This is an optimization exercise on Yosys and OpenROAD, whose aim is small area, not a production implementation. Only simulation tests tie the RTL to the original design; equivalence was not proved. Some runs may be left out. An edit can pass the tests and still lose a function that they never use.

Figure 1. Zoomed window (run 1).
Window x 198 to 228, y 198 to 228 um. Cells in gray, sequential cells in the stronger gray; small squares are vias.
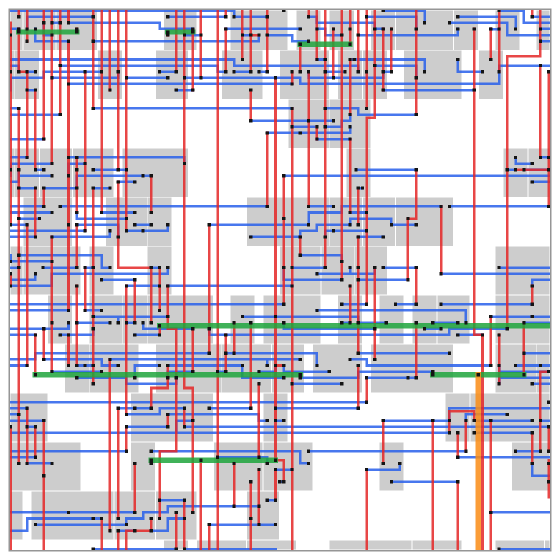
Figure 2. Selected gate families (run 1).
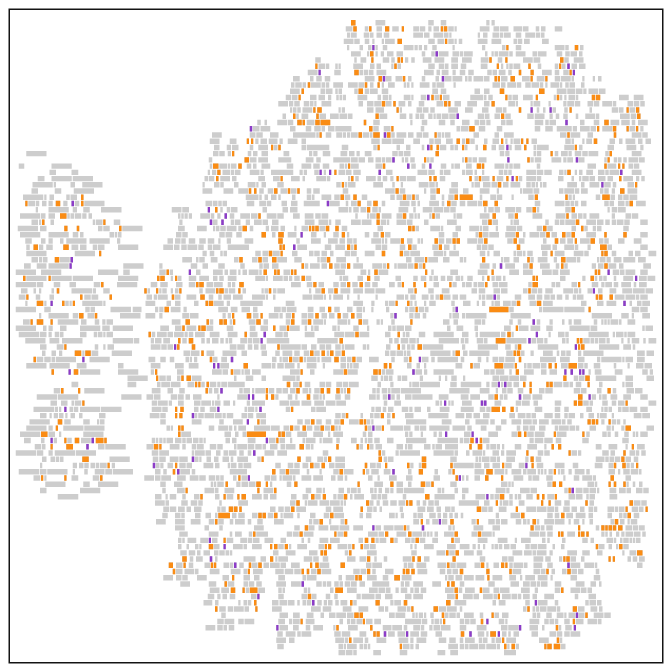
Figure 3. Where the registers sit (run 1).
Scale bar: 100 um.
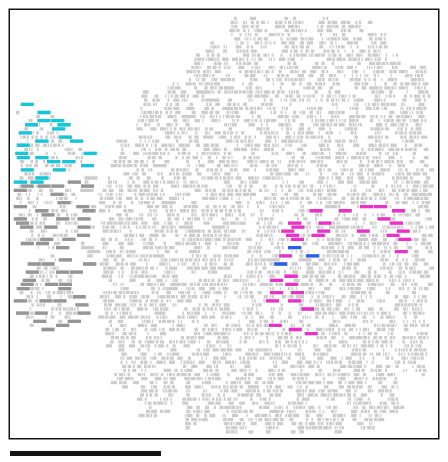
### design.v
`timescale 1ns / 1ps
module BCDDecoder(bcd, seg);
    input [3:0] bcd;
    output reg [6:0] seg;
    always @(bcd) begin
        case (bcd)
            0: seg = 7'b000_0001;
            1: seg = 7'b100_1111;
            2: seg = 7'b001_0010;
            3: seg = 7'b000_0110;
            4: seg = 7'b100_1100;
            5: seg = 7'b010_0100;
            6: seg = 7'b010_0000;
            7: seg = 7'b000_1111;
            8: seg = 7'b000_0000;
            9: seg = 7'b000_0100;
            default: seg = 7'b111_1111;  
        endcase        
    end
endmodule
`timescale 1ns / 1ps
module Counter24 #(parameter RATE = 1000000)(sysclk, rstn, ovf);
    input sysclk;
    input rstn;
    output reg ovf;
    reg [23:0] cnt;
    always @(posedge sysclk or negedge rstn) begin
        if (!rstn) begin
            cnt <= 0;
            ovf <= 0;
        end
        else begin
            if (cnt == RATE) begin
                ovf <= 1;
                cnt <= 0;
            end
            else begin
                ovf <= 0;
                cnt <= cnt + 1;
            end
        end
    end
endmodule
`timescale 1ns / 1ps
module FNDCounter(clk, rstn, clksel, ld, ld_val, seg, an);
    input clk;
    input rstn;
    input clksel;
    input ld;            
    input [31:0] ld_val;
    output [6:0] seg;    
    output reg [7:0] an; 
    reg [31:0] fndcnt;   
    reg [2:0]  fndsel;   
    reg [3:0] bcd;
    wire fndovf;
    wire fndovf1;
    wire fndovf2;
    wire refreshovf;
    Counter24                  fctr1(clk, rstn, fndovf1);    
    Counter24 #(.RATE(500000)) fctr2(clk, rstn, fndovf2);    
    Counter24 #(.RATE(125000)) rctr(clk, rstn, refreshovf);  
    BCDDecoder dec(bcd, seg);
    assign fndovf = (clksel) ? fndovf2 : fndovf1;
    always @(*) begin
        case (fndsel) 
            3'b000: begin
                an = 8'b1111_1110;
                bcd = fndcnt % 10;
            end
            3'b001: begin
                an = 8'b1111_1101;
                bcd = (fndcnt / 10) % 10;
            end
            3'b010: begin
                an = 8'b1111_1011;
                bcd = (fndcnt / 100) % 10;
            end
            3'b011: begin
                an = 8'b1111_0111;
                bcd = (fndcnt / 1000) % 10;
            end
            3'b100: begin
                an = 8'b1110_1111;
                bcd = (fndcnt / 10000) % 10;
            end
            3'b101: begin
                an = 8'b1101_1111;
                bcd = (fndcnt / 100000) % 10;
            end
            3'b110: begin
                an = 8'b1011_1111;
                bcd = (fndcnt / 1000000) % 10;
            end
            3'b111: begin
                an = 8'b0111_1111;
                bcd = (fndcnt / 10000000) % 10;
            end
            default: begin
                an = 8'b1111_1110;
                bcd = fndcnt % 10;
            end
        endcase
    end
    always @(posedge clk or negedge rstn) begin
        if (!rstn) begin
            fndcnt <= 0;
        end
        else begin
            if (ld)
                fndcnt <= ld_val;
            else if (fndovf)
                fndcnt <= fndcnt + 1;
        end
    end
    always @(posedge clk or negedge rstn) begin
        if (!rstn) begin
            fndsel <= 0;
        end
        else begin
            if (refreshovf)
                fndsel <= fndsel + 1;
        end
    end
endmodule
### run.sh
#!/bin/bash
# synth_recipe.tcl (not shown) runs the flow's synth.tcl, then flattens the netlist and writes it again
# the make line also repeats each setting of config.mk as NAME=value (left out here)
make -C /OpenROAD-flow-scripts/flow DESIGN_CONFIG=/design/flow/config.mk WORK_HOME=/design/flow/orfs CLKGATE_MAP_FILE= SYNTH_SCRIPT=/design/flow/synth_recipe.tcl finish
### config.mk
export PLATFORM = sky130hd
export DESIGN_NAME = FNDCounter
export DESIGN_NICKNAME = FNDCounter
export VERILOG_FILES = /design/flow/design.v
export SDC_FILE = /design/flow/constraint.sdc
export NUM_CORES = 4
export LEC_CHECK = 0
export CAP_MARGIN = 20
export CORE_MARGIN = 2
export CORE_UTILIZATION = 40
export SLEW_MARGIN = 20
### constraint.sdc
create_clock -name core_clock -period 150.0 [get_ports {clk}]
set_input_delay 30.0000 -clock core_clock [delete_from_list [all_inputs] [get_ports {clk}]]
set_output_delay 30.0000 -clock core_clock [all_outputs]
set_load 0.01 [all_outputs]
==> notes.md, run 1 <==
- Status: finished clean
- CTS tree: built
- Place WS: 27.84 ns
- Reg-to-reg slack, setup: 146.65 ns
- Final setup fails: 0
- First-pass GRT wire length: 154 mm
- Vias in the first global route: 29200
- Cell area after synthesis: 0.0314 sq mm
- Max Root-Sink Buffers: 2
- Mapped Nets: 4785
- Max_cap viols: 0
- Max_slew headroom: 0.285
- Area added between synthesis and finish: 5.99%
- Vias per inst: 6.02
- F_max: 8.08 MHz
- Max incr delay on CP: 0.86 ns
- Final worst slack: 26.29 ns
- DR pass1 iterations: 6
- Max FO, Critical Path: 36
- Mux cell area share after synthesis: 0.0519
- Placed Instance Area: 0.0330 sq mm
- Setup TNS: 0 ns
- CP required: 120.00 ns
- Die Height: 284 um
- Setup Buffers After CTS: 0
- Largest register FFs: 32
- H-Tree Depth: 3
- Ys flop type: dfrtp_1
- Final hold violations: 0
About Figure 1:
legend:
  metal 3:
    color: green
  metal 4:
    color: orange
  metal 1:
    color: blue
  metal 2:
    color: red
cells with their middle in the window: 76
sequential cells in the window: 0
most frequent: nor2_1 (12), nand2_1 (12), ha_1 (7)

About Figure 2:
legend:
  NOR gates:
    color: orange
    cells: 745
    where: all over the die
  inverters:
    color: purple
    cells: 120
    where: all over the die
multi-input logic portion of the cell area: 0.832
commonest non-fill, non-tap cell in the layout: nand2_1
Layout Cells excl Fill: 5309

About Figure 3:
legend:
  `fndcnt`:
    color: magenta
    sequential_cells: 32
  `fndsel`:
    color: blue
    sequential_cells: 3
  `fctr1.cnt`:
    color: cyan
    sequential_cells: 24
not colored: 51

run 1: layer usage:
layer,GRT usage,wire length (um),up-vias,share of wire
met1,0.330,47300,14900,0.50
met3,0.0196,4210,96,0.044
li1,-,-,16200,-
met5,0,0,-,0
met4,0.0379,1620,0,0.017
met2,0.368,41900,724,0.44
run 1: per-stage QoR:
stage	hold slack [ns]	std cells
global placement	0.468	5292
global route	0.511	5308
finish	0.481	5309
floorplan	0.446	4311
CTS	0.484	5308
detailed placement	0.465	5292
run 1: synthesized netlist by cell type, types with 12 or more instances:
cell	n
nand2_1	448
ha_1	438
nor2_1	392
a21oi_1	265
nor3_1	245
o21ai_0	221
o21a_1	193
xnor2_1	190
o31ai_1	125
a21o_1	121
xor2_1	119
inv_1	117
clkbuf_1	110
dfrtp_1	110
nand3_1	109
mux2_2	91
nand4_1	81
and3_1	63
nor2b_1	51
mux2i_1	50
and2_1	44
nand2b_1	43
or3_1	38
a211oi_1	37
a31oi_1	36
o211ai_1	36
or2_2	29
a211o_1	22
nor4_1	22
o21ai_1	20
o21bai_1	20
and4_1	19
buf_1	19
a31o_2	16
o31a_1	15
a21boi_0	14
buf_2	14
o22ai_1	14
or4_1	14
a2111oi_0	13
a22oi_1	13
o211a_1	13
o2111ai_1	12
run 1: how the worst min path moves through the flow:
stage / startpoint / end
floorplan: rctr.cnt[23] / rctr.cnt[23]
global placement: rctr.cnt[23] / rctr.cnt[23]
detailed placement: fctr2.cnt[23] / fctr2.cnt[23]
CTS: fctr2.cnt[23] / fctr2.cnt[23]
global route: fctr2.cnt[23] / fctr2.cnt[23]
finish: rctr.cnt[23] / rctr.cnt[23]
run 1: layout make-up:
class	count	share of cell area
inverter	120	0.0135
multi-input combinational	3932	0.832
timing repair buffer	90	0.0238
clock buffer	9	0.00676
antenna	1	0.0000751
tap	1040	0.0391
sequential	110	0.0826
clock inverter	7	0.00255
run 1: critical path, delay by kind of cell, from the launching register on:
family          cells  cell delay, ns
compound gates    256           55.85
simple gates       89           19.75
fa+ha+maj          31           10.28
buf+inv            22            3.81
mux                 8            2.49
flops               1            0.80
xor+xnor            1            0.09
--- run 2 (changed files replaced; the others as in run 1) ---
removed: run.sh
==> design.v <==
`timescale 1ns / 1ps
module BCDDecoder(n, an, seg);
    input [31:0] n;
    input [7:0] an;       
    output [6:0] seg;
    function [3:0] f;
        input [2:0] m;
        input l;
        begin
            f[0] = ~((m[0] & l) | ~(m[0] | m[2] | l) | m[1]);
            f[1] = ~((m[0] & l) | ~((m[2] & l) | m[0]));
            f[2] = ~((m[0] & m[1] & l) | ~((m[0] & l) | m[1]));
            f[3] = (m[1] & l) | m[2];
        end
    endfunction
    wire [2:0] m1_0 = {2'b00, n[31]};
    wire [2:0] m2_0;
    wire m2_0_h;
    assign {m2_0_h, m2_0} = f(m1_0, n[30]);
    wire [2:0] m3_0;
    wire c3_0;
    assign {c3_0, m3_0} = f(m2_0, n[29]);
    wire [2:0] m4_0;
    wire c4_0;
    assign {c4_0, m4_0} = f(m3_0, n[28]);
    wire [2:0] m4_1 = {2'b00, c3_0};
    wire [2:0] m5_0;
    wire c5_0;
    assign {c5_0, m5_0} = f(m4_0, n[27]);
    wire [2:0] m5_1;
    wire m5_1_h;
    assign {m5_1_h, m5_1} = f(m4_1, c4_0);
    wire [2:0] m6_0;
    wire c6_0;
    assign {c6_0, m6_0} = f(m5_0, n[26]);
    wire [2:0] m6_1;
    wire c6_1;
    assign {c6_1, m6_1} = f(m5_1, c5_0);
    wire [2:0] m7_0;
    wire c7_0;
    assign {c7_0, m7_0} = f(m6_0, n[25]);
    wire [2:0] m7_1;
    wire c7_1;
    assign {c7_1, m7_1} = f(m6_1, c6_0);
    wire [2:0] m7_2 = {2'b00, c6_1};
    wire [2:0] m8_0;
    wire c8_0;
    assign {c8_0, m8_0} = f(m7_0, n[24]);
    wire [2:0] m8_1;
    wire c8_1;
    assign {c8_1, m8_1} = f(m7_1, c7_0);
    wire [2:0] m8_2;
    wire m8_2_h;
    assign {m8_2_h, m8_2} = f(m7_2, c7_1);
    wire [2:0] m9_0;
    wire c9_0;
    assign {c9_0, m9_0} = f(m8_0, n[23]);
    wire [2:0] m9_1;
    wire c9_1;
    assign {c9_1, m9_1} = f(m8_1, c8_0);
    wire [2:0] m9_2;
    wire c9_2;
    assign {c9_2, m9_2} = f(m8_2, c8_1);
    wire [2:0] m10_0;
    wire c10_0;
    assign {c10_0, m10_0} = f(m9_0, n[22]);
    wire [2:0] m10_1;
    wire c10_1;
    assign {c10_1, m10_1} = f(m9_1, c9_0);
    wire [2:0] m10_2;
    wire c10_2;
    assign {c10_2, m10_2} = f(m9_2, c9_1);
    wire [2:0] m10_3 = {2'b00, c9_2};
    wire [2:0] m11_0;
    wire c11_0;
    assign {c11_0, m11_0} = f(m10_0, n[21]);
    wire [2:0] m11_1;
    wire c11_1;
    assign {c11_1, m11_1} = f(m10_1, c10_0);
    wire [2:0] m11_2;
    wire c11_2;
    assign {c11_2, m11_2} = f(m10_2, c10_1);
    wire [2:0] m11_3;
    wire m11_3_h;
    assign {m11_3_h, m11_3} = f(m10_3, c10_2);
    wire [2:0] m12_0;
    wire c12_0;
    assign {c12_0, m12_0} = f(m11_0, n[20]);
    wire [2:0] m12_1;
    wire c12_1;
    assign {c12_1, m12_1} = f(m11_1, c11_0);
    wire [2:0] m12_2;
    wire c12_2;
    assign {c12_2, m12_2} = f(m11_2, c11_1);
    wire [2:0] m12_3;
    wire m12_3_h;
    assign {m12_3_h, m12_3} = f(m11_3, c11_2);
    wire [2:0] m13_0;
    wire c13_0;
    assign {c13_0, m13_0} = f(m12_0, n[19]);
    wire [2:0] m13_1;
    wire c13_1;
    assign {c13_1, m13_1} = f(m12_1, c12_0);
    wire [2:0] m13_2;
    wire c13_2;
    assign {c13_2, m13_2} = f(m12_2, c12_1);
    wire [2:0] m13_3;
    wire c13_3;
    assign {c13_3, m13_3} = f(m12_3, c12_2);
    wire [2:0] m14_0;
    wire c14_0;
    assign {c14_0, m14_0} = f(m13_0, n[18]);
    wire [2:0] m14_1;
    wire c14_1;
    assign {c14_1, m14_1} = f(m13_1, c13_0);
    wire [2:0] m14_2;
    wire c14_2;
    assign {c14_2, m14_2} = f(m13_2, c13_1);
    wire [2:0] m14_3;
    wire c14_3;
    assign {c14_3, m14_3} = f(m13_3, c13_2);
    wire [2:0] m14_4 = {2'b00, c13_3};
    wire [2:0] m15_0;
    wire c15_0;
    assign {c15_0, m15_0} = f(m14_0, n[17]);
    wire [2:0] m15_1;
    wire c15_1;
    assign {c15_1, m15_1} = f(m14_1, c14_0);
    wire [2:0] m15_2;
    wire c15_2;
    assign {c15_2, m15_2} = f(m14_2, c14_1);
    wire [2:0] m15_3;
    wire c15_3;
    assign {c15_3, m15_3} = f(m14_3, c14_2);
    wire [2:0] m15_4;
    wire m15_4_h;
    assign {m15_4_h, m15_4} = f(m14_4, c14_3);
    wire [2:0] m16_0;
    wire c16_0;
    assign {c16_0, m16_0} = f(m15_0, n[16]);
    wire [2:0] m16_1;
    wire c16_1;
    assign {c16_1, m16_1} = f(m15_1, c15_0);
    wire [2:0] m16_2;
    wire c16_2;
    assign {c16_2, m16_2} = f(m15_2, c15_1);
    wire [2:0] m16_3;
    wire c16_3;
    assign {c16_3, m16_3} = f(m15_3, c15_2);
    wire [2:0] m16_4;
    wire c16_4;
    assign {c16_4, m16_4} = f(m15_4, c15_3);
    wire [2:0] m17_0;
    wire c17_0;
    assign {c17_0, m17_0} = f(m16_0, n[15]);
    wire [2:0] m17_1;
    wire c17_1;
    assign {c17_1, m17_1} = f(m16_1, c16_0);
    wire [2:0] m17_2;
    wire c17_2;
    assign {c17_2, m17_2} = f(m16_2, c16_1);
    wire [2:0] m17_3;
    wire c17_3;
    assign {c17_3, m17_3} = f(m16_3, c16_2);
    wire [2:0] m17_4;
    wire c17_4;
    assign {c17_4, m17_4} = f(m16_4, c16_3);
    wire [2:0] m17_5 = {2'b00, c16_4};
    wire [2:0] m18_0;
    wire c18_0;
    assign {c18_0, m18_0} = f(m17_0, n[14]);
    wire [2:0] m18_1;
    wire c18_1;
    assign {c18_1, m18_1} = f(m17_1, c17_0);
    wire [2:0] m18_2;
    wire c18_2;
    assign {c18_2, m18_2} = f(m17_2, c17_1);
    wire [2:0] m18_3;
    wire c18_3;
    assign {c18_3, m18_3} = f(m17_3, c17_2);
    wire [2:0] m18_4;
    wire c18_4;
    assign {c18_4, m18_4} = f(m17_4, c17_3);
    wire [2:0] m18_5;
    wire m18_5_h;
    assign {m18_5_h, m18_5} = f(m17_5, c17_4);
    wire [2:0] m19_0;
    wire c19_0;
    assign {c19_0, m19_0} = f(m18_0, n[13]);
    wire [2:0] m19_1;
    wire c19_1;
    assign {c19_1, m19_1} = f(m18_1, c18_0);
    wire [2:0] m19_2;
    wire c19_2;
    assign {c19_2, m19_2} = f(m18_2, c18_1);
    wire [2:0] m19_3;
    wire c19_3;
    assign {c19_3, m19_3} = f(m18_3, c18_2);
    wire [2:0] m19_4;
    wire c19_4;
    assign {c19_4, m19_4} = f(m18_4, c18_3);
    wire [2:0] m19_5;
    wire c19_5;
    assign {c19_5, m19_5} = f(m18_5, c18_4);
    wire [2:0] m20_0;
    wire c20_0;
    assign {c20_0, m20_0} = f(m19_0, n[12]);
    wire [2:0] m20_1;
    wire c20_1;
    assign {c20_1, m20_1} = f(m19_1, c19_0);
    wire [2:0] m20_2;
    wire c20_2;
    assign {c20_2, m20_2} = f(m19_2, c19_1);
    wire [2:0] m20_3;
    wire c20_3;
    assign {c20_3, m20_3} = f(m19_3, c19_2);
    wire [2:0] m20_4;
    wire c20_4;
    assign {c20_4, m20_4} = f(m19_4, c19_3);
    wire [2:0] m20_5;
    wire c20_5;
    assign {c20_5, m20_5} = f(m19_5, c19_4);
    wire [2:0] m20_6 = {2'b00, c19_5};
    wire [2:0] m21_0;
    wire c21_0;
    assign {c21_0, m21_0} = f(m20_0, n[11]);
    wire [2:0] m21_1;
    wire c21_1;
    assign {c21_1, m21_1} = f(m20_1, c20_0);
    wire [2:0] m21_2;
    wire c21_2;
    assign {c21_2, m21_2} = f(m20_2, c20_1);
    wire [2:0] m21_3;
    wire c21_3;
    assign {c21_3, m21_3} = f(m20_3, c20_2);
    wire [2:0] m21_4;
    wire c21_4;
    assign {c21_4, m21_4} = f(m20_4, c20_3);
    wire [2:0] m21_5;
    wire c21_5;
    assign {c21_5, m21_5} = f(m20_5, c20_4);
    wire [2:0] m21_6;
    wire m21_6_h;
    assign {m21_6_h, m21_6} = f(m20_6, c20_5);
    wire [2:0] m22_0;
    wire c22_0;
    assign {c22_0, m22_0} = f(m21_0, n[10]);
    wire [2:0] m22_1;
    wire c22_1;
    assign {c22_1, m22_1} = f(m21_1, c21_0);
    wire [2:0] m22_2;
    wire c22_2;
    assign {c22_2, m22_2} = f(m21_2, c21_1);
    wire [2:0] m22_3;
    wire c22_3;
    assign {c22_3, m22_3} = f(m21_3, c21_2);
    wire [2:0] m22_4;
    wire c22_4;
    assign {c22_4, m22_4} = f(m21_4, c21_3);
    wire [2:0] m22_5;
    wire c22_5;
    assign {c22_5, m22_5} = f(m21_5, c21_4);
    wire [2:0] m22_6;
    wire m22_6_h;
    assign {m22_6_h, m22_6} = f(m21_6, c21_5);
    wire [2:0] m23_0;
    wire c23_0;
    assign {c23_0, m23_0} = f(m22_0, n[9]);
    wire [2:0] m23_1;
    wire c23_1;
    assign {c23_1, m23_1} = f(m22_1, c22_0);
    wire [2:0] m23_2;
    wire c23_2;
    assign {c23_2, m23_2} = f(m22_2, c22_1);
    wire [2:0] m23_3;
    wire c23_3;
    assign {c23_3, m23_3} = f(m22_3, c22_2);
    wire [2:0] m23_4;
    wire c23_4;
    assign {c23_4, m23_4} = f(m22_4, c22_3);
    wire [2:0] m23_5;
    wire c23_5;
    assign {c23_5, m23_5} = f(m22_5, c22_4);
    wire [2:0] m23_6;
    wire c23_6;
    assign {c23_6, m23_6} = f(m22_6, c22_5);
    wire [2:0] m24_0;
    wire c24_0;
    assign {c24_0, m24_0} = f(m23_0, n[8]);
    wire [2:0] m24_1;
    wire c24_1;
    assign {c24_1, m24_1} = f(m23_1, c23_0);
    wire [2:0] m24_2;
    wire c24_2;
    assign {c24_2, m24_2} = f(m23_2, c23_1);
    wire [2:0] m24_3;
    wire c24_3;
    assign {c24_3, m24_3} = f(m23_3, c23_2);
    wire [2:0] m24_4;
    wire c24_4;
    assign {c24_4, m24_4} = f(m23_4, c23_3);
    wire [2:0] m24_5;
    wire c24_5;
    assign {c24_5, m24_5} = f(m23_5, c23_4);
    wire [2:0] m24_6;
    wire c24_6;
    assign {c24_6, m24_6} = f(m23_6, c23_5);
    wire [2:0] m24_7 = {2'b00, c23_6};
    wire [2:0] m25_0;
    wire c25_0;
    assign {c25_0, m25_0} = f(m24_0, n[7]);
    wire [2:0] m25_1;
    wire c25_1;
    assign {c25_1, m25_1} = f(m24_1, c24_0);
    wire [2:0] m25_2;
    wire c25_2;
    assign {c25_2, m25_2} = f(m24_2, c24_1);
    wire [2:0] m25_3;
    wire c25_3;
    assign {c25_3, m25_3} = f(m24_3, c24_2);
    wire [2:0] m25_4;
    wire c25_4;
    assign {c25_4, m25_4} = f(m24_4, c24_3);
    wire [2:0] m25_5;
    wire c25_5;
    assign {c25_5, m25_5} = f(m24_5, c24_4);
    wire [2:0] m25_6;
    wire c25_6;
    assign {c25_6, m25_6} = f(m24_6, c24_5);
    wire [2:0] m25_7;
    wire m25_7_h;
    assign {m25_7_h, m25_7} = f(m24_7, c24_6);
    wire [2:0] m26_0;
    wire c26_0;
    assign {c26_0, m26_0} = f(m25_0, n[6]);
    wire [2:0] m26_1;
    wire c26_1;
    assign {c26_1, m26_1} = f(m25_1, c25_0);
    wire [2:0] m26_2;
    wire c26_2;
    assign {c26_2, m26_2} = f(m25_2, c25_1);
    wire [2:0] m26_3;
    wire c26_3;
    assign {c26_3, m26_3} = f(m25_3, c25_2);
    wire [2:0] m26_4;
    wire c26_4;
    assign {c26_4, m26_4} = f(m25_4, c25_3);
    wire [2:0] m26_5;
    wire c26_5;
    assign {c26_5, m26_5} = f(m25_5, c25_4);
    wire [2:0] m26_6;
    wire c26_6;
    assign {c26_6, m26_6} = f(m25_6, c25_5);
    wire [2:0] m26_7;
    wire c26_7;
    assign {c26_7, m26_7} = f(m25_7, c25_6);
    wire [2:0] m27_0;
    wire c27_0;
    assign {c27_0, m27_0} = f(m26_0, n[5]);
    wire [2:0] m27_1;
    wire c27_1;
    assign {c27_1, m27_1} = f(m26_1, c26_0);
    wire [2:0] m27_2;
    wire c27_2;
    assign {c27_2, m27_2} = f(m26_2, c26_1);
    wire [2:0] m27_3;
    wire c27_3;
    assign {c27_3, m27_3} = f(m26_3, c26_2);
    wire [2:0] m27_4;
    wire c27_4;
    assign {c27_4, m27_4} = f(m26_4, c26_3);
    wire [2:0] m27_5;
    wire c27_5;
    assign {c27_5, m27_5} = f(m26_5, c26_4);
    wire [2:0] m27_6;
    wire c27_6;
    assign {c27_6, m27_6} = f(m26_6, c26_5);
    wire [2:0] m27_7;
    wire c27_7;
    assign {c27_7, m27_7} = f(m26_7, c26_6);
    wire [2:0] m28_0;
    wire c28_0;
    assign {c28_0, m28_0} = f(m27_0, n[4]);
    wire [2:0] m28_1;
    wire c28_1;
    assign {c28_1, m28_1} = f(m27_1, c27_0);
    wire [2:0] m28_2;
    wire c28_2;
    assign {c28_2, m28_2} = f(m27_2, c27_1);
    wire [2:0] m28_3;
    wire c28_3;
    assign {c28_3, m28_3} = f(m27_3, c27_2);
    wire [2:0] m28_4;
    wire c28_4;
    assign {c28_4, m28_4} = f(m27_4, c27_3);
    wire [2:0] m28_5;
    wire c28_5;
    assign {c28_5, m28_5} = f(m27_5, c27_4);
    wire [2:0] m28_6;
    wire c28_6;
    assign {c28_6, m28_6} = f(m27_6, c27_5);
    wire [2:0] m28_7;
    wire c28_7;
    assign {c28_7, m28_7} = f(m27_7, c27_6);
    wire [2:0] m29_0;
    wire c29_0;
    assign {c29_0, m29_0} = f(m28_0, n[3]);
    wire [2:0] m29_1;
    wire c29_1;
    assign {c29_1, m29_1} = f(m28_1, c28_0);
    wire [2:0] m29_2;
    wire c29_2;
    assign {c29_2, m29_2} = f(m28_2, c28_1);
    wire [2:0] m29_3;
    wire c29_3;
    assign {c29_3, m29_3} = f(m28_3, c28_2);
    wire [2:0] m29_4;
    wire c29_4;
    assign {c29_4, m29_4} = f(m28_4, c28_3);
    wire [2:0] m29_5;
    wire c29_5;
    assign {c29_5, m29_5} = f(m28_5, c28_4);
    wire [2:0] m29_6;
    wire c29_6;
    assign {c29_6, m29_6} = f(m28_6, c28_5);
    wire [2:0] m29_7;
    wire c29_7;
    assign {c29_7, m29_7} = f(m28_7, c28_6);
    wire [2:0] m30_0;
    wire c30_0;
    assign {c30_0, m30_0} = f(m29_0, n[2]);
    wire [2:0] m30_1;
    wire c30_1;
    assign {c30_1, m30_1} = f(m29_1, c29_0);
    wire [2:0] m30_2;
    wire c30_2;
    assign {c30_2, m30_2} = f(m29_2, c29_1);
    wire [2:0] m30_3;
    wire c30_3;
    assign {c30_3, m30_3} = f(m29_3, c29_2);
    wire [2:0] m30_4;
    wire c30_4;
    assign {c30_4, m30_4} = f(m29_4, c29_3);
    wire [2:0] m30_5;
    wire c30_5;
    assign {c30_5, m30_5} = f(m29_5, c29_4);
    wire [2:0] m30_6;
    wire c30_6;
    assign {c30_6, m30_6} = f(m29_6, c29_5);
    wire [2:0] m30_7;
    wire c30_7;
    assign {c30_7, m30_7} = f(m29_7, c29_6);
    wire [2:0] m31_0;
    wire c31_0;
    assign {c31_0, m31_0} = f(m30_0, n[1]);
    wire [2:0] m31_1;
    wire c31_1;
    assign {c31_1, m31_1} = f(m30_1, c30_0);
    wire [2:0] m31_2;
    wire c31_2;
    assign {c31_2, m31_2} = f(m30_2, c30_1);
    wire [2:0] m31_3;
    wire c31_3;
    assign {c31_3, m31_3} = f(m30_3, c30_2);
    wire [2:0] m31_4;
    wire c31_4;
    assign {c31_4, m31_4} = f(m30_4, c30_3);
    wire [2:0] m31_5;
    wire c31_5;
    assign {c31_5, m31_5} = f(m30_5, c30_4);
    wire [2:0] m31_6;
    wire c31_6;
    assign {c31_6, m31_6} = f(m30_6, c30_5);
    wire [2:0] m31_7;
    wire c31_7;
    assign {c31_7, m31_7} = f(m30_7, c30_6);
    wire [3:0] dsel;
    assign dsel[0] = (~an[0] & m31_0[0]) | (~an[1] & m31_1[0]) | (~an[2] & m31_2[0]) | (~an[3] & m31_3[0]) | (~an[4] & m31_4[0]) | (~an[5] & m31_5[0]) | (~an[6] & m31_6[0]) | (~an[7] & m31_7[0]);
    assign dsel[1] = (~an[0] & m31_0[1]) | (~an[1] & m31_1[1]) | (~an[2] & m31_2[1]) | (~an[3] & m31_3[1]) | (~an[4] & m31_4[1]) | (~an[5] & m31_5[1]) | (~an[6] & m31_6[1]) | (~an[7] & m31_7[1]);
    assign dsel[2] = (~an[0] & m31_0[2]) | (~an[1] & m31_1[2]) | (~an[2] & m31_2[2]) | (~an[3] & m31_3[2]) | (~an[4] & m31_4[2]) | (~an[5] & m31_5[2]) | (~an[6] & m31_6[2]) | (~an[7] & m31_7[2]);
    assign dsel[3] = (~an[0] & n[0]) | (~an[1] & c31_0) | (~an[2] & c31_1) | (~an[3] & c31_2) | (~an[4] & c31_3) | (~an[5] & c31_4) | (~an[6] & c31_5) | (~an[7] & c31_6);
    reg [6:0] segr;
    assign seg = segr;
    always @(*) begin
        case ({dsel[3], dsel[2:0]})
            4'd0: segr = 7'b0000001;
            4'd1: segr = 7'b0010010;
            4'd2: segr = 7'b1001001;
            4'd3: segr = 7'b1001100;
            4'd4: segr = 7'b0100000;
            4'd5: segr = 7'b0110010;
            4'd6: segr = 7'b0000000;
            4'd7: segr = 7'b0000100;
            4'd8: segr = 7'b1001111;
            4'd9: segr = 7'b0000110;
            4'd10: segr = 7'b1101101;
            4'd11: segr = 7'b0100100;
            4'd12: segr = 7'b0001111;
            4'd13: segr = 7'b0000111;
            4'd14: segr = 7'b0000100;
            4'd15: segr = 7'b0000100;
        endcase
    end
endmodule
`timescale 1ns / 1ps
module Counter24 #(
    parameter W    = 20,
    parameter TAP  = 17,
    parameter JBIT = 19,
    parameter [W-1:0] TVAL = 0,
    parameter [W-1:0] IVAL = 0
)(sysclk, rstn, ovf);
    input sysclk;
    input rstn;
    output ovf;
    reg [W-1:0] cnt;
    assign ovf = (cnt == TVAL);
    wire [W-1:0] nxt = {cnt[W-2:0], cnt[W-1] ^ cnt[TAP-1]};
    always @(posedge sysclk or negedge rstn) begin
        if (!rstn)
            cnt <= IVAL;
        else
            cnt <= nxt ^ ({{(W-1){1'b0}}, ovf} << JBIT);
    end
endmodule
`timescale 1ns / 1ps
module FNDCounter(clk, rstn, clksel, ld, ld_val, seg, an);
    input clk;
    input rstn;
    input clksel;
    input ld;            
    input [31:0] ld_val;
    output [6:0] seg;    
    output [7:0] an;     
    reg [31:0] fndcnt;   
    reg [2:0]  fndsel;   
    wire fndovf1, fndovf2, refreshovf;
    Counter24 #(.W(20), .TAP(17), .JBIT(19), .TVAL(20'h71d94), .IVAL(20'h31d94)) fctr1(clk, rstn, fndovf1);
    Counter24 #(.W(19), .TAP(7),  .JBIT(3),  .TVAL(19'h28284), .IVAL(19'h28280)) fctr2(clk, rstn, fndovf2);
    Counter24 #(.W(17), .TAP(14), .JBIT(0),  .TVAL(17'h15c38), .IVAL(17'h05c38)) rctr(clk, rstn, refreshovf);
    BCDDecoder dec(.n(fndcnt), .an(an), .seg(seg));
    wire fndovf = clksel ? fndovf2 : fndovf1;
    assign an = ~(8'b1 << fndsel);
    always @(posedge clk or negedge rstn) begin
        if (!rstn)
            fndcnt <= 0;
        else if (ld)
            fndcnt <= ld_val;
        else if (fndovf)
            fndcnt <= fndcnt + 1;
    end
    always @(posedge clk or negedge rstn) begin
        if (!rstn)
            fndsel <= 0;
        else if (refreshovf)
            fndsel <= fndsel + 1;
    end
endmodule
==> flow/run.sh <==
#!/bin/bash
# Layout flow: the standard flow, except that
#  - synthesis maps the logic with an area-only ABC script (flow/abc_area.script)
#    in place of ORFS's abc_area.script, which sizes cells up for speed;
#  - ports are buffered with sky130_fd_sc_hd__buf_1.
# Synthesis itself is ORFS's (synth_recipe.tcl), so registers keep their names and cells.
set -euo pipefail
W=$(pwd)
rm -rf "$W/scripts_custom"
cp -r "$FLOW_HOME/scripts" "$W/scripts_custom"
cp "$W/flow/abc_area.script" "$W/scripts_custom/abc_area.script"
bash standard.sh synth "SCRIPTS_DIR=$W/scripts_custom" > "$W/synth.log" 2>&1
bash standard.sh finish "BUFFER_PORTS_ARGS=-buffer_cell sky130_fd_sc_hd__buf_1" > "$W/finish.log" 2>&1
==> flow/abc_area.script <==
strash
dc2
dch -f
amap
topo
==> standard.sh <==
#!/bin/bash
# synth_recipe.tcl (not shown) runs the flow's synth.tcl, then flattens the netlist and writes it again
# the make line also repeats each setting of config.mk as NAME=value (left out here)
make -C /OpenROAD-flow-scripts/flow DESIGN_CONFIG=/design/flow/config.mk WORK_HOME=/design/flow/orfs CLKGATE_MAP_FILE= SYNTH_SCRIPT=/design/flow/synth_recipe.tcl "${@:-finish}"
==> config.mk <==
export PLATFORM = sky130hd
export DESIGN_NAME = FNDCounter
export DESIGN_NICKNAME = FNDCounter
export VERILOG_FILES = /design/flow/design.v
export SDC_FILE = /design/flow/constraint.sdc
export NUM_CORES = 4
export LEC_CHECK = 0
export ABC_AREA = 1
export CAP_MARGIN = 20
export CORE_MARGIN = 2
export CORE_UTILIZATION = 40
export CTS_BUF_LIST = sky130_fd_sc_hd__clkbuf_8
export SLEW_MARGIN = 20
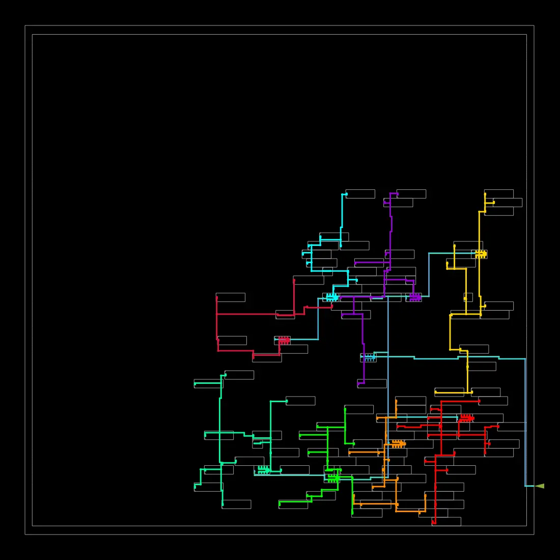
Figure 4: run 2, CTS result over the die.
TritonCTS Buffers: 9
CTS Sinks: 91
CTS Root Cell: clkbuf_8

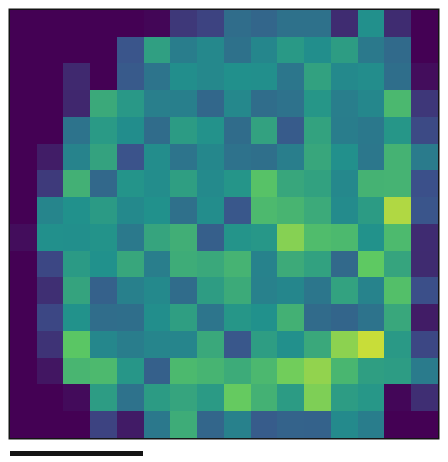
Figure 5: run 2, placement density heat map.
Scale bar: 50 um. The die is cut into 16 by 16 equal tiles; dark purple is low, yellow is high, 0 to 100% covered.
emptiest ninth of the die: north-west
nearly empty tiles: 14%
tiles over 75% full: 3.1%
fullest tile: 92%
mean over tiles: 40%
Initial Utilization: 0.406
final core utilization: 0.440
Core Box Area: 0.0242 sq mm

==> run 2 against run 1 <==
  * Die area down 68%
  * Sequential share of layout area up 13 points
  * Synthesized cell count down 62%
  * Via count down 67%
==> notes.md, run 2 <==
- Placed cells: 1995 (was 5292)
- Commonest non-fill, non-tap cell in the layout: nor2_1 (was nand2_1)
- Vias in the first global route: 9485 (was 29200)
- F_max: 22.7 MHz (was 8.08 MHz)
- CP Buf/Inv Count: 11 (was 22)
- Vias per inst: 5.16 (was 6.02)
- Ys flop type: dfrtp_1 (unchanged)
- Final hold violations: 0 (unchanged)
- H-Tree Depth: 3 (unchanged)
- Ant diodes: 0 (was 1)
- Cell area after synthesis: 0.00981 sq mm (was 0.0314 sq mm)
- Die Height: 161 um (was 284 um)
- Via Count: 10400 (was 31900)
- Largest register FFs: 32 (unchanged)
- CTS tree: built (unchanged)
- Top-count cell post-synth: nor2_1 (was nand2_1)
- Max_slew headroom: 0.416 (was 0.285)
- Initial antenna violation count: 0 (was 1)
- First-pass GRT wire length: 39.7 mm (was 154 mm)
- Max FO, Critical Path: 5 (was 36)
- Final setup fails: 0 (unchanged)
- CP delay by family, top: compound AO/OA/AOI/OAI gates (unchanged)
- Mapped Nets: 1692 (was 4785)
- Largest net degree at the start of global routing: 55 (was 67)
- Final #Nets: 1757 (was 4737)
- Most frequent cells after synthesis: nor2_1 (427), o21ai_0 (244), a21oi_1 (213) (was nand2_1 (448), ha_1 (438), nor2_1 (392))
- DR pass1 iterations: 5 (was 6)
- Worst path most repeated cell: o21ai_0 (was o21a_1)
- Status: finished clean (unchanged)
- CP required: 120.00 ns (about the same)
- Max_cap viols: 0 (unchanged)
- Setup Buffers After CTS: 0 (unchanged)
- Setup TNS: 0 ns (unchanged)
- Max incr delay on CP: 0.44 ns (was 0.86 ns)
- DRT iter0 DRCs: 558 (was 2433)
- Detailed Place HPWL: 17.9 mm (was 73.6 mm)
- Layout Cells excl Fill: 2011 (was 5309)
- Hold Slack: 0.363 ns (was 0.481 ns)
[run 2: stage by stage]
stage / area [sq um] / setup WS [ns] / util
floorplan: 9810 / 108.45 / -
global route: 10600 / 103.70 / 0.440
detailed placement: 10400 / 106.58 / 0.432
finish: 10600 / 106.03 / 0.440
global placement: 10400 / 107.22 / 0.432
CTS: 10600 / 106.06 / 0.440
[run 2: cells by family after synthesis]
group	Yosys count	share of synthesized area
AND/OR/NAND/NOR	687	0.288
buffers and inverters	189	0.0723
flip-flops	91	0.235
AO/OA/AOI/OAI	611	0.355
adder cells (fa/ha/maj)	39	0.0498
[run 2: routing by layer]
layer	vias up	global-route usage	wire, um
met5	-	0	0
met4	0	0.0283	184
met3	17	0.0214	536
met2	99	0.323	10500
met1	4545	0.226	11100
li1	5723	-	-
[run 2: worst paths after layout]
| kind | cells past startpoint | to | slack (ns) | from |
|---|---|---|---|---|
| min in group asynchronous | 1 | fctr1.cnt[1] | 29.61 | rstn |
| max in group asynchronous | 2 | fctr2.cnt[4] | 119.30 | rstn |
| hold reg to reg | 0 | rctr.cnt[5] | 0.36 | rctr.cnt[4] |
| hold / removal | 0 | rctr.cnt[5] | 0.36 | rctr.cnt[4] |
| setup reg to reg | 23 | fndcnt[31] | 145.76 | fndcnt[4] |
| setup / recovery | 70 | seg[3] | 106.03 | fndcnt[31] |
[run 2: worst reg2reg max path: cells and delay by family, from the launching register on]
kind	cells	cell delay, ns
DFF	1	0.40
and+or+nand+nor	18	3.11
AOI/OAI and AO/OA	3	0.31
buffers and inverters	2	0.27
[run 2: layout make-up]
type / count / area [sq um]
clock buffer: 10 / 138
multi-input combinational: 1337 / 6800
sequential: 91 / 2300
fill: 2561 / 13500
inverter: 189 / 709
clock inverter: 6 / 58.8
timing repair buffer: 54 / 223
tap: 324 / 405
--- run 3 (changed files replaced; the others as in run 2) ---
==> design.v <==
`timescale 1ns / 1ps
module BCDDecoder(n, an, seg);
    input [31:0] n;
    input [7:0] an;
    output [6:0] seg;
    function [3:0] fa;
        input [2:0] m;
        input l;
        begin
            fa[0] = ~((m[0] | l) & ~((m[0] & m[2] & l) | m[1]));
            fa[1] = ~(l ? m[0] : m[2]);
            fa[2] = ~(~(m[0] | l) ^ m[1]);
            fa[3] = ~((m[0] | m[1]) & ~((m[0] | l) & m[2]));
        end
    endfunction
    function [3:0] fb;
        input [2:0] m;
        input l;
        begin
            fb[0] = ~((m[0] | l) & ~((m[0] & m[2] & l) | m[1]));
            fb[1] = ~(l ? m[0] : m[2]);
            fb[2] = ~(~(m[0] | l) ^ m[1]);
            fb[3] = ~((m[0] | m[1]) & ~((m[0] | l) & m[2]));
        end
    endfunction
    wire [2:0] m1_0;
    wire m1_0_h;
    assign {m1_0_h, m1_0} = fb(3'd3, n[31]);
    wire [2:0] m2_0;
    wire m2_0_h;
    assign {m2_0_h, m2_0} = fa(m1_0, n[30]);
    wire [2:0] m3_0;
    wire c3_0;
    assign {c3_0, m3_0} = fb(m2_0, n[29]);
    wire [2:0] m4_0;
    wire c4_0;
    assign {c4_0, m4_0} = fa(m3_0, n[28]);
    wire [2:0] m4_1;
    wire m4_1_h;
    assign {m4_1_h, m4_1} = fa(3'd3, c3_0);
    wire [2:0] m5_0;
    wire c5_0;
    assign {c5_0, m5_0} = fb(m4_0, n[27]);
    wire [2:0] m5_1;
    wire m5_1_h;
    assign {m5_1_h, m5_1} = fb(m4_1, c4_0);
    wire [2:0] m6_0;
    wire c6_0;
    assign {c6_0, m6_0} = fa(m5_0, n[26]);
    wire [2:0] m6_1;
    wire c6_1;
    assign {c6_1, m6_1} = fa(m5_1, c5_0);
    wire [2:0] m7_0;
    wire c7_0;
    assign {c7_0, m7_0} = fb(m6_0, n[25]);
    wire [2:0] m7_1;
    wire c7_1;
    assign {c7_1, m7_1} = fb(m6_1, c6_0);
    wire [2:0] m7_2;
    wire m7_2_h;
    assign {m7_2_h, m7_2} = fb(3'd3, c6_1);
    wire [2:0] m8_0;
    wire c8_0;
    assign {c8_0, m8_0} = fa(m7_0, n[24]);
    wire [2:0] m8_1;
    wire c8_1;
    assign {c8_1, m8_1} = fa(m7_1, c7_0);
    wire [2:0] m8_2;
    wire m8_2_h;
    assign {m8_2_h, m8_2} = fa(m7_2, c7_1);
    wire [2:0] m9_0;
    wire c9_0;
    assign {c9_0, m9_0} = fb(m8_0, n[23]);
    wire [2:0] m9_1;
    wire c9_1;
    assign {c9_1, m9_1} = fb(m8_1, c8_0);
    wire [2:0] m9_2;
    wire c9_2;
    assign {c9_2, m9_2} = fb(m8_2, c8_1);
    wire [2:0] m10_0;
    wire c10_0;
    assign {c10_0, m10_0} = fa(m9_0, n[22]);
    wire [2:0] m10_1;
    wire c10_1;
    assign {c10_1, m10_1} = fa(m9_1, c9_0);
    wire [2:0] m10_2;
    wire c10_2;
    assign {c10_2, m10_2} = fa(m9_2, c9_1);
    wire [2:0] m10_3;
    wire m10_3_h;
    assign {m10_3_h, m10_3} = fa(3'd3, c9_2);
    wire [2:0] m11_0;
    wire c11_0;
    assign {c11_0, m11_0} = fb(m10_0, n[21]);
    wire [2:0] m11_1;
    wire c11_1;
    assign {c11_1, m11_1} = fb(m10_1, c10_0);
    wire [2:0] m11_2;
    wire c11_2;
    assign {c11_2, m11_2} = fb(m10_2, c10_1);
    wire [2:0] m11_3;
    wire m11_3_h;
    assign {m11_3_h, m11_3} = fb(m10_3, c10_2);
    wire [2:0] m12_0;
    wire c12_0;
    assign {c12_0, m12_0} = fa(m11_0, n[20]);
    wire [2:0] m12_1;
    wire c12_1;
    assign {c12_1, m12_1} = fa(m11_1, c11_0);
    wire [2:0] m12_2;
    wire c12_2;
    assign {c12_2, m12_2} = fa(m11_2, c11_1);
    wire [2:0] m12_3;
    wire m12_3_h;
    assign {m12_3_h, m12_3} = fa(m11_3, c11_2);
    wire [2:0] m13_0;
    wire c13_0;
    assign {c13_0, m13_0} = fb(m12_0, n[19]);
    wire [2:0] m13_1;
    wire c13_1;
    assign {c13_1, m13_1} = fb(m12_1, c12_0);
    wire [2:0] m13_2;
    wire c13_2;
    assign {c13_2, m13_2} = fb(m12_2, c12_1);
    wire [2:0] m13_3;
    wire c13_3;
    assign {c13_3, m13_3} = fb(m12_3, c12_2);
    wire [2:0] m14_0;
    wire c14_0;
    assign {c14_0, m14_0} = fa(m13_0, n[18]);
    wire [2:0] m14_1;
    wire c14_1;
    assign {c14_1, m14_1} = fa(m13_1, c13_0);
    wire [2:0] m14_2;
    wire c14_2;
    assign {c14_2, m14_2} = fa(m13_2, c13_1);
    wire [2:0] m14_3;
    wire c14_3;
    assign {c14_3, m14_3} = fa(m13_3, c13_2);
    wire [2:0] m14_4;
    wire m14_4_h;
    assign {m14_4_h, m14_4} = fa(3'd3, c13_3);
    wire [2:0] m15_0;
    wire c15_0;
    assign {c15_0, m15_0} = fb(m14_0, n[17]);
    wire [2:0] m15_1;
    wire c15_1;
    assign {c15_1, m15_1} = fb(m14_1, c14_0);
    wire [2:0] m15_2;
    wire c15_2;
    assign {c15_2, m15_2} = fb(m14_2, c14_1);
    wire [2:0] m15_3;
    wire c15_3;
    assign {c15_3, m15_3} = fb(m14_3, c14_2);
    wire [2:0] m15_4;
    wire m15_4_h;
    assign {m15_4_h, m15_4} = fb(m14_4, c14_3);
    wire [2:0] m16_0;
    wire c16_0;
    assign {c16_0, m16_0} = fa(m15_0, n[16]);
    wire [2:0] m16_1;
    wire c16_1;
    assign {c16_1, m16_1} = fa(m15_1, c15_0);
    wire [2:0] m16_2;
    wire c16_2;
    assign {c16_2, m16_2} = fa(m15_2, c15_1);
    wire [2:0] m16_3;
    wire c16_3;
    assign {c16_3, m16_3} = fa(m15_3, c15_2);
    wire [2:0] m16_4;
    wire c16_4;
    assign {c16_4, m16_4} = fa(m15_4, c15_3);
    wire [2:0] m17_0;
    wire c17_0;
    assign {c17_0, m17_0} = fb(m16_0, n[15]);
    wire [2:0] m17_1;
    wire c17_1;
    assign {c17_1, m17_1} = fb(m16_1, c16_0);
    wire [2:0] m17_2;
    wire c17_2;
    assign {c17_2, m17_2} = fb(m16_2, c16_1);
    wire [2:0] m17_3;
    wire c17_3;
    assign {c17_3, m17_3} = fb(m16_3, c16_2);
    wire [2:0] m17_4;
    wire c17_4;
    assign {c17_4, m17_4} = fb(m16_4, c16_3);
    wire [2:0] m17_5;
    wire m17_5_h;
    assign {m17_5_h, m17_5} = fb(3'd3, c16_4);
    wire [2:0] m18_0;
    wire c18_0;
    assign {c18_0, m18_0} = fa(m17_0, n[14]);
    wire [2:0] m18_1;
    wire c18_1;
    assign {c18_1, m18_1} = fa(m17_1, c17_0);
    wire [2:0] m18_2;
    wire c18_2;
    assign {c18_2, m18_2} = fa(m17_2, c17_1);
    wire [2:0] m18_3;
    wire c18_3;
    assign {c18_3, m18_3} = fa(m17_3, c17_2);
    wire [2:0] m18_4;
    wire c18_4;
    assign {c18_4, m18_4} = fa(m17_4, c17_3);
    wire [2:0] m18_5;
    wire m18_5_h;
    assign {m18_5_h, m18_5} = fa(m17_5, c17_4);
    wire [2:0] m19_0;
    wire c19_0;
    assign {c19_0, m19_0} = fb(m18_0, n[13]);
    wire [2:0] m19_1;
    wire c19_1;
    assign {c19_1, m19_1} = fb(m18_1, c18_0);
    wire [2:0] m19_2;
    wire c19_2;
    assign {c19_2, m19_2} = fb(m18_2, c18_1);
    wire [2:0] m19_3;
    wire c19_3;
    assign {c19_3, m19_3} = fb(m18_3, c18_2);
    wire [2:0] m19_4;
    wire c19_4;
    assign {c19_4, m19_4} = fb(m18_4, c18_3);
    wire [2:0] m19_5;
    wire c19_5;
    assign {c19_5, m19_5} = fb(m18_5, c18_4);
    wire [2:0] m20_0;
    wire c20_0;
    assign {c20_0, m20_0} = fa(m19_0, n[12]);
    wire [2:0] m20_1;
    wire c20_1;
    assign {c20_1, m20_1} = fa(m19_1, c19_0);
    wire [2:0] m20_2;
    wire c20_2;
    assign {c20_2, m20_2} = fa(m19_2, c19_1);
    wire [2:0] m20_3;
    wire c20_3;
    assign {c20_3, m20_3} = fa(m19_3, c19_2);
    wire [2:0] m20_4;
    wire c20_4;
    assign {c20_4, m20_4} = fa(m19_4, c19_3);
    wire [2:0] m20_5;
    wire c20_5;
    assign {c20_5, m20_5} = fa(m19_5, c19_4);
    wire [2:0] m20_6;
    wire m20_6_h;
    assign {m20_6_h, m20_6} = fa(3'd3, c19_5);
    wire [2:0] m21_0;
    wire c21_0;
    assign {c21_0, m21_0} = fb(m20_0, n[11]);
    wire [2:0] m21_1;
    wire c21_1;
    assign {c21_1, m21_1} = fb(m20_1, c20_0);
    wire [2:0] m21_2;
    wire c21_2;
    assign {c21_2, m21_2} = fb(m20_2, c20_1);
    wire [2:0] m21_3;
    wire c21_3;
    assign {c21_3, m21_3} = fb(m20_3, c20_2);
    wire [2:0] m21_4;
    wire c21_4;
    assign {c21_4, m21_4} = fb(m20_4, c20_3);
    wire [2:0] m21_5;
    wire c21_5;
    assign {c21_5, m21_5} = fb(m20_5, c20_4);
    wire [2:0] m21_6;
    wire m21_6_h;
    assign {m21_6_h, m21_6} = fb(m20_6, c20_5);
    wire [2:0] m22_0;
    wire c22_0;
    assign {c22_0, m22_0} = fa(m21_0, n[10]);
    wire [2:0] m22_1;
    wire c22_1;
    assign {c22_1, m22_1} = fa(m21_1, c21_0);
    wire [2:0] m22_2;
    wire c22_2;
    assign {c22_2, m22_2} = fa(m21_2, c21_1);
    wire [2:0] m22_3;
    wire c22_3;
    assign {c22_3, m22_3} = fa(m21_3, c21_2);
    wire [2:0] m22_4;
    wire c22_4;
    assign {c22_4, m22_4} = fa(m21_4, c21_3);
    wire [2:0] m22_5;
    wire c22_5;
    assign {c22_5, m22_5} = fa(m21_5, c21_4);
    wire [2:0] m22_6;
    wire m22_6_h;
    assign {m22_6_h, m22_6} = fa(m21_6, c21_5);
    wire [2:0] m23_0;
    wire c23_0;
    assign {c23_0, m23_0} = fb(m22_0, n[9]);
    wire [2:0] m23_1;
    wire c23_1;
    assign {c23_1, m23_1} = fb(m22_1, c22_0);
    wire [2:0] m23_2;
    wire c23_2;
    assign {c23_2, m23_2} = fb(m22_2, c22_1);
    wire [2:0] m23_3;
    wire c23_3;
    assign {c23_3, m23_3} = fb(m22_3, c22_2);
    wire [2:0] m23_4;
    wire c23_4;
    assign {c23_4, m23_4} = fb(m22_4, c22_3);
    wire [2:0] m23_5;
    wire c23_5;
    assign {c23_5, m23_5} = fb(m22_5, c22_4);
    wire [2:0] m23_6;
    wire c23_6;
    assign {c23_6, m23_6} = fb(m22_6, c22_5);
    wire [2:0] m24_0;
    wire c24_0;
    assign {c24_0, m24_0} = fa(m23_0, n[8]);
    wire [2:0] m24_1;
    wire c24_1;
    assign {c24_1, m24_1} = fa(m23_1, c23_0);
    wire [2:0] m24_2;
    wire c24_2;
    assign {c24_2, m24_2} = fa(m23_2, c23_1);
    wire [2:0] m24_3;
    wire c24_3;
    assign {c24_3, m24_3} = fa(m23_3, c23_2);
    wire [2:0] m24_4;
    wire c24_4;
    assign {c24_4, m24_4} = fa(m23_4, c23_3);
    wire [2:0] m24_5;
    wire c24_5;
    assign {c24_5, m24_5} = fa(m23_5, c23_4);
    wire [2:0] m24_6;
    wire c24_6;
    assign {c24_6, m24_6} = fa(m23_6, c23_5);
    wire [2:0] m24_7;
    wire m24_7_h;
    assign {m24_7_h, m24_7} = fa(3'd3, c23_6);
    wire [2:0] m25_0;
    wire c25_0;
    assign {c25_0, m25_0} = fb(m24_0, n[7]);
    wire [2:0] m25_1;
    wire c25_1;
    assign {c25_1, m25_1} = fb(m24_1, c24_0);
    wire [2:0] m25_2;
    wire c25_2;
    assign {c25_2, m25_2} = fb(m24_2, c24_1);
    wire [2:0] m25_3;
    wire c25_3;
    assign {c25_3, m25_3} = fb(m24_3, c24_2);
    wire [2:0] m25_4;
    wire c25_4;
    assign {c25_4, m25_4} = fb(m24_4, c24_3);
    wire [2:0] m25_5;
    wire c25_5;
    assign {c25_5, m25_5} = fb(m24_5, c24_4);
    wire [2:0] m25_6;
    wire c25_6;
    assign {c25_6, m25_6} = fb(m24_6, c24_5);
    wire [2:0] m25_7;
    wire m25_7_h;
    assign {m25_7_h, m25_7} = fb(m24_7, c24_6);
    wire [2:0] m26_0;
    wire c26_0;
    assign {c26_0, m26_0} = fa(m25_0, n[6]);
    wire [2:0] m26_1;
    wire c26_1;
    assign {c26_1, m26_1} = fa(m25_1, c25_0);
    wire [2:0] m26_2;
    wire c26_2;
    assign {c26_2, m26_2} = fa(m25_2, c25_1);
    wire [2:0] m26_3;
    wire c26_3;
    assign {c26_3, m26_3} = fa(m25_3, c25_2);
    wire [2:0] m26_4;
    wire c26_4;
    assign {c26_4, m26_4} = fa(m25_4, c25_3);
    wire [2:0] m26_5;
    wire c26_5;
    assign {c26_5, m26_5} = fa(m25_5, c25_4);
    wire [2:0] m26_6;
    wire c26_6;
    assign {c26_6, m26_6} = fa(m25_6, c25_5);
    wire [2:0] m26_7;
    wire c26_7;
    assign {c26_7, m26_7} = fa(m25_7, c25_6);
    wire [2:0] m27_0;
    wire c27_0;
    assign {c27_0, m27_0} = fb(m26_0, n[5]);
    wire [2:0] m27_1;
    wire c27_1;
    assign {c27_1, m27_1} = fb(m26_1, c26_0);
    wire [2:0] m27_2;
    wire c27_2;
    assign {c27_2, m27_2} = fb(m26_2, c26_1);
    wire [2:0] m27_3;
    wire c27_3;
    assign {c27_3, m27_3} = fb(m26_3, c26_2);
    wire [2:0] m27_4;
    wire c27_4;
    assign {c27_4, m27_4} = fb(m26_4, c26_3);
    wire [2:0] m27_5;
    wire c27_5;
    assign {c27_5, m27_5} = fb(m26_5, c26_4);
    wire [2:0] m27_6;
    wire c27_6;
    assign {c27_6, m27_6} = fb(m26_6, c26_5);
    wire [2:0] m27_7;
    wire c27_7;
    assign {c27_7, m27_7} = fb(m26_7, c26_6);
    wire [2:0] m28_0;
    wire c28_0;
    assign {c28_0, m28_0} = fa(m27_0, n[4]);
    wire [2:0] m28_1;
    wire c28_1;
    assign {c28_1, m28_1} = fa(m27_1, c27_0);
    wire [2:0] m28_2;
    wire c28_2;
    assign {c28_2, m28_2} = fa(m27_2, c27_1);
    wire [2:0] m28_3;
    wire c28_3;
    assign {c28_3, m28_3} = fa(m27_3, c27_2);
    wire [2:0] m28_4;
    wire c28_4;
    assign {c28_4, m28_4} = fa(m27_4, c27_3);
    wire [2:0] m28_5;
    wire c28_5;
    assign {c28_5, m28_5} = fa(m27_5, c27_4);
    wire [2:0] m28_6;
    wire c28_6;
    assign {c28_6, m28_6} = fa(m27_6, c27_5);
    wire [2:0] m28_7;
    wire c28_7;
    assign {c28_7, m28_7} = fa(m27_7, c27_6);
    wire [2:0] m29_0;
    wire c29_0;
    assign {c29_0, m29_0} = fb(m28_0, n[3]);
    wire [2:0] m29_1;
    wire c29_1;
    assign {c29_1, m29_1} = fb(m28_1, c28_0);
    wire [2:0] m29_2;
    wire c29_2;
    assign {c29_2, m29_2} = fb(m28_2, c28_1);
    wire [2:0] m29_3;
    wire c29_3;
    assign {c29_3, m29_3} = fb(m28_3, c28_2);
    wire [2:0] m29_4;
    wire c29_4;
    assign {c29_4, m29_4} = fb(m28_4, c28_3);
    wire [2:0] m29_5;
    wire c29_5;
    assign {c29_5, m29_5} = fb(m28_5, c28_4);
    wire [2:0] m29_6;
    wire c29_6;
    assign {c29_6, m29_6} = fb(m28_6, c28_5);
    wire [2:0] m29_7;
    wire c29_7;
    assign {c29_7, m29_7} = fb(m28_7, c28_6);
    wire [2:0] m30_0;
    wire c30_0;
    assign {c30_0, m30_0} = fa(m29_0, n[2]);
    wire [2:0] m30_1;
    wire c30_1;
    assign {c30_1, m30_1} = fa(m29_1, c29_0);
    wire [2:0] m30_2;
    wire c30_2;
    assign {c30_2, m30_2} = fa(m29_2, c29_1);
    wire [2:0] m30_3;
    wire c30_3;
    assign {c30_3, m30_3} = fa(m29_3, c29_2);
    wire [2:0] m30_4;
    wire c30_4;
    assign {c30_4, m30_4} = fa(m29_4, c29_3);
    wire [2:0] m30_5;
    wire c30_5;
    assign {c30_5, m30_5} = fa(m29_5, c29_4);
    wire [2:0] m30_6;
    wire c30_6;
    assign {c30_6, m30_6} = fa(m29_6, c29_5);
    wire [2:0] m30_7;
    wire c30_7;
    assign {c30_7, m30_7} = fa(m29_7, c29_6);
    wire [2:0] m31_0;
    wire c31_0;
    assign {c31_0, m31_0} = fb(m30_0, n[1]);
    wire [2:0] m31_1;
    wire c31_1;
    assign {c31_1, m31_1} = fb(m30_1, c30_0);
    wire [2:0] m31_2;
    wire c31_2;
    assign {c31_2, m31_2} = fb(m30_2, c30_1);
    wire [2:0] m31_3;
    wire c31_3;
    assign {c31_3, m31_3} = fb(m30_3, c30_2);
    wire [2:0] m31_4;
    wire c31_4;
    assign {c31_4, m31_4} = fb(m30_4, c30_3);
    wire [2:0] m31_5;
    wire c31_5;
    assign {c31_5, m31_5} = fb(m30_5, c30_4);
    wire [2:0] m31_6;
    wire c31_6;
    assign {c31_6, m31_6} = fb(m30_6, c30_5);
    wire [2:0] m31_7;
    wire c31_7;
    assign {c31_7, m31_7} = fb(m30_7, c30_6);
    wire [3:0] dsel;   
    assign dsel[0] = (~an[0] & m31_0[0]) | (~an[1] & m31_1[0]) | (~an[2] & m31_2[0]) | (~an[3] & m31_3[0]) | (~an[4] & m31_4[0]) | (~an[5] & m31_5[0]) | (~an[6] & m31_6[0]) | (~an[7] & m31_7[0]);
    assign dsel[1] = (~an[0] & m31_0[1]) | (~an[1] & m31_1[1]) | (~an[2] & m31_2[1]) | (~an[3] & m31_3[1]) | (~an[4] & m31_4[1]) | (~an[5] & m31_5[1]) | (~an[6] & m31_6[1]) | (~an[7] & m31_7[1]);
    assign dsel[2] = (~an[0] & m31_0[2]) | (~an[1] & m31_1[2]) | (~an[2] & m31_2[2]) | (~an[3] & m31_3[2]) | (~an[4] & m31_4[2]) | (~an[5] & m31_5[2]) | (~an[6] & m31_6[2]) | (~an[7] & m31_7[2]);
    assign dsel[3] = (~an[0] & n[0]) | (~an[1] & c31_0) | (~an[2] & c31_1) | (~an[3] & c31_2) | (~an[4] & c31_3) | (~an[5] & c31_4) | (~an[6] & c31_5) | (~an[7] & c31_6);
    reg [6:0] segr;
    assign seg = segr;
    always @(*) begin
        case (dsel)
            4'd0: segr = 7'b0110010;
            4'd1: segr = 7'b0010010;
            4'd2: segr = 7'b0001000;
            4'd3: segr = 7'b0000001;
            4'd4: segr = 7'b0100000;
            4'd5: segr = 7'b0000000;
            4'd6: segr = 7'b1001100;
            4'd7: segr = 7'b1000101;
            4'd8: segr = 7'b0001111;
            4'd9: segr = 7'b0000110;
            4'd10: segr = 7'b1000110;
            4'd11: segr = 7'b1001111;
            4'd12: segr = 7'b0001111;
            4'd13: segr = 7'b0000100;
            4'd14: segr = 7'b0100100;
            4'd15: segr = 7'b0101101;
        endcase
    end
endmodule
`timescale 1ns / 1ps
module Counter24 #(
    parameter W    = 20,
    parameter TAP  = 17,
    parameter JBIT = 19,
    parameter [W-1:0] TVAL = 0,
    parameter [W-1:0] IVAL = 0
)(sysclk, rstn, ovf);
    input sysclk;
    input rstn;
    output ovf;
    reg [W-1:0] cnt;
    assign ovf = (cnt == TVAL);
    wire [W-1:0] nxt = {cnt[W-2:0], cnt[W-1] ^ cnt[TAP-1]};
    always @(posedge sysclk or negedge rstn) begin
        if (!rstn)
            cnt <= IVAL;
        else
            cnt <= nxt ^ ({{(W-1){1'b0}}, ovf} << JBIT);
    end
endmodule
`timescale 1ns / 1ps
module FNDCounter(clk, rstn, clksel, ld, ld_val, seg, an);
    input clk;
    input rstn;
    input clksel;
    input ld;            
    input [31:0] ld_val;
    output [6:0] seg;    
    output [7:0] an;     
    reg [31:0] fndcnt;   
    reg [2:0]  fndsel;   
    wire fndovf1, fndovf2, refreshovf;
    Counter24 #(.W(20), .TAP(17), .JBIT(19), .TVAL(20'h71d94), .IVAL(20'h31d94)) fctr1(clk, rstn, fndovf1);
    Counter24 #(.W(19), .TAP(7),  .JBIT(3),  .TVAL(19'h28284), .IVAL(19'h28280)) fctr2(clk, rstn, fndovf2);
    Counter24 #(.W(17), .TAP(14), .JBIT(0),  .TVAL(17'h15c38), .IVAL(17'h05c38)) rctr(clk, rstn, refreshovf);
    BCDDecoder dec(.n(fndcnt), .an(an), .seg(seg));
    wire fndovf = clksel ? fndovf2 : fndovf1;
    assign an = ~(8'b1 << fndsel);
    always @(posedge clk or negedge rstn) begin
        if (!rstn)
            fndcnt <= 0;
        else if (ld)
            fndcnt <= ld_val;
        else if (fndovf)
            fndcnt <= fndcnt + 1;
    end
    always @(posedge clk or negedge rstn) begin
        if (!rstn)
            fndsel <= 0;
        else if (refreshovf)
            fndsel <= fndsel + 1;
    end
endmodule
==> flow/abc_area.script <==
strash
dc2
&get -n
&deepsyn -T 30
&put
dc2
dch -f
amap
topo
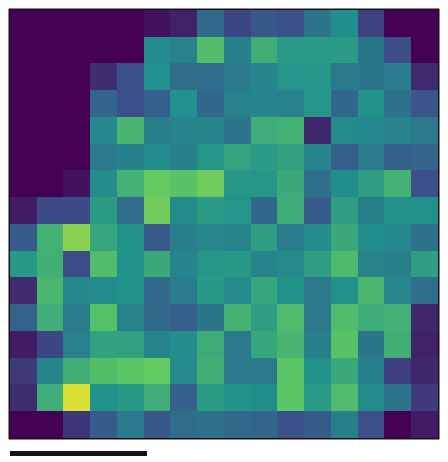
Figure 6: run 3, placement density heat map.
Scale bar: 50 um. The die is cut into 16 by 16 equal tiles; dark purple is low, yellow is high, 0 to 100% covered.
densest ninth of the die: center
nearly empty tiles: 12%
mean over tiles: 40%
Initial Utilization: 0.407
final core utilization: 0.442
Core Box Area: 0.0226 sq mm

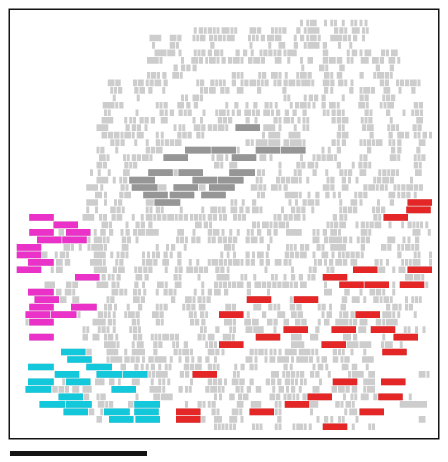
Figure 7: run 3, where the registers sit.
Scale bar: 50 um.
legend:
  `fndcnt`:
    color: red
    sequential_cells: 32
  `fctr1.cnt`:
    color: cyan
    sequential_cells: 20
    where: south-west
  `fctr2.cnt`:
    color: magenta
    sequential_cells: 19
    where: west
not colored: 20

==> run 3 against run 2 <==
  * Count of clock-buffer cells in the layout decreased by 1
  * Via count is 7.8% lower
  * Cell area shrank 5.9%
  * Area after synthesis is 6.1% lower
  * Sequential cell count unchanged
  * Cell count shrank 11%
  * Global-route usage is 0.28 points higher
==> notes.md, run 3 <==
- Place WS: 106.68 ns (was 106.58 ns)
- Vias in the first global route: 8761 (was 9485)
- Largest register FFs: 32 (unchanged)
- Fillers: 2351 (was 2561)
- Final instance area: 0.0100 sq mm (was 0.0106 sq mm)
- Vias per inst: 5.38 (was 5.16)
- Via Count: 9575 (was 10400)
- Placed Instance Area: 0.00978 sq mm (was 0.0104 sq mm)
- Final setup fails: 0 (unchanged)
- FF+latch area: 0.00230 sq mm (unchanged)
- Final #Nets: 1567 (was 1757)
- DR pass1 iterations: 5 (unchanged)
- H-Tree Depth: 3 (unchanged)
- Die Height: 156 um (was 161 um)
- Area occupied by multi-input gates: 0.00651 sq mm (was 0.00680 sq mm)
- Detailed Place HPWL: 17.0 mm (was 17.9 mm)
- Slew Limit Fails: 0 (unchanged)
- CP required: 120.00 ns (about the same)
- Ant diodes: 0 (unchanged)
- Most frequent cells after synthesis: nor2_1 (316), o21ai_0 (253), nand2_1 (157) (was nor2_1 (427), o21ai_0 (244), a21oi_1 (213))
- Slew @ Worst Pin: 0.850 ns (was 0.870 ns)
- Global route overflow: 0 (unchanged)
- Tcrit/Tclk final: 0.292 (was 0.293)
- Cell area after synthesis: 0.00921 sq mm (was 0.00981 sq mm)
- Mapped Nets: 1501 (was 1692)
- F_max: 22.8 MHz (was 22.7 MHz)
- Ys flop type: dfrtp_1 (unchanged)
- Max incr delay on CP: 0.45 ns (was 0.44 ns)
- Commonest non-fill, non-tap cell in the layout: nor2_1 (unchanged)
- Max_slew headroom: 0.433 (was 0.416)
- Initial antenna violation count: 0 (unchanged)
- Max_cap viols: 0 (unchanged)
- Status: finished clean (unchanged)
- Max Root-Sink Buffers: 2 (unchanged)
- Setup Buffers After CTS: 0 (unchanged)
- Top-count cell post-synth: nor2_1 (unchanged)
- Max FO, Critical Path: 5 (unchanged)
- Largest net degree at the start of global routing: 69 (was 55)
- Setup TNS: 0 ns (unchanged)
- Placed cells: 1764 (was 1995)
- CTS Root Cell: clkbuf_8 (unchanged)
- Final worst slack: 106.16 ns (was 106.03 ns)
- CTS tree: built (unchanged)
- TritonCTS Buffers: 9 (unchanged)
- Final hold violations: 0 (unchanged)
==> run 3: path summary, 6_finish.rpt <==
| check | startpoint | end | slack [ns] | cells after the start |
|---|---|---|---|---|
| min | rctr.cnt[11] | rctr.cnt[12] | 0.37 | 0 |
| max | fndcnt[29] | seg[0] | 106.16 | 77 |
| min in group asynchronous | rstn | fndcnt[31] | 29.53 | 1 |
| max in group asynchronous | rstn | fctr2.cnt[16] | 119.28 | 2 |
| max reg2reg | fndcnt[4] | fndcnt[30] | 146.02 | 15 |
| min reg2reg | rctr.cnt[11] | rctr.cnt[12] | 0.37 | 0 |
==> run 3: stage by stage <==
stage | hold slack (ns)
6_report | 0.371
2_1_floorplan | 0.346
5_1_grt | 0.379
3_3_place_gp | 0.350
3_5_place_dp | 0.355
4_1_cts | 0.372
==> run 3: cell type report <==
| type | count | share of cell area |
|---|---|---|
| multi-input combinational | 1230 | 0.650 |
| inverter | 104 | 0.0390 |
| sequential | 91 | 0.230 |
| tap | 285 | 0.0356 |
| clock buffer | 9 | 0.0124 |
| timing repair buffer | 55 | 0.0249 |
| clock inverter | 7 | 0.00787 |
==> run 3: layer usage <==
metal | vias to the layer above | share of wire | GRT usage
li1 | 5258 | - | -
met1 | 4224 | 0.52 | 0.238
met2 | 76 | 0.45 | 0.312
met5 | - | 0 | 0
met4 | 0 | 0.0086 | 0.0349
met3 | 17 | 0.022 | 0.0239
==> run 3: worst max-delay path, delay by kind of cell, from the launching register on <==
kind            cells  cell delay [ns]
buf+inv            13             1.21
simple gates       35             4.96
fa+ha+maj           7             1.36
compound gates     22             5.51
flops               1             0.45
==> run 3: logic make-up (layout without fill, tap and decap cells) <==
kind of cell	Yosys count	in the layout	share of synthesized area
AO/OA/AOI/OAI	502	502	0.329
XOR/XNOR	1	1	0.000952
adder cells (fa/ha/maj)	40	40	0.0544
buffers and inverters	104	175	0.0424
flip-flops	91	91	0.250
AND/OR/NAND/NOR	687	687	0.323
==> run 4, diff against run 3 <==
--- a/design.v
+++ b/design.v
@@ -569,2 +569,10 @@
     assign an = ~(8'b1 << fndsel);
+    wire [32:0] carry;
+    assign carry[0] = fndovf;
+    genvar i;
+    generate
+        for (i = 0; i < 32; i = i + 1) begin : inc
+            assign carry[i+1] = carry[i] & fndcnt[i];
+        end
+    endgenerate
     always @(posedge clk or negedge rstn) begin
@@ -572,6 +580,4 @@
             fndcnt <= 0;
-        else if (ld)
-            fndcnt <= ld_val;
-        else if (fndovf)
-            fndcnt <= fndcnt + 1;
+        else
+            fndcnt <= ld ? ld_val : (fndcnt ^ carry[31:0]);
     end
--- a/flow/run.sh
+++ b/flow/run.sh
@@ -3,3 +3,5 @@
 #  - synthesis maps the logic with an area-only ABC script (flow/abc_area.script)
-#    in place of ORFS's abc_area.script, which sizes cells up for speed;
+#    in place of ORFS's abc_area.script, which sizes cells up for speed, and
+#    without mapping adders to sky130 half/full adder cells (ADDER_MAP_FILE empty),
+#    so that ABC optimizes that logic with the rest;
 #  - ports are buffered with sky130_fd_sc_hd__buf_1.
@@ -11,3 +13,3 @@
 cp "$W/flow/abc_area.script" "$W/scripts_custom/abc_area.script"
-bash standard.sh synth "SCRIPTS_DIR=$W/scripts_custom" > "$W/synth.log" 2>&1
+bash standard.sh synth "SCRIPTS_DIR=$W/scripts_custom" "ADDER_MAP_FILE=" > "$W/synth.log" 2>&1
 bash standard.sh finish "BUFFER_PORTS_ARGS=-buffer_cell sky130_fd_sc_hd__buf_1" > "$W/finish.log" 2>&1
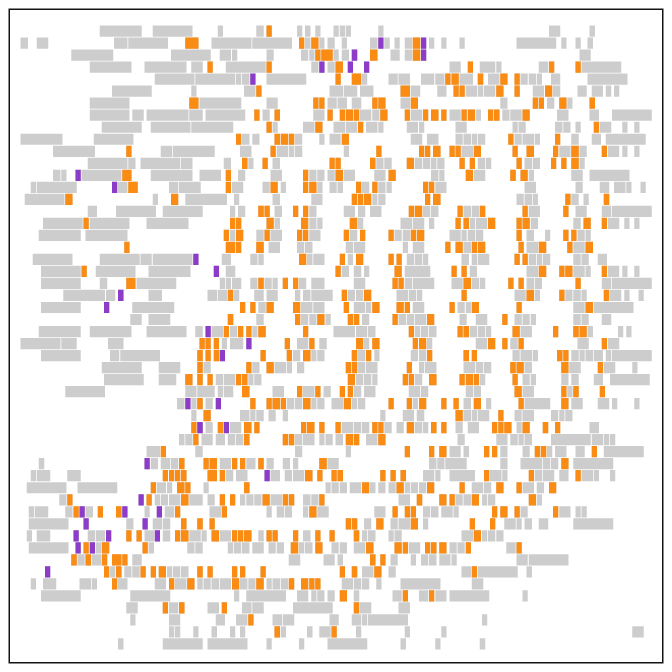
Figure 8: run 4, selected gate families.
legend:
  inverters:
    color: purple
    cells: 35
  NOR gates:
    color: orange
    cells: 481
Layout Cells excl Fill: 1634
multi-input logic portion of the cell area: 0.646

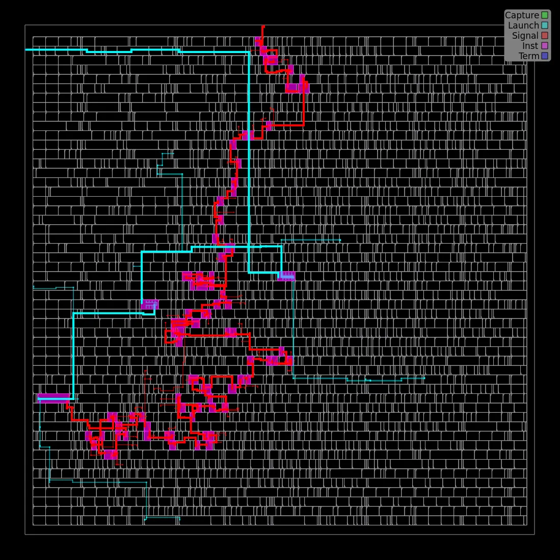
Figure 9: run 4, critical path on the layout.
setup TNS: 0 ns
final core utilization: 0.445

==> run 4 against run 3 <==
  * Die area decreased by 10%
  * Critical path depth fell by 1
  * Count of clock-buffer cells in the layout unchanged
  * Clock skew decreased by 0.0017 ns
  * Area after synthesis fell by 10%
  * Global-route usage fell by 1.4 points
  * Via count decreased by 9.9%
  * Core utilization up 0.25 points
  * Cell area shrank 10%
  * First-iteration DRC count shrank 19%
  * Non-clock buffer count decreased by 3
==> notes.md, run 4 <==
- FF-to-FF path depth: 27 (was 15)
- Max incr delay on CP: 0.60 ns (was 0.45 ns)
- Setup Buffers After CTS: 0 (unchanged)
- Via Count: 8627 (was 9575)
- DR pass1 iterations: 5 (unchanged)
- Max FO, Critical Path: 6 (was 5)
- CP required: 120.00 ns (about the same)
- Area added between synthesis and finish: 9.15% (was 8.78%)
- Final hold violations: 0 (unchanged)
- Max Root-Sink Buffers: 2 (unchanged)
- Initial antenna violation count: 0 (unchanged)
- TritonCTS Buffers: 9 (unchanged)
- Placed Instance Area: 0.00879 sq mm (was 0.00978 sq mm)
- Global route overflow: 0 (unchanged)
- Max_slew headroom: 0.458 (was 0.433)
- CTS tree: built (unchanged)
- Ys flop type: dfrtp_1 (unchanged)
- Die Height: 148 um (was 156 um)
- Tcrit/Tclk final: 0.293 (was 0.292)
- Mapped Nets: 1332 (was 1501)
- Cell area after synthesis: 0.00825 sq mm (was 0.00921 sq mm)
- Worst path most repeated cell: o21ai_0
- F_max: 22.8 MHz (about the same)
- Initial Utilization: 0.407 (about the same)
- Largest net degree at the start of global routing: 61 (was 69)
- H-Tree Depth: 3 (unchanged)
- Status: finished clean (unchanged)
- Worst Hold Path EP: rctr.cnt[11] (was rctr.cnt[12])
- Final instance area: 0.00900 sq mm (was 0.0100 sq mm)
- Max_cap viols: 0 (unchanged)
- Detailed Place HPWL: 13.5 mm (was 17.0 mm)
run 4: changes by cell type after synthesis, sizes merged, moves of 15 or more:
cell / change
a21oi: -30
and3: +20
clkinv: -69
ha: -40
nand2: +15
nor2: +19
o31ai: +25
run 4: worst max-delay path by stage:
stage | cells past startpoint | slack (ns) | end | from
2_1_floorplan | 74 | 108.31 | seg[6] | fndcnt[31]
3_3_place_gp | 75 | 106.75 | seg[6] | fndcnt[31]
3_5_place_dp | 76 | 106.60 | seg[6] | fndcnt[31]
4_1_cts | 76 | 106.12 | seg[6] | fndcnt[31]
5_1_grt | 69 | 103.45 | seg[6] | fndcnt[31]
6_report | 76 | 106.10 | seg[6] | fndcnt[31]
run 4: metal layers:
metal	GRT usage	share of wire	routed length, um
met4	0.0327	0.0066	115
met3	0.0247	0.025	432
met1	0.232	0.55	9550
met5	0	0	0
met2	0.271	0.42	7270
run 4: area by class of cell:
class	instances	area, sq um	share of cell area
inverters	35	131	0.0146
clock inverters	7	85.1	0.00945
multi-input cells	1170	5810	0.646
flip-flops and latches	91	2300	0.256
well taps	270	338	0.0375
repair buffers	52	208	0.0231
clock buffers	9	124	0.0138
run 4: cells by family after synthesis:
logic type | share of synthesized area
buffers and inverters | 0.0159
DFF | 0.279
and+or+nand+nor | 0.365
AOI/OAI and AO/OA | 0.340
run 4: worst max-delay path: cells and delay by family, from the launching register on:
| kind | cells | cell delay, ns |
|---|---|---|
| buf+inv | 6 | 0.87 |
| compound gates | 30 | 6.43 |
| simple gates | 40 | 5.72 |
| flops | 1 | 0.46 |
run 4: through the flow:
| stage | std cells | worst slack [ns] |
|---|---|---|
| after floorplan | 1296 | 108.31 |
| after global placement | 1618 | 106.75 |
| after detailed placement | 1618 | 106.60 |
| after CTS | 1634 | 106.12 |
| after global routing | 1634 | 103.45 |
| final | 1634 | 106.10 |
==> run 5, diff against run 4 <==
--- a/config.mk
+++ b/config.mk
@@ -8,6 +8,6 @@
 export ABC_AREA = 1
-export CAP_MARGIN = 20
+export CAP_MARGIN = 10
 export CORE_MARGIN = 2
 export CORE_UTILIZATION = 40
-export CTS_BUF_LIST = sky130_fd_sc_hd__clkbuf_8
-export SLEW_MARGIN = 20
+export CTS_BUF_LIST = sky130_fd_sc_hd__clkbuf_4 sky130_fd_sc_hd__clkbuf_8
+export SLEW_MARGIN = 10
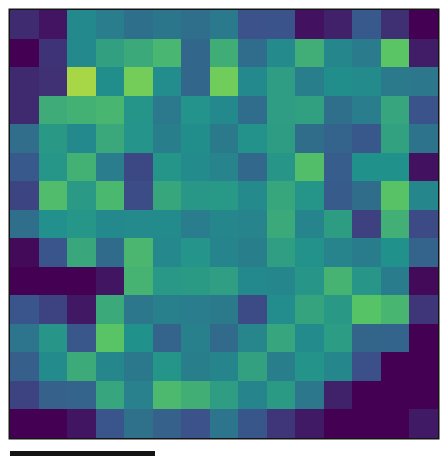
Figure 10: run 5, placement density heat map.
Scale bar: 50 um. The die is cut into 15 by 15 equal tiles; dark purple is low, yellow is high, 0 to 100% covered.
mean over tiles: 40%
tiles over 75% full: 1.3%
emptiest ninth of the die: south-east
nearly empty tiles: 7.1%
fullest tile: 87%
densest ninth of the die: center
Initial Utilization: 0.407
Core Box Area: 0.0202 sq mm

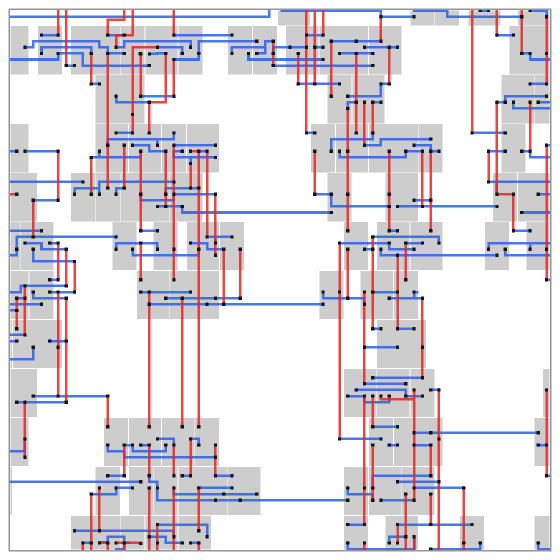
Figure 11: run 5, zoomed window.
Window x 96 to 126, y 96 to 126 um. Cells in gray, sequential cells in the stronger gray; small squares are vias.
legend:
  metal 1:
    color: blue
  metal 2:
    color: red
most frequent: nor2_1 (25), o21ai_0 (21), o21a_1 (13)
sequential cells in the window: 0
cells with their middle in the window: 81

==> run 5 against run 4 <==
  * Hold slack unchanged
  * Synthesized cell count stayed put
  * Critical endpoint unchanged
  * Critical path depth is the same
  * Area after synthesis unchanged
  * Global-route usage unchanged
  * Count of clock-buffer cells in the layout unchanged
  * Routed wire length did not move
  * Die area is the same
  * Sequential cell count stayed put
  * Maximum frequency is the same
  * Register-to-register slack is essentially flat
  * Still clean on timing, DRC and antenna
==> notes.md, run 5 <==
- Status: finished clean (unchanged)
- Commonest non-fill, non-tap cell in the layout: nor2_1 (unchanged)
- DRT iter0 DRCs: 334 (unchanged)
- Setup Buffers After CTS: 0 (unchanged)
- Vias per inst: 5.28 (unchanged)
- Detailed Place HPWL: 13.5 mm (unchanged)
- Most frequent cells after synthesis: nor2_1 (335), o21ai_0 (247), nand2_1 (172) (unchanged)
- CTS tree: built (unchanged)
- Hold Slack: 0.364 ns (unchanged)
- Die Height: 148 um (unchanged)
- CTS Root Cell: clkbuf_8 (unchanged)
- Tcrit/Tclk final: 0.293 (unchanged)
- Placed Instance Area: 0.00879 sq mm (unchanged)
- Place WS: 106.60 ns (unchanged)
- TritonCTS Buffers: 9 (unchanged)
- Mapped Nets: 1332 (unchanged)
- Area added between synthesis and finish: 9.15% (unchanged)
- CTS Sinks: 91 (unchanged)
- Max FO, Critical Path: 6 (unchanged)
- Ant diodes: 0 (unchanged)
- Final instance area: 0.00900 sq mm (unchanged)
- Final worst slack: 106.10 ns (unchanged)
- F_max: 22.8 MHz (unchanged)
- Layout Cells excl Fill: 1634 (unchanged)
- Largest register FFs: 32 (unchanged)
- CP required: 120.00 ns (about the same)
- Max Root-Sink Buffers: 2 (unchanged)
- Global route overflow: 0 (unchanged)
- Top-count cell post-synth: nor2_1 (unchanged)
- CP Buf/Inv Count: 6 (unchanged)
- Slew @ Worst Pin: 0.803 ns (unchanged)
- Setup TNS: 0 ns (unchanged)
- Max incr delay on CP: 0.60 ns (about the same)
- Max_cap viols: 0 (unchanged)
- Max_slew headroom: 0.458 (unchanged)
[run 5: kinds of logic (layout without fill, tap and decap cells)]
group,Yosys count,count (layout),share of synthesized area
buffers and inverters,35,103,0.0159
AOI/OAI and AO/OA,461,461,0.340
DFF,91,91,0.279
and+or+nand+nor,709,709,0.365
[run 5: worst register-to-register path: stages (launching register included)]
cell and delay [ns]:
dfstp_2 0.54, or4b_1 0.43, or4b_1 0.52, nor4_1 0.31
o22ai_1 0.21, nor2_1 0.38, and3_1 0.28, and3_1 0.21
and3_1 0.20, and3_1 0.20, and3_1 0.20, and3_1 0.21
and3_1 0.22, and3_1 0.22, and3_1 0.21, and3_1 0.22
and3_1 0.22, and3_1 0.21, and3_1 0.22, nand2_1 0.10
nor2_1 0.15, clkinv_1 0.10, nor2_1 0.13, clkinv_1 0.09
nor2_1 0.15, nor2_1 0.06, a21oi_1 0.13, o22a_1 0.13
[run 5: final cells by class]
| type | instances | area, sq um |
|---|---|---|
| Clock inverter | 7 | 85.1 |
| Sequential cell | 91 | 2300 |
| Inverter | 35 | 131 |
| Tap cell | 270 | 338 |
| Fill cell | 2101 | 11200 |
| Timing Repair Buffer | 52 | 208 |
| Clock buffer | 9 | 124 |
| Multi-Input combinational cell | 1170 | 5810 |
[run 5: worst paths after layout]
path	slack (ns)	cells after the start	start	to
min	0.36	0	rctr.cnt[10]	rctr.cnt[11]
min in group asynchronous	29.69	1	rstn	fndcnt[24]
max in group asynchronous	119.28	2	rstn	fctr1.cnt[2]
max reg2reg	143.69	27	fctr2.cnt[9]	fndcnt[31]
min reg2reg	0.36	0	rctr.cnt[10]	rctr.cnt[11]
max	106.10	76	fndcnt[31]	seg[6]
[run 5: layer usage]
metal,track usage,up-vias,share of wire
met4,0.0327,0,0.0066
met3,0.0247,6,0.025
met1,0.232,3736,0.55
met5,0,-,0
met2,0.271,69,0.42
li1,-,4816,-
==> run 6, diff against run 5 <==
--- a/design.v
+++ b/design.v
@@ -478,31 +478,17 @@
     assign {c30_7, m30_7} = fa(m29_7, c29_6);
-    wire [2:0] m31_0;
-    wire c31_0;
-    assign {c31_0, m31_0} = fb(m30_0, n[1]);
-    wire [2:0] m31_1;
-    wire c31_1;
-    assign {c31_1, m31_1} = fb(m30_1, c30_0);
-    wire [2:0] m31_2;
-    wire c31_2;
-    assign {c31_2, m31_2} = fb(m30_2, c30_1);
-    wire [2:0] m31_3;
-    wire c31_3;
-    assign {c31_3, m31_3} = fb(m30_3, c30_2);
-    wire [2:0] m31_4;
-    wire c31_4;
-    assign {c31_4, m31_4} = fb(m30_4, c30_3);
-    wire [2:0] m31_5;
-    wire c31_5;
-    assign {c31_5, m31_5} = fb(m30_5, c30_4);
-    wire [2:0] m31_6;
-    wire c31_6;
-    assign {c31_6, m31_6} = fb(m30_6, c30_5);
-    wire [2:0] m31_7;
-    wire c31_7;
-    assign {c31_7, m31_7} = fb(m30_7, c30_6);
-    wire [3:0] dsel;   
-    assign dsel[0] = (~an[0] & m31_0[0]) | (~an[1] & m31_1[0]) | (~an[2] & m31_2[0]) | (~an[3] & m31_3[0]) | (~an[4] & m31_4[0]) | (~an[5] & m31_5[0]) | (~an[6] & m31_6[0]) | (~an[7] & m31_7[0]);
-    assign dsel[1] = (~an[0] & m31_0[1]) | (~an[1] & m31_1[1]) | (~an[2] & m31_2[1]) | (~an[3] & m31_3[1]) | (~an[4] & m31_4[1]) | (~an[5] & m31_5[1]) | (~an[6] & m31_6[1]) | (~an[7] & m31_7[1]);
-    assign dsel[2] = (~an[0] & m31_0[2]) | (~an[1] & m31_1[2]) | (~an[2] & m31_2[2]) | (~an[3] & m31_3[2]) | (~an[4] & m31_4[2]) | (~an[5] & m31_5[2]) | (~an[6] & m31_6[2]) | (~an[7] & m31_7[2]);
-    assign dsel[3] = (~an[0] & n[0]) | (~an[1] & c31_0) | (~an[2] & c31_1) | (~an[3] & c31_2) | (~an[4] & c31_3) | (~an[5] & c31_4) | (~an[6] & c31_5) | (~an[7] & c31_6);
+    wire [2:0] ms;    
+    wire ls;          
+    wire [2:0] mb;    
+    wire lb;          
+    assign ms[0] = (~an[0] & m30_0[0]) | (~an[1] & m30_1[0]) | (~an[2] & m30_2[0]) | (~an[3] & m30_3[0]) | (~an[4] & m30_4[0]) | (~an[5] & m30_5[0]) | (~an[6] & m30_6[0]) | (~an[7] & m30_7[0]);
+    assign mb[0] = (~an[1] & m30_0[0]) | (~an[2] & m30_1[0]) | (~an[3] & m30_2[0]) | (~an[4] & m30_3[0]) | (~an[5] & m30_4[0]) | (~an[6] & m30_5[0]) | (~an[7] & m30_6[0]);
+    assign ms[1] = (~an[0] & m30_0[1]) | (~an[1] & m30_1[1]) | (~an[2] & m30_2[1]) | (~an[3] & m30_3[1]) | (~an[4] & m30_4[1]) | (~an[5] & m30_5[1]) | (~an[6] & m30_6[1]) | (~an[7] & m30_7[1]);
+    assign mb[1] = (~an[1] & m30_0[1]) | (~an[2] & m30_1[1]) | (~an[3] & m30_2[1]) | (~an[4] & m30_3[1]) | (~an[5] & m30_4[1]) | (~an[6] & m30_5[1]) | (~an[7] & m30_6[1]);
+    assign ms[2] = (~an[0] & m30_0[2]) | (~an[1] & m30_1[2]) | (~an[2] & m30_2[2]) | (~an[3] & m30_3[2]) | (~an[4] & m30_4[2]) | (~an[5] & m30_5[2]) | (~an[6] & m30_6[2]) | (~an[7] & m30_7[2]);
+    assign mb[2] = (~an[1] & m30_0[2]) | (~an[2] & m30_1[2]) | (~an[3] & m30_2[2]) | (~an[4] & m30_3[2]) | (~an[5] & m30_4[2]) | (~an[6] & m30_5[2]) | (~an[7] & m30_6[2]);
+    assign ls = (~an[0] & n[1]) | (~an[1] & c30_0) | (~an[2] & c30_1) | (~an[3] & c30_2) | (~an[4] & c30_3) | (~an[5] & c30_4) | (~an[6] & c30_5) | (~an[7] & c30_6);
+    assign lb = (~an[1] & n[1]) | (~an[2] & c30_0) | (~an[3] & c30_1) | (~an[4] & c30_2) | (~an[5] & c30_3) | (~an[6] & c30_4) | (~an[7] & c30_5);
+    wire [3:0] sa = fb(ms, ls);
+    wire [3:0] sb = fb(mb, lb);
+    wire [3:0] dsel = {(~an[0] & n[0]) | (an[0] & sb[3]), sa[2:0]};   
     reg [6:0] segr;
--- a/config.mk
+++ b/config.mk
@@ -8,6 +8,6 @@
 export ABC_AREA = 1
-export CAP_MARGIN = 10
+export CAP_MARGIN = 20
 export CORE_MARGIN = 2
 export CORE_UTILIZATION = 40
-export CTS_BUF_LIST = sky130_fd_sc_hd__clkbuf_4 sky130_fd_sc_hd__clkbuf_8
-export SLEW_MARGIN = 10
+export CTS_BUF_LIST = sky130_fd_sc_hd__clkbuf_8
+export SLEW_MARGIN = 20
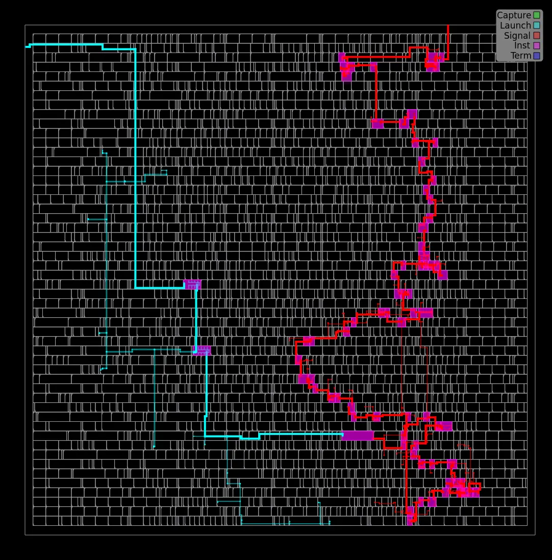
Figure 12: run 6, critical path on the layout.
Layout Cells excl Fill: 1614
final worst slack: 106.19 ns
final core utilization: 0.442

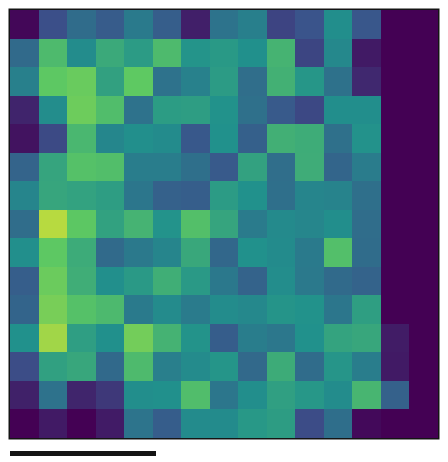
Figure 13: run 6, placement density heat map.
Scale bar: 50 um. The die is cut into 15 by 15 equal tiles; dark purple is low, yellow is high, 0 to 100% covered.
fullest tile: 89%
tiles over 75% full: 3.1%
densest ninth of the die: west
emptiest ninth of the die: north-east
Core Box Area: 0.0201 sq mm
Initial Utilization: 0.405

==> run 6 against run 5 <==
  * Area after synthesis decreased by 1.2%
  * Via count grew 0.35%
  * Cell area fell by 1.3%
  * Synthesized cell count decreased by 1.6%
  * Critical path type unchanged
  * Worst setup slack improved by 0.094 ns
  * Hold slack gained 0.0077 ns
  * Routed wire length up 3.2%
  * Critical endpoint is now seg[5]
  * Cell count shrank 1.2%
  * Die area decreased by 1.2%
  * Non-clock buffer count increased by 1
==> notes.md, run 6 <==
- F_max: 22.8 MHz (about the same)
- First-pass GRT wire length: 32.3 mm (was 31.3 mm)
- Vias per inst: 5.36 (was 5.28)
- Vias in the first global route: 7789 (was 7613)
- Ys flop type: dfrtp_1 (unchanged)
- TritonCTS Buffers: 9 (unchanged)
- Mapped Nets: 1311 (was 1332)
- Top-count cell post-synth: nor2_1 (unchanged)
- Place WS: 106.70 ns (was 106.60 ns)
- Worst path most repeated cell: o21ai_0 (unchanged)
- Most frequent cells after synthesis: nor2_1 (324), o21ai_0 (245), nand2_1 (164) (was nor2_1 (335), o21ai_0 (247), nand2_1 (172))
- Via Count: 8657 (was 8627)
- Max FO, Critical Path: 7 (was 6)
- Initial antenna violation count: 0 (unchanged)
- Final instance area: 0.00888 sq mm (was 0.00900 sq mm)
- Placed cells: 1598 (was 1618)
- CP required: 120.00 ns (about the same)
- Slew Limit Fails: 0 (unchanged)
- Detailed Place HPWL: 14.4 mm (was 13.5 mm)
- Final #Nets: 1375 (was 1395)
- DRT iter0 DRCs: 500 (was 334)
- Status: finished clean (unchanged)
- Slew @ Worst Pin: 0.868 ns (was 0.803 ns)
- H-Tree Depth: 3 (unchanged)
- CTS Sinks: 91 (unchanged)
- DR pass1 iterations: 7 (was 5)
[run 6: changes by cell type in the layout (fill, tap and decap cells not counted), moves of 3 or more]
cell / before / now
a21oi_1: 16 / 21
clkinv_8: 3 / 0
inv_6: 0 / 4
nand2_1: 172 / 164
nand3_1: 7 / 12
nor2_1: 335 / 324
nor3_1: 135 / 124
nor4_1: 5 / 8
o21a_1: 131 / 123
o22ai_1: 18 / 27
or2_0: 8 / 15
[run 6: worst paths after layout]
| path | cells past startpoint | start | endpoint | slack [ns] |
|---|---|---|---|---|
| setup / recovery | 73 | fndcnt[29] | seg[5] | 106.19 |
| hold / removal | 0 | rctr.cnt[10] | rctr.cnt[11] | 0.37 |
| setup reg to reg | 29 | fctr2.cnt[9] | fndcnt[31] | 143.31 |
| hold reg to reg | 0 | rctr.cnt[10] | rctr.cnt[11] | 0.37 |
| max in group asynchronous | 2 | rstn | fndcnt[3] | 119.32 |
| min in group asynchronous | 1 | rstn | fndcnt[19] | 29.52 |
[run 6: cell families (layout without fill, tap and decap cells)]
logic type	Yosys count	after routing	share of synthesized area
AND/OR/NAND/NOR	692	692	0.363
AO/OA/AOI/OAI	459	459	0.339
flip-flops	91	91	0.283
buffers and inverters	33	102	0.0152
[run 6: area by class of cell]
type | instances | area [sq um] | area share
timing repair buffer | 53 | 215 | 0.0242
tap | 270 | 338 | 0.0380
inverter | 33 | 124 | 0.0139
multi-input combinational | 1151 | 5720 | 0.644
clock inverter | 7 | 56.3 | 0.00634
sequential | 91 | 2300 | 0.259
clock buffer | 9 | 124 | 0.0139
[run 6: critical path: cells and delay by family, from the launching register on]
kind            cells  cell delay, ns
compound gates     34            6.91
buf+inv             4            0.66
simple gates       35            5.48
flops               1            0.39
[run 6: routing by layer]
metal	global-route usage	vias up	part of all wire
li1	-	4735	-
met1	0.248	3780	0.54
met2	0.278	117	0.41
met3	0.0193	25	0.032
met4	0.0442	0	0.016
met5	0	-	0
==> run 7, diff against run 6 <==
--- a/design.v
+++ b/design.v
@@ -480,15 +480,17 @@
     wire ls;          
-    wire [2:0] mb;    
-    wire lb;          
+    wire lf;          
+    wire [3:0] t0 = fb(m30_0, n[1]);   
+    wire [3:0] t1 = fb(m30_1, c30_0);   
+    wire [3:0] t2 = fb(m30_2, c30_1);   
+    wire [3:0] t3 = fb(m30_3, c30_2);   
+    wire [3:0] t4 = fb(m30_4, c30_3);   
+    wire [3:0] t5 = fb(m30_5, c30_4);   
+    wire [3:0] t6 = fb(m30_6, c30_5);   
     assign ms[0] = (~an[0] & m30_0[0]) | (~an[1] & m30_1[0]) | (~an[2] & m30_2[0]) | (~an[3] & m30_3[0]) | (~an[4] & m30_4[0]) | (~an[5] & m30_5[0]) | (~an[6] & m30_6[0]) | (~an[7] & m30_7[0]);
-    assign mb[0] = (~an[1] & m30_0[0]) | (~an[2] & m30_1[0]) | (~an[3] & m30_2[0]) | (~an[4] & m30_3[0]) | (~an[5] & m30_4[0]) | (~an[6] & m30_5[0]) | (~an[7] & m30_6[0]);
     assign ms[1] = (~an[0] & m30_0[1]) | (~an[1] & m30_1[1]) | (~an[2] & m30_2[1]) | (~an[3] & m30_3[1]) | (~an[4] & m30_4[1]) | (~an[5] & m30_5[1]) | (~an[6] & m30_6[1]) | (~an[7] & m30_7[1]);
-    assign mb[1] = (~an[1] & m30_0[1]) | (~an[2] & m30_1[1]) | (~an[3] & m30_2[1]) | (~an[4] & m30_3[1]) | (~an[5] & m30_4[1]) | (~an[6] & m30_5[1]) | (~an[7] & m30_6[1]);
     assign ms[2] = (~an[0] & m30_0[2]) | (~an[1] & m30_1[2]) | (~an[2] & m30_2[2]) | (~an[3] & m30_3[2]) | (~an[4] & m30_4[2]) | (~an[5] & m30_5[2]) | (~an[6] & m30_6[2]) | (~an[7] & m30_7[2]);
-    assign mb[2] = (~an[1] & m30_0[2]) | (~an[2] & m30_1[2]) | (~an[3] & m30_2[2]) | (~an[4] & m30_3[2]) | (~an[5] & m30_4[2]) | (~an[6] & m30_5[2]) | (~an[7] & m30_6[2]);
     assign ls = (~an[0] & n[1]) | (~an[1] & c30_0) | (~an[2] & c30_1) | (~an[3] & c30_2) | (~an[4] & c30_3) | (~an[5] & c30_4) | (~an[6] & c30_5) | (~an[7] & c30_6);
-    assign lb = (~an[1] & n[1]) | (~an[2] & c30_0) | (~an[3] & c30_1) | (~an[4] & c30_2) | (~an[5] & c30_3) | (~an[6] & c30_4) | (~an[7] & c30_5);
+    assign lf = (~an[0] & n[0]) | (~an[1] & t0[3]) | (~an[2] & t1[3]) | (~an[3] & t2[3]) | (~an[4] & t3[3]) | (~an[5] & t4[3]) | (~an[6] & t5[3]) | (~an[7] & t6[3]);
     wire [3:0] sa = fb(ms, ls);
-    wire [3:0] sb = fb(mb, lb);
-    wire [3:0] dsel = {(~an[0] & n[0]) | (an[0] & sb[3]), sa[2:0]};   
+    wire [3:0] dsel = {lf, sa[2:0]};   
     reg [6:0] segr;
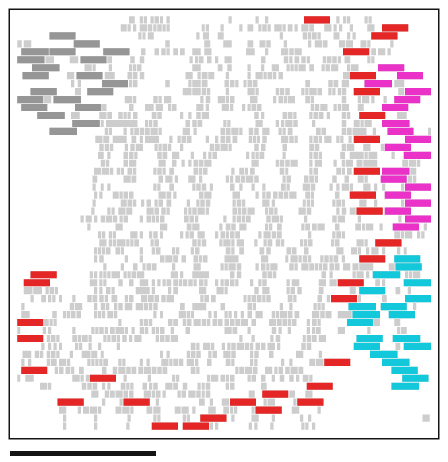
Figure 14: run 7, where the registers sit.
Scale bar: 50 um.
legend:
  `fctr1.cnt`:
    color: cyan
    sequential_cells: 20
    where: south-east
  `fndcnt`:
    color: red
    sequential_cells: 32
    where: all over the die
  `fctr2.cnt`:
    color: magenta
    sequential_cells: 19
not colored: 20
FF+latch area: 0.00230 sq mm

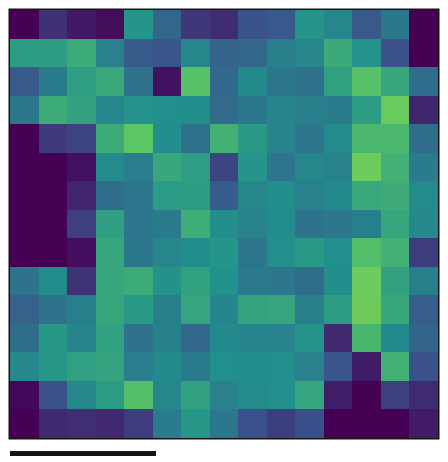
Figure 15: run 7, placement density heat map.
Scale bar: 50 um. The die is cut into 15 by 15 equal tiles; dark purple is low, yellow is high, 0 to 100% covered.
mean over tiles: 40%
emptiest ninth of the die: west
densest ninth of the die: east
nearly empty tiles: 7.6%
tiles over 75% full: 1.8%
fullest tile: 78%
Core Box Area: 0.0200 sq mm
Initial Utilization: 0.404
final core utilization: 0.442

==> run 7 against run 6 <==
  * Still clean
  * Critical path depth increased by 2
  * Global-route usage increased by 0.25 points
  * Synthesized cell count decreased by 0.86%
  * Die area decreased by 0.70%
  * Hold slack got worse by 0.022 ns
  * Count of clock-buffer cells in the layout increased by 1
  * First-iteration DRC count decreased by 37%
==> notes.md, run 7 <==
- Status: finished clean (unchanged)
- TritonCTS Buffers: 9 (unchanged)
- Max_slew headroom: 0.536 (was 0.421)
- Fillers: 2149 (was 2072)
- CTS Root Cell: clkbuf_8 (unchanged)
- F_max: 22.6 MHz (was 22.8 MHz)
- First-pass GRT wire length: 32.4 mm (was 32.3 mm)
- Area added between synthesis and finish: 9.44% (was 9.00%)
- Max Root-Sink Buffers: 2 (unchanged)
- Max FO, Critical Path: 4 (was 7)
- Tcrit/Tclk final: 0.295 (was 0.292)
- DR pass1 iterations: 5 (was 7)
- Global route overflow: 0 (unchanged)
- Most frequent cells after synthesis: nor2_1 (329), o21ai_0 (242), nand2_1 (162) (was nor2_1 (324), o21ai_0 (245), nand2_1 (164))
- Top-count cell post-synth: nor2_1 (unchanged)
- Ys flop type: dfrtp_1 (unchanged)
- Post-synth top area cell: dfrtp_1 (unchanged)
- Commonest non-fill, non-tap cell in the layout: nor2_1 (unchanged)
- Via Count: 8531 (was 8657)
- Largest net degree at the start of global routing: 61 (was 74)
- Die Height: 146 um (was 147 um)
- Die area: 0.0214 sq mm (was 0.0215 sq mm)
- EDFF count, synth: 0 (unchanged)
- Max incr delay on CP: 0.52 ns (was 0.39 ns)
- Slew Limit Fails: 0 (unchanged)
- Max_cap viols: 0 (unchanged)
- Detailed Place HPWL: 14.2 mm (was 14.4 mm)
- Setup Buffers After CTS: 0 (unchanged)
- Vias in the first global route: 7791 (was 7789)
- Final #Nets: 1363 (was 1375)
- Initial antenna violation count: 0 (unchanged)
- Largest register FFs: 32 (unchanged)
- Placed cells: 1586 (was 1598)
- Vias per inst: 5.33 (was 5.36)
- H-Tree Depth: 3 (unchanged)
- Slew @ Worst Pin: 0.697 ns (was 0.868 ns)
- Setup CP Type: flip-flop to primary output (unchanged)
- CP required: 120.00 ns (about the same)
- Register area share after synthesis: 0.285 (was 0.283)
- Worst path most repeated cell: o21ai_0 (unchanged)
- Setup TNS: 0 ns (unchanged)
- Final hold violations: 0 (unchanged)
- Post-route minimum period: 44.18 ns (was 43.81 ns)
- Cell area after synthesis: 0.00809 sq mm (was 0.00815 sq mm)
- GRT Util Overall: 0.175 (was 0.173)
- CTS tree: built (unchanged)
- Hold Slack: 0.349 ns (was 0.372 ns)
- Layout Cells excl Fill: 1602 (was 1614)
- DRT iter0 DRCs: 313 (was 500)
- Mapped Nets: 1300 (was 1311)
- CTS Sinks: 91 (unchanged)
-- run 7: cell types whose count changed after synthesis, sizes merged, moves of 3 or more --
cell / before / now
nor3: 124 / 133
o21a: 123 / 127
o22ai: 27 / 11
or2: 15 / 7
nor2: 324 / 329
nand3: 12 / 6
nor4: 8 / 5
o21ai: 245 / 242
-- run 7: final timing paths --
check,from,end,slack (ns),depth (start not counted)
max,fndcnt[31],seg[5],105.83,75
max in group asynchronous,rstn,fndsel[0],119.30,2
min reg2reg,rctr.cnt[10],rctr.cnt[11],0.35,0
max reg2reg,fctr2.cnt[9],fndcnt[31],143.57,28
min,rctr.cnt[10],rctr.cnt[11],0.35,0
min in group asynchronous,rstn,fndcnt[20],29.61,1
-- run 7: layer usage --
metal / share of wire / vias to the layer above / track usage
met5: 0 / - / 0
met4: 0.011 / 0 / 0.0466
met3: 0.026 / 11 / 0.0263
met2: 0.44 / 66 / 0.297
met1: 0.52 / 3755 / 0.234
li1: - / 4699 / -
-- run 7: cell families (layout without fill, tap and decap cells) --
logic type | count (synthesis) | in the layout | share of synthesized area
AND/OR/NAND/NOR | 690 | 690 | 0.363
AO/OA/AOI/OAI | 448 | 448 | 0.336
buffers and inverters | 35 | 103 | 0.0162
flip-flops | 91 | 91 | 0.285
-- run 7: worst max-delay path: cells and delay by family, from the launching register on --
family / cells / cell delay [ns]
AO/OA/AOI/OAI: 30 / 6.88
buffers and inverters: 5 / 0.58
flip-flops: 1 / 0.40
AND/OR/NAND/NOR: 40 / 5.94
-- run 7: layout make-up --
type	count	area, sq um	area share
sequential	91	2300	0.260
tap	270	338	0.0382
clock inverter	6	80.1	0.00905
inverter	35	131	0.0148
timing repair buffer	52	208	0.0235
multi-input combinational	1138	5650	0.639
clock buffer	10	138	0.0155
-- run 7: metrics by stage --
stage                     setup WS [ns]  utilization  instance area (sq um)
final                            105.83        0.442                   8850
after global routing             103.34        0.442                   8850
after CTS                        105.82        0.442                   8850
after detailed placement         106.34        0.431                   8630
after global placement           106.70        0.431                   8630
after floorplan                  107.89            -                   8090
==> run 8, diff against run 7 <==
--- a/flow/run.sh
+++ b/flow/run.sh
@@ -14,2 +14,2 @@
 bash standard.sh synth "SCRIPTS_DIR=$W/scripts_custom" "ADDER_MAP_FILE=" > "$W/synth.log" 2>&1
-bash standard.sh finish "BUFFER_PORTS_ARGS=-buffer_cell sky130_fd_sc_hd__buf_1" > "$W/finish.log" 2>&1
+bash standard.sh finish "BUFFER_PORTS_ARGS=-buffer_cell sky130_fd_sc_hd__buf_1" "CTS_ARGS=-sink_clustering_enable -repair_clock_nets -buf_list sky130_fd_sc_hd__clkbuf_8 -dont_use_dummy_load" > "$W/finish.log" 2>&1
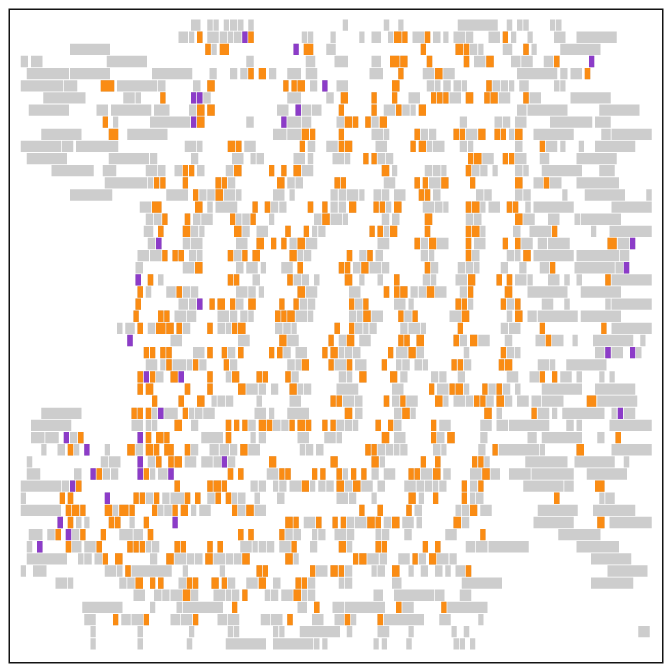
Figure 16: run 8, selected gate families.
legend:
  NOR gates:
    color: orange
    cells: 474
  inverters:
    color: purple
    cells: 35
    where: all over the die
commonest non-fill, non-tap cell in the layout: nor2_1
multi-input logic portion of the cell area: 0.646

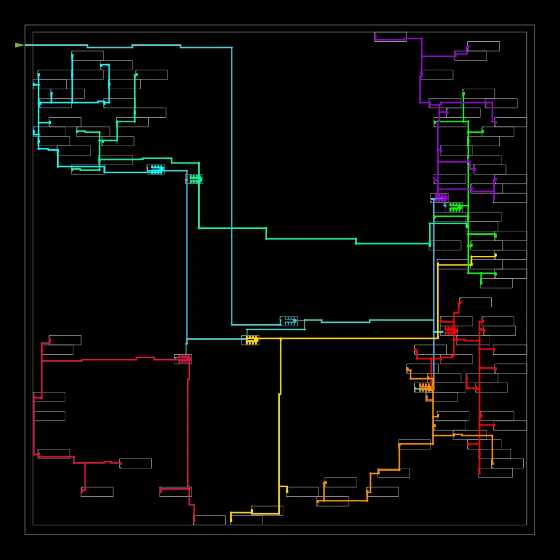
Figure 17: run 8, CTS result over the die.
H-Tree Depth: 3
seq_cells: 91

==> run 8 against run 7 <==
  * Cell area fell by 1.1%
  * First-iteration DRC count grew 25%
  * Still clean on timing, DRC and antenna
==> notes.md, run 8 <==
- Slew @ Worst Pin: 0.699 ns (was 0.697 ns)
- CP startpoint: fndcnt[31] (unchanged)
- Final core utilization: 0.437 (was 0.442)
- Tcrit/Tclk final: 0.294 (was 0.295)
- Mapped Nets: 1300 (unchanged)
- Final #Nets: 1363 (unchanged)
- First-pass GRT wire length: 32.3 mm (was 32.4 mm)
- CTS tree: built (unchanged)
- TritonCTS Buffers: 9 (unchanged)
- Setup TNS: 0 ns (unchanged)
- Initial Utilization: 0.404 (unchanged)
- Max incr delay on CP: 0.53 ns (was 0.52 ns)
- Status: finished clean (unchanged)
- Fillers: 2152 (was 2149)
- Core Box Area: 0.0200 sq mm (unchanged)
- Synth Area in Compound Gates: 0.336 (unchanged)
- CTS Sinks: 91 (unchanged)
- Top-count cell post-synth: nor2_1 (unchanged)
- Slew Limit Fails: 0 (unchanged)
- Setup CP Type: flip-flop to primary output (unchanged)
- Adder-cell area share of the yosys netlist: 0 (unchanged)
- CTS Root Cell: clkbuf_8 (unchanged)
[run 8: cell counts after synthesis]
Identical to the previous run, type by type.
[run 8: critical path, delay by kind of cell (launching register included)]
family | cells | cell delay, ns
and+or+nand+nor | 40 | 5.95
DFF | 1 | 0.39
AOI/OAI and AO/OA | 30 | 6.87
buffers and inverters | 5 | 0.58
[run 8: kinds of logic (layout without fill, tap and decap cells)]
logic type             after synthesis  count (layout)
and+or+nand+nor                    690             690
AOI/OAI and AO/OA                  448             448
DFF                                 91              91
buffers and inverters               35              96
[run 8: layout make-up]
type	instances	area [sq um]	area share
timing repair buffer	52	208	0.0237
inverter	35	131	0.0150
tap	270	338	0.0386
multi-input combinational	1138	5650	0.646
sequential	91	2300	0.263
clock buffer	9	124	0.0141
[run 8: worst paths after layout]
path / endpoint / cells past startpoint
min in group asynchronous: fctr1.cnt[9] / 1
hold reg to reg: fctr2.cnt[11] / 0
setup reg to reg: fndcnt[31] / 28
hold / removal: fctr2.cnt[11] / 0
setup / recovery: seg[5] / 75
max in group asynchronous: fndcnt[5] / 2
[run 8: stage by stage]
stage / area (sq um) / std cells
floorplan: 8090 / 1264
finish: 8760 / 1595
CTS: 8760 / 1595
global placement: 8630 / 1586
detailed placement: 8630 / 1586
global route: 8760 / 1595
[run 8: layer usage]
metal | GRT usage | vias to the layer above | routed length (um) | part of all wire
met1 | 0.235 | 3749 | 9320 | 0.53
met3 | 0.0263 | 13 | 476 | 0.027
met5 | 0 | - | 0 | 0
met4 | 0.0422 | 0 | 212 | 0.012
met2 | 0.296 | 73 | 7740 | 0.44
li1 | - | 4690 | - | -
==> run 9, diff against run 8 <==
--- a/flow/run.sh
+++ b/flow/run.sh
@@ -6,3 +6,4 @@
 #    so that ABC optimizes that logic with the rest;
-#  - ports are buffered with sky130_fd_sc_hd__buf_1.
+#  - ports are buffered with sky130_fd_sc_hd__buf_1;
+#  - clock tree synthesis uses clkbuf_8 and adds no dummy loads.
 # Synthesis itself is ORFS's (synth_recipe.tcl), so registers keep their names and cells.
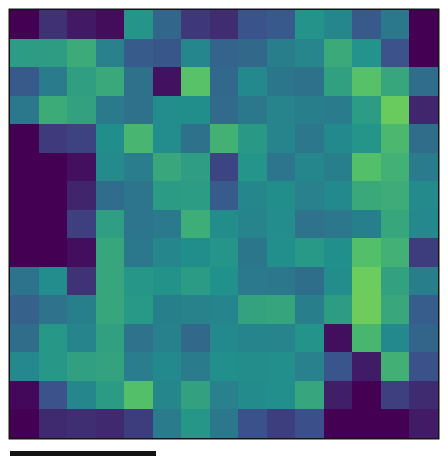
Figure 18: run 9, placement density heat map.
Scale bar: 50 um. The die is cut into 15 by 15 equal tiles; dark purple is low, yellow is high, 0 to 100% covered.
tiles over 75% full: 1.3%
nearly empty tiles: 7.6%
fullest tile: 78%
mean over tiles: 39%
emptiest ninth of the die: west

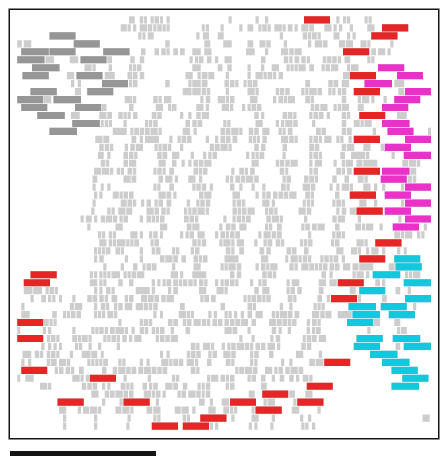
Figure 19: run 9, where the registers sit.
Scale bar: 50 um.
legend:
  `fctr2.cnt`:
    color: magenta
    sequential_cells: 19
  `fndcnt`:
    color: red
    sequential_cells: 32
    where: all over the die
  `fctr1.cnt`:
    color: cyan
    sequential_cells: 20
    where: south-east
fraction of area in registers: 0.263
final core utilization: 0.437

==> run 9 against run 8 <==
  * Maximum frequency unchanged
  * Global-route usage unchanged
  * Die area is the same
  * Area after synthesis did not move
  * Critical path type unchanged
  * Clock skew unchanged
  * Hold slack unchanged
  * Core utilization did not move
  * First-iteration DRC count unchanged
  * Worst setup slack did not move
  * Synthesized cell count unchanged
==> notes.md, run 9 <==
- Via Count: 8525 (unchanged)
- Area added between synthesis and finish: 8.28% (unchanged)
- Hold_sp: fctr2.cnt[10] (unchanged)
- CTS Root Cell: clkbuf_8 (unchanged)
- Most frequent cells after synthesis: nor2_1 (329), o21ai_0 (242), nand2_1 (162) (unchanged)
- Final #Nets: 1363 (unchanged)
- Reg2reg start: fctr2.cnt[9] (unchanged)
- Initial antenna violation count: 0 (unchanged)
- CP required: 120.00 ns (about the same)
- Setup CP Type: flip-flop to primary output (unchanged)
- Mapped Nets: 1300 (unchanged)
- GRT Util Overall: 0.174 (unchanged)
- Largest net degree at the start of global routing: 61 (unchanged)
- Worst path most repeated cell: o21ai_0 (unchanged)
- Worst Hold Depth: 0 (unchanged)
- F_max: 22.7 MHz (unchanged)
- Initial Utilization: 0.404 (unchanged)
- Max FO, Critical Path: 4 (unchanged)
- Top-count cell post-synth: nor2_1 (unchanged)
- TritonCTS Buffers: 9 (unchanged)
- EDFF count, synth: 0 (unchanged)
- Die area: 0.0214 sq mm (unchanged)
- Global route overflow: 0 (unchanged)
- DR pass1 iterations: 5 (unchanged)
- Max incr delay on CP: 0.53 ns (about the same)
- Die Height: 146 um (unchanged)
- Status: finished clean (unchanged)
- Max_cap viols: 0 (unchanged)
- Tcrit/Tclk final: 0.294 (unchanged)
## run 9: cell counts after synthesis
No cell type changed its count.
## run 9: final cells by class
cell class | count | area [sq um] | area share
timing repair buffer | 52 | 208 | 0.0237
multi-input combinational | 1138 | 5650 | 0.646
sequential | 91 | 2300 | 0.263
inverter | 35 | 131 | 0.0150
clock buffer | 9 | 124 | 0.0141
tap | 270 | 338 | 0.0386
## run 9: kinds of logic after synthesis
kind of cell	share of synthesized area
simple gates	0.363
flops	0.285
buf+inv	0.0162
compound gates	0.336
## run 9: worst max-delay path by stage
stage                     startpoint  endpoint  slack (ns)  cells past startpoint
final                     fndcnt[31]    seg[5]      105.85                     75
after global placement    fndcnt[31]    seg[5]      106.70                     67
after CTS                 fndcnt[31]    seg[5]      105.86                     67
after global routing      fndcnt[31]    seg[5]      103.37                     79
after floorplan           fndcnt[31]    seg[5]      107.89                     75
after detailed placement  fndcnt[31]    seg[5]      106.34                     67
## run 9: critical path, delay by kind of cell, from the launching register on
family | cells | cell delay [ns]
simple gates | 40 | 5.95
flops | 1 | 0.39
buf+inv | 5 | 0.58
compound gates | 30 | 6.87
## run 9: layer usage
layer,share of wire,track usage,vias to the layer above
li1,-,-,4690
met3,0.027,0.0263,13
met4,0.012,0.0422,0
met5,0,0,-
met2,0.44,0.296,73
met1,0.53,0.235,3749
## run 9: stage by stage
step / util / setup WS [ns] / instances
2_1_floorplan: - / 107.89 / 1264
3_3_place_gp: 0.431 / 106.70 / 1586
3_5_place_dp: 0.431 / 106.34 / 1586
4_1_cts: 0.437 / 105.86 / 1595
5_1_grt: 0.437 / 103.37 / 1595
6_report: 0.437 / 105.85 / 1595
==> run 10, diff against run 9 <==
--- a/config.mk
+++ b/config.mk
@@ -10,4 +10,4 @@
 export CORE_MARGIN = 2
-export CORE_UTILIZATION = 40
-export CTS_BUF_LIST = sky130_fd_sc_hd__clkbuf_8
+export CORE_UTILIZATION = 65
+export PLACE_DENSITY = 0.75
 export SLEW_MARGIN = 20
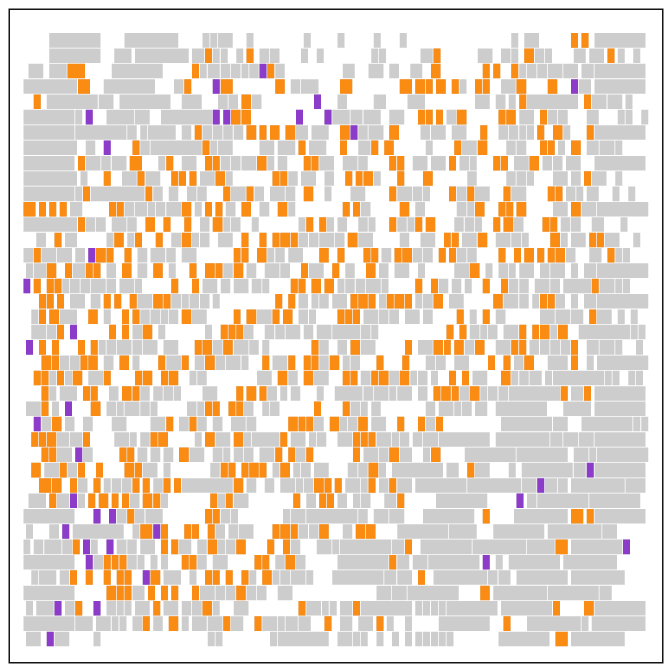
Figure 20: run 10, selected gate families.
legend:
  NOR gates:
    color: orange
    cells: 474
    where: all over the die
  inverters:
    color: purple
    cells: 35
    where: all over the die

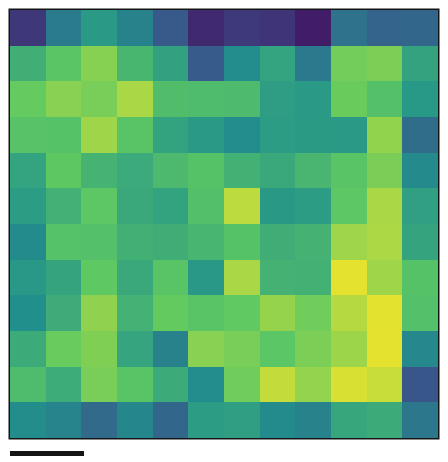
Figure 21: run 10, placement density heat map.
Scale bar: 20 um. The die is cut into 12 by 12 equal tiles; dark purple is low, yellow is high, 0 to 100% covered.
emptiest ninth of the die: north
fullest tile: 96%
tiles over 75% full: 26%
mean over tiles: 63%

==> run 10 against run 9 <==
  * Cell count fell by 6.4%
  * Sequential share of layout area up 0.39 points
  * Critical path depth is 4 higher
  * First-iteration DRC count up 56%
  * Count of clock-buffer cells in the layout stayed put
==> notes.md, run 10 <==
- TritonCTS Buffers: 9 (unchanged)
- CP delay by family, top: compound AO/OA/AOI/OAI gates (unchanged)
- F_max: 22.6 MHz (was 22.7 MHz)
- Fillers: 1073 (was 2152)
- First-pass GRT wire length: 30.8 mm (was 32.3 mm)
- Setup CP Type: flip-flop to primary output (unchanged)
- Max incr delay on CP: 0.38 ns (was 0.53 ns)
- Max Root-Sink Buffers: 2 (unchanged)
- Final setup fails: 0 (unchanged)
- Detailed Place HPWL: 13.8 mm (was 14.2 mm)
- FF-to-FF path depth: 27 (was 28)
- CTS Root Cell: clkbuf_8 (unchanged)
- Core Box Area: 0.0121 sq mm (was 0.0200 sq mm)
- Worst Hold Path EP: fctr2.cnt[1] (was fctr2.cnt[11])
- Ys flop type: dfrtp_1 (unchanged)
- CP Buf/Inv Count: 5 (unchanged)
- Most frequent cells after synthesis: nor2_1 (329), o21ai_0 (242), nand2_1 (162) (unchanged)
- Top-count cell post-synth: nor2_1 (unchanged)
- Largest net degree at the start of global routing: 68 (was 61)
- Worst Hold Depth: 0 (unchanged)
- CTS tree: built (unchanged)
- Status: finished clean (unchanged)
- Final worst slack: 105.82 ns (was 105.85 ns)
- EDFF count, synth: 0 (unchanged)
- Die area: 0.0134 sq mm (was 0.0214 sq mm)
- Global route overflow: 0 (unchanged)
- Reg-to-reg slack, setup: 143.54 ns (was 143.56 ns)
[run 10: cell counts after synthesis]
No cell type changed its count.
[run 10: layer usage]
metal / track usage / vias to the layer above
li1: - / 4701
met1: 0.357 / 3785
met2: 0.479 / 133
met3: 0.0439 / 21
met4: 0.0707 / 0
met5: 0 / -
[run 10: metrics by stage]
stage	utilization	cell area, sq um	hold slack [ns]
after floorplan	-	8090	0.346
after global placement	0.705	8510	0.352
after detailed placement	0.705	8510	0.356
after CTS	0.715	8630	0.353
after global routing	0.715	8630	0.358
final	0.715	8630	0.351
[run 10: worst max-delay path by stage]
stage | from | endpoint | slack (ns) | cells past startpoint
floorplan | fndcnt[31] | seg[5] | 107.89 | 75
global placement | fndcnt[31] | seg[5] | 106.68 | 77
detailed placement | fndcnt[31] | seg[5] | 106.38 | 79
CTS | fndcnt[31] | seg[5] | 105.91 | 79
global route | fndcnt[31] | seg[5] | 103.51 | 70
finish | fndcnt[31] | seg[5] | 105.82 | 79
[run 10: worst reg2reg max path, cell delays in order, from the launching register on]
cell,delay [ns]
dfstp_2,0.54
or4b_1,0.49
or4b_1,0.57
nor4_1,0.29
o22ai_1,0.24
nor2_1,0.22
and2_0,0.21
and2_0,0.20
and3_1,0.22
and3_1,0.20
and3_1,0.20
and3_1,0.21
and3_1,0.23
and3_1,0.23
and3_1,0.21
and3_1,0.21
and3_1,0.22
and3_1,0.21
and3_1,0.21
and3_1,0.23
nand2_1,0.10
nor2_1,0.14
clkinv_1,0.11
nor2_1,0.14
clkinv_1,0.10
nor2_1,0.16
a21oi_1,0.06
o22a_1,0.20
[run 10: cell type report]
class | instances | share of cell area
sequential | 91 | 0.267
clock buffer | 9 | 0.0144
inverter | 35 | 0.0152
multi-input combinational | 1138 | 0.655
tap | 168 | 0.0244
timing repair buffer | 52 | 0.0241
[run 10: cells by family (layout without fill, tap and decap cells)]
group / Yosys count / count (layout) / synth area share
buffers and inverters: 35 / 96 / 0.0162
AOI/OAI and AO/OA: 448 / 448 / 0.336
and+or+nand+nor: 690 / 690 / 0.363
DFF: 91 / 91 / 0.285
==> run 11, diff against run 10 <==
--- a/design.v
+++ b/design.v
@@ -558,3 +558,3 @@
     wire [32:0] carry;
-    assign carry[0] = fndovf;
+    assign carry[0] = fndovf & ~ld;
     genvar i;
@@ -569,3 +569,3 @@
         else
-            fndcnt <= ld ? ld_val : (fndcnt ^ carry[31:0]);
+            fndcnt <= (ld ? ld_val : fndcnt) ^ carry[31:0];
     end
--- a/config.mk
+++ b/config.mk
@@ -10,4 +10,5 @@
 export CORE_MARGIN = 2
-export CORE_UTILIZATION = 65
-export PLACE_DENSITY = 0.75
+export CORE_UTILIZATION = 40
+export GPL_ROUTABILITY_DRIVEN = 0
+export GPL_TIMING_DRIVEN = 0
 export SLEW_MARGIN = 20
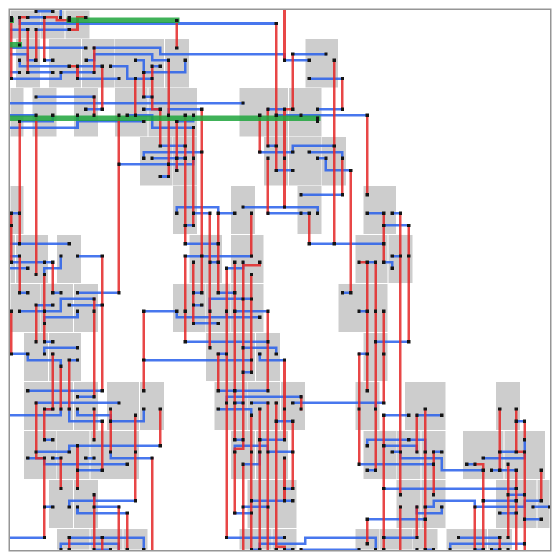
Figure 22: run 11, zoomed window.
Window x 94 to 124, y 94 to 124 um. Cells in gray, sequential cells in the stronger gray; small squares are vias.
legend:
  metal 2:
    color: red
  metal 1:
    color: blue
  metal 3:
    color: green
sequential cells in the window: 0
cells with their middle in the window: 70
most frequent: nor2_1 (21), o21ai_0 (13), nand2_1 (11)

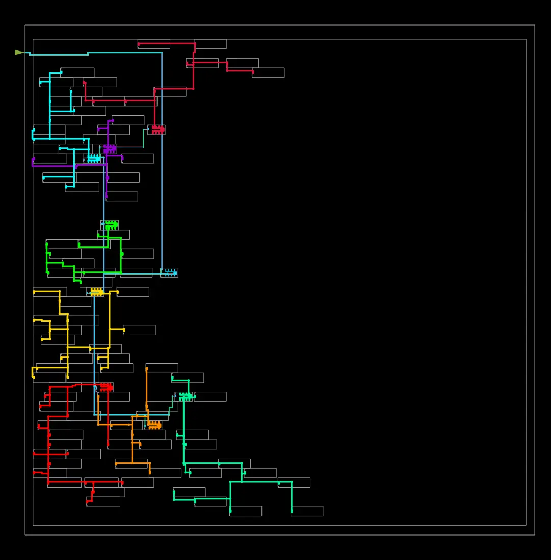
Figure 23: run 11, CTS result over the die.

==> run 11 against run 10 <==
  * Via count is 0.68% lower
  * Highest routed layer unchanged
  * Worst setup slack lost 0.14 ns
  * Maximum frequency decreased by 0.31%
  * Area after synthesis decreased by 0.96%
  * Largest cell class unchanged
==> notes.md, run 11 <==
- Status: finished clean (unchanged)
- Post-synth top area cell: dfrtp_1 (unchanged)
- Area added between synthesis and finish: 8.90% (was 6.70%)
- EDFF count, synth: 0 (unchanged)
- Hold_sp: rctr.cnt[10] (was fctr2.cnt[0])
- Ant diodes: 0 (unchanged)
- Max_slew headroom: 0.342 (was 0.462)
- Tcrit/Tclk final: 0.295 (about the same)
- Setup Buffers After CTS: 0 (unchanged)
- Final #Nets: 1355 (was 1363)
- Reg2reg start: fctr2.cnt[9] (unchanged)
- Final setup fails: 0 (unchanged)
- Reg-to-reg slack, setup: 143.70 ns (was 143.54 ns)
- Most frequent cells after synthesis: nor2_1 (325), o21ai_0 (247), nand2_1 (152) (was nor2_1 (329), o21ai_0 (242), nand2_1 (162))
- Vias in the first global route: 7730 (was 7648)
- Initial Utilization: 0.410 (was 0.671)
- Final instance area: 0.00872 sq mm (was 0.00863 sq mm)
- Placed Instance Area: 0.00860 sq mm (was 0.00851 sq mm)
- Post-route minimum period: 44.32 ns (was 44.18 ns)
- Core Box Area: 0.0195 sq mm (was 0.0121 sq mm)
- Setup CP Type: flip-flop to primary output (unchanged)
- Cell area after synthesis: 0.00801 sq mm (was 0.00809 sq mm)
- Die area: 0.0212 sq mm (was 0.0134 sq mm)
- Slew Limit Fails: 0 (unchanged)
- Detailed Place HPWL: 14.3 mm (was 13.8 mm)
- Ys flop type: dfrtp_1 (unchanged)
- Mapped Nets: 1291 (was 1300)
- Via Count: 8581 (was 8640)
- DR pass1 iterations: 5 (unchanged)
- CTS Sinks: 91 (unchanged)
- Max_cap viols: 0 (unchanged)
- CP required: 120.00 ns (about the same)
- Global route overflow: 0 (unchanged)
- H-Tree Depth: 3 (unchanged)
- DRT iter0 DRCs: 448 (was 611)
- Largest register FFs: 32 (unchanged)
run 11: worst max-delay path: cells and delay by family, from the launching register on:
family	cells	cell delay, ns
and+or+nand+nor	44	6.84
AOI/OAI and AO/OA	24	5.88
buffers and inverters	5	0.79
DFF	1	0.46
run 11: cell type report:
class	count	area, sq um
Multi-Input combinational cell	1128	5570
Sequential cell	91	2300
Clock buffer	9	124
Tap cell	265	332
Inverter	36	135
Fill cell	2072	10800
Timing Repair Buffer	53	258
run 11: worst min path at each step:
| stage | to | slack (ns) | cells after the start |
|---|---|---|---|
| after floorplan | rctr.cnt[9] | 0.35 | 0 |
| after global placement | fctr1.cnt[11] | 0.36 | 0 |
| after detailed placement | fctr1.cnt[11] | 0.36 | 0 |
| after CTS | rctr.cnt[11] | 0.34 | 0 |
| after global routing | rctr.cnt[11] | 0.34 | 0 |
| final | rctr.cnt[11] | 0.35 | 0 |
run 11: kinds of logic (layout without fill, tap and decap cells):
| logic type | after synthesis | after routing | share of synthesized area |
|---|---|---|---|
| AOI/OAI and AO/OA | 466 | 466 | 0.347 |
| buffers and inverters | 36 | 98 | 0.0169 |
| and+or+nand+nor | 662 | 662 | 0.348 |
| DFF | 91 | 91 | 0.287 |
run 11: per-stage QoR:
stage	hold slack (ns)	worst slack (ns)	util	instances
final	0.348	105.68	0.447	1582
after global routing	0.344	103.23	0.447	1582
after CTS	0.343	105.82	0.447	1582
after detailed placement	0.356	106.23	0.440	1573
after global placement	0.355	106.44	0.437	1570
after floorplan	0.346	108.17	-	1255
run 11: routing by layer:
layer  global-route usage  wire [um]  vias up
li1                     -          -     4710
met1                0.244       9560     3790
met3               0.0188        421        9
met2                0.280       7420       72
met4               0.0338        135        0
met5                    0          0        -

## static timing again, ports no longer ideal
The flow's constraints put no driver on any port. The routed layouts listed below were extracted and timed again, unchanged, in two steps.
Step 1 (the two cells are an assumption about what drives the block):
set clk [get_ports {clk}]
set_driving_cell -lib_cell sky130_fd_sc_hd__clkbuf_16 $clk
set_driving_cell -lib_cell sky130_fd_sc_hd__buf_2 [delete_from_list [all_inputs] $clk]
Step 2 moves the port delays by t, midway between the first and last clock arrival at a register: inputs arrive t later, outputs are due t later. That takes back most of the time a late clock gives input paths.
Slacks: ideal ports / drivers / drivers and shift; pairs: ideal ports / drivers.
| run | t (ns) | setup slack, ns | worst hold slack (ns) | worst setup path at the end | slew at the worst register clock pin (ns) |
|---|---|---|---|---|---|
| run 1 | 0.427 | 26.287 / 26.229 / 26.656 | 0.481 / 0.481 / 0.481 | register to output | 0.09 / 0.09 |
| run 2 | 0.403 | 106.032 / 105.999 / 106.402 | 0.363 / 0.363 / 0.363 | register to output | 0.10 / 0.10 |
| run 3 | 0.420 | 106.155 / 106.115 / 106.536 | 0.371 / 0.371 / 0.371 | register to output | 0.11 / 0.11 |
| run 4 | 0.416 | 106.095 / 106.053 / 106.469 | 0.364 / 0.364 / 0.364 | register to output | 0.12 / 0.12 |
| run 5 | 0.416 | 106.095 / 106.053 / 106.469 | 0.364 / 0.364 / 0.364 | register to output | 0.12 / 0.12 |
| run 6 | 0.396 | 106.189 / 106.151 / 106.547 | 0.372 / 0.372 / 0.372 | register to output | 0.10 / 0.10 |
| run 7 | 0.426 | 105.825 / 105.780 / 106.207 | 0.349 / 0.349 / 0.349 | register to output | 0.11 / 0.11 |
| run 8 | 0.408 | 105.851 / 105.806 / 106.214 | 0.345 / 0.345 / 0.345 | register to output | 0.10 / 0.10 |
| run 9 | 0.408 | 105.851 / 105.806 / 106.214 | 0.345 / 0.345 / 0.345 | register to output | 0.10 / 0.10 |
| run 10 | 0.405 | 105.817 / 105.781 / 106.186 | 0.351 / 0.351 / 0.351 | register to output | 0.10 / 0.10 |
| run 11 | 0.371 | 105.679 / 105.646 / 106.017 | 0.348 / 0.348 / 0.348 | register to output | 0.10 / 0.10 |
After both steps every run listed still meets setup and hold.
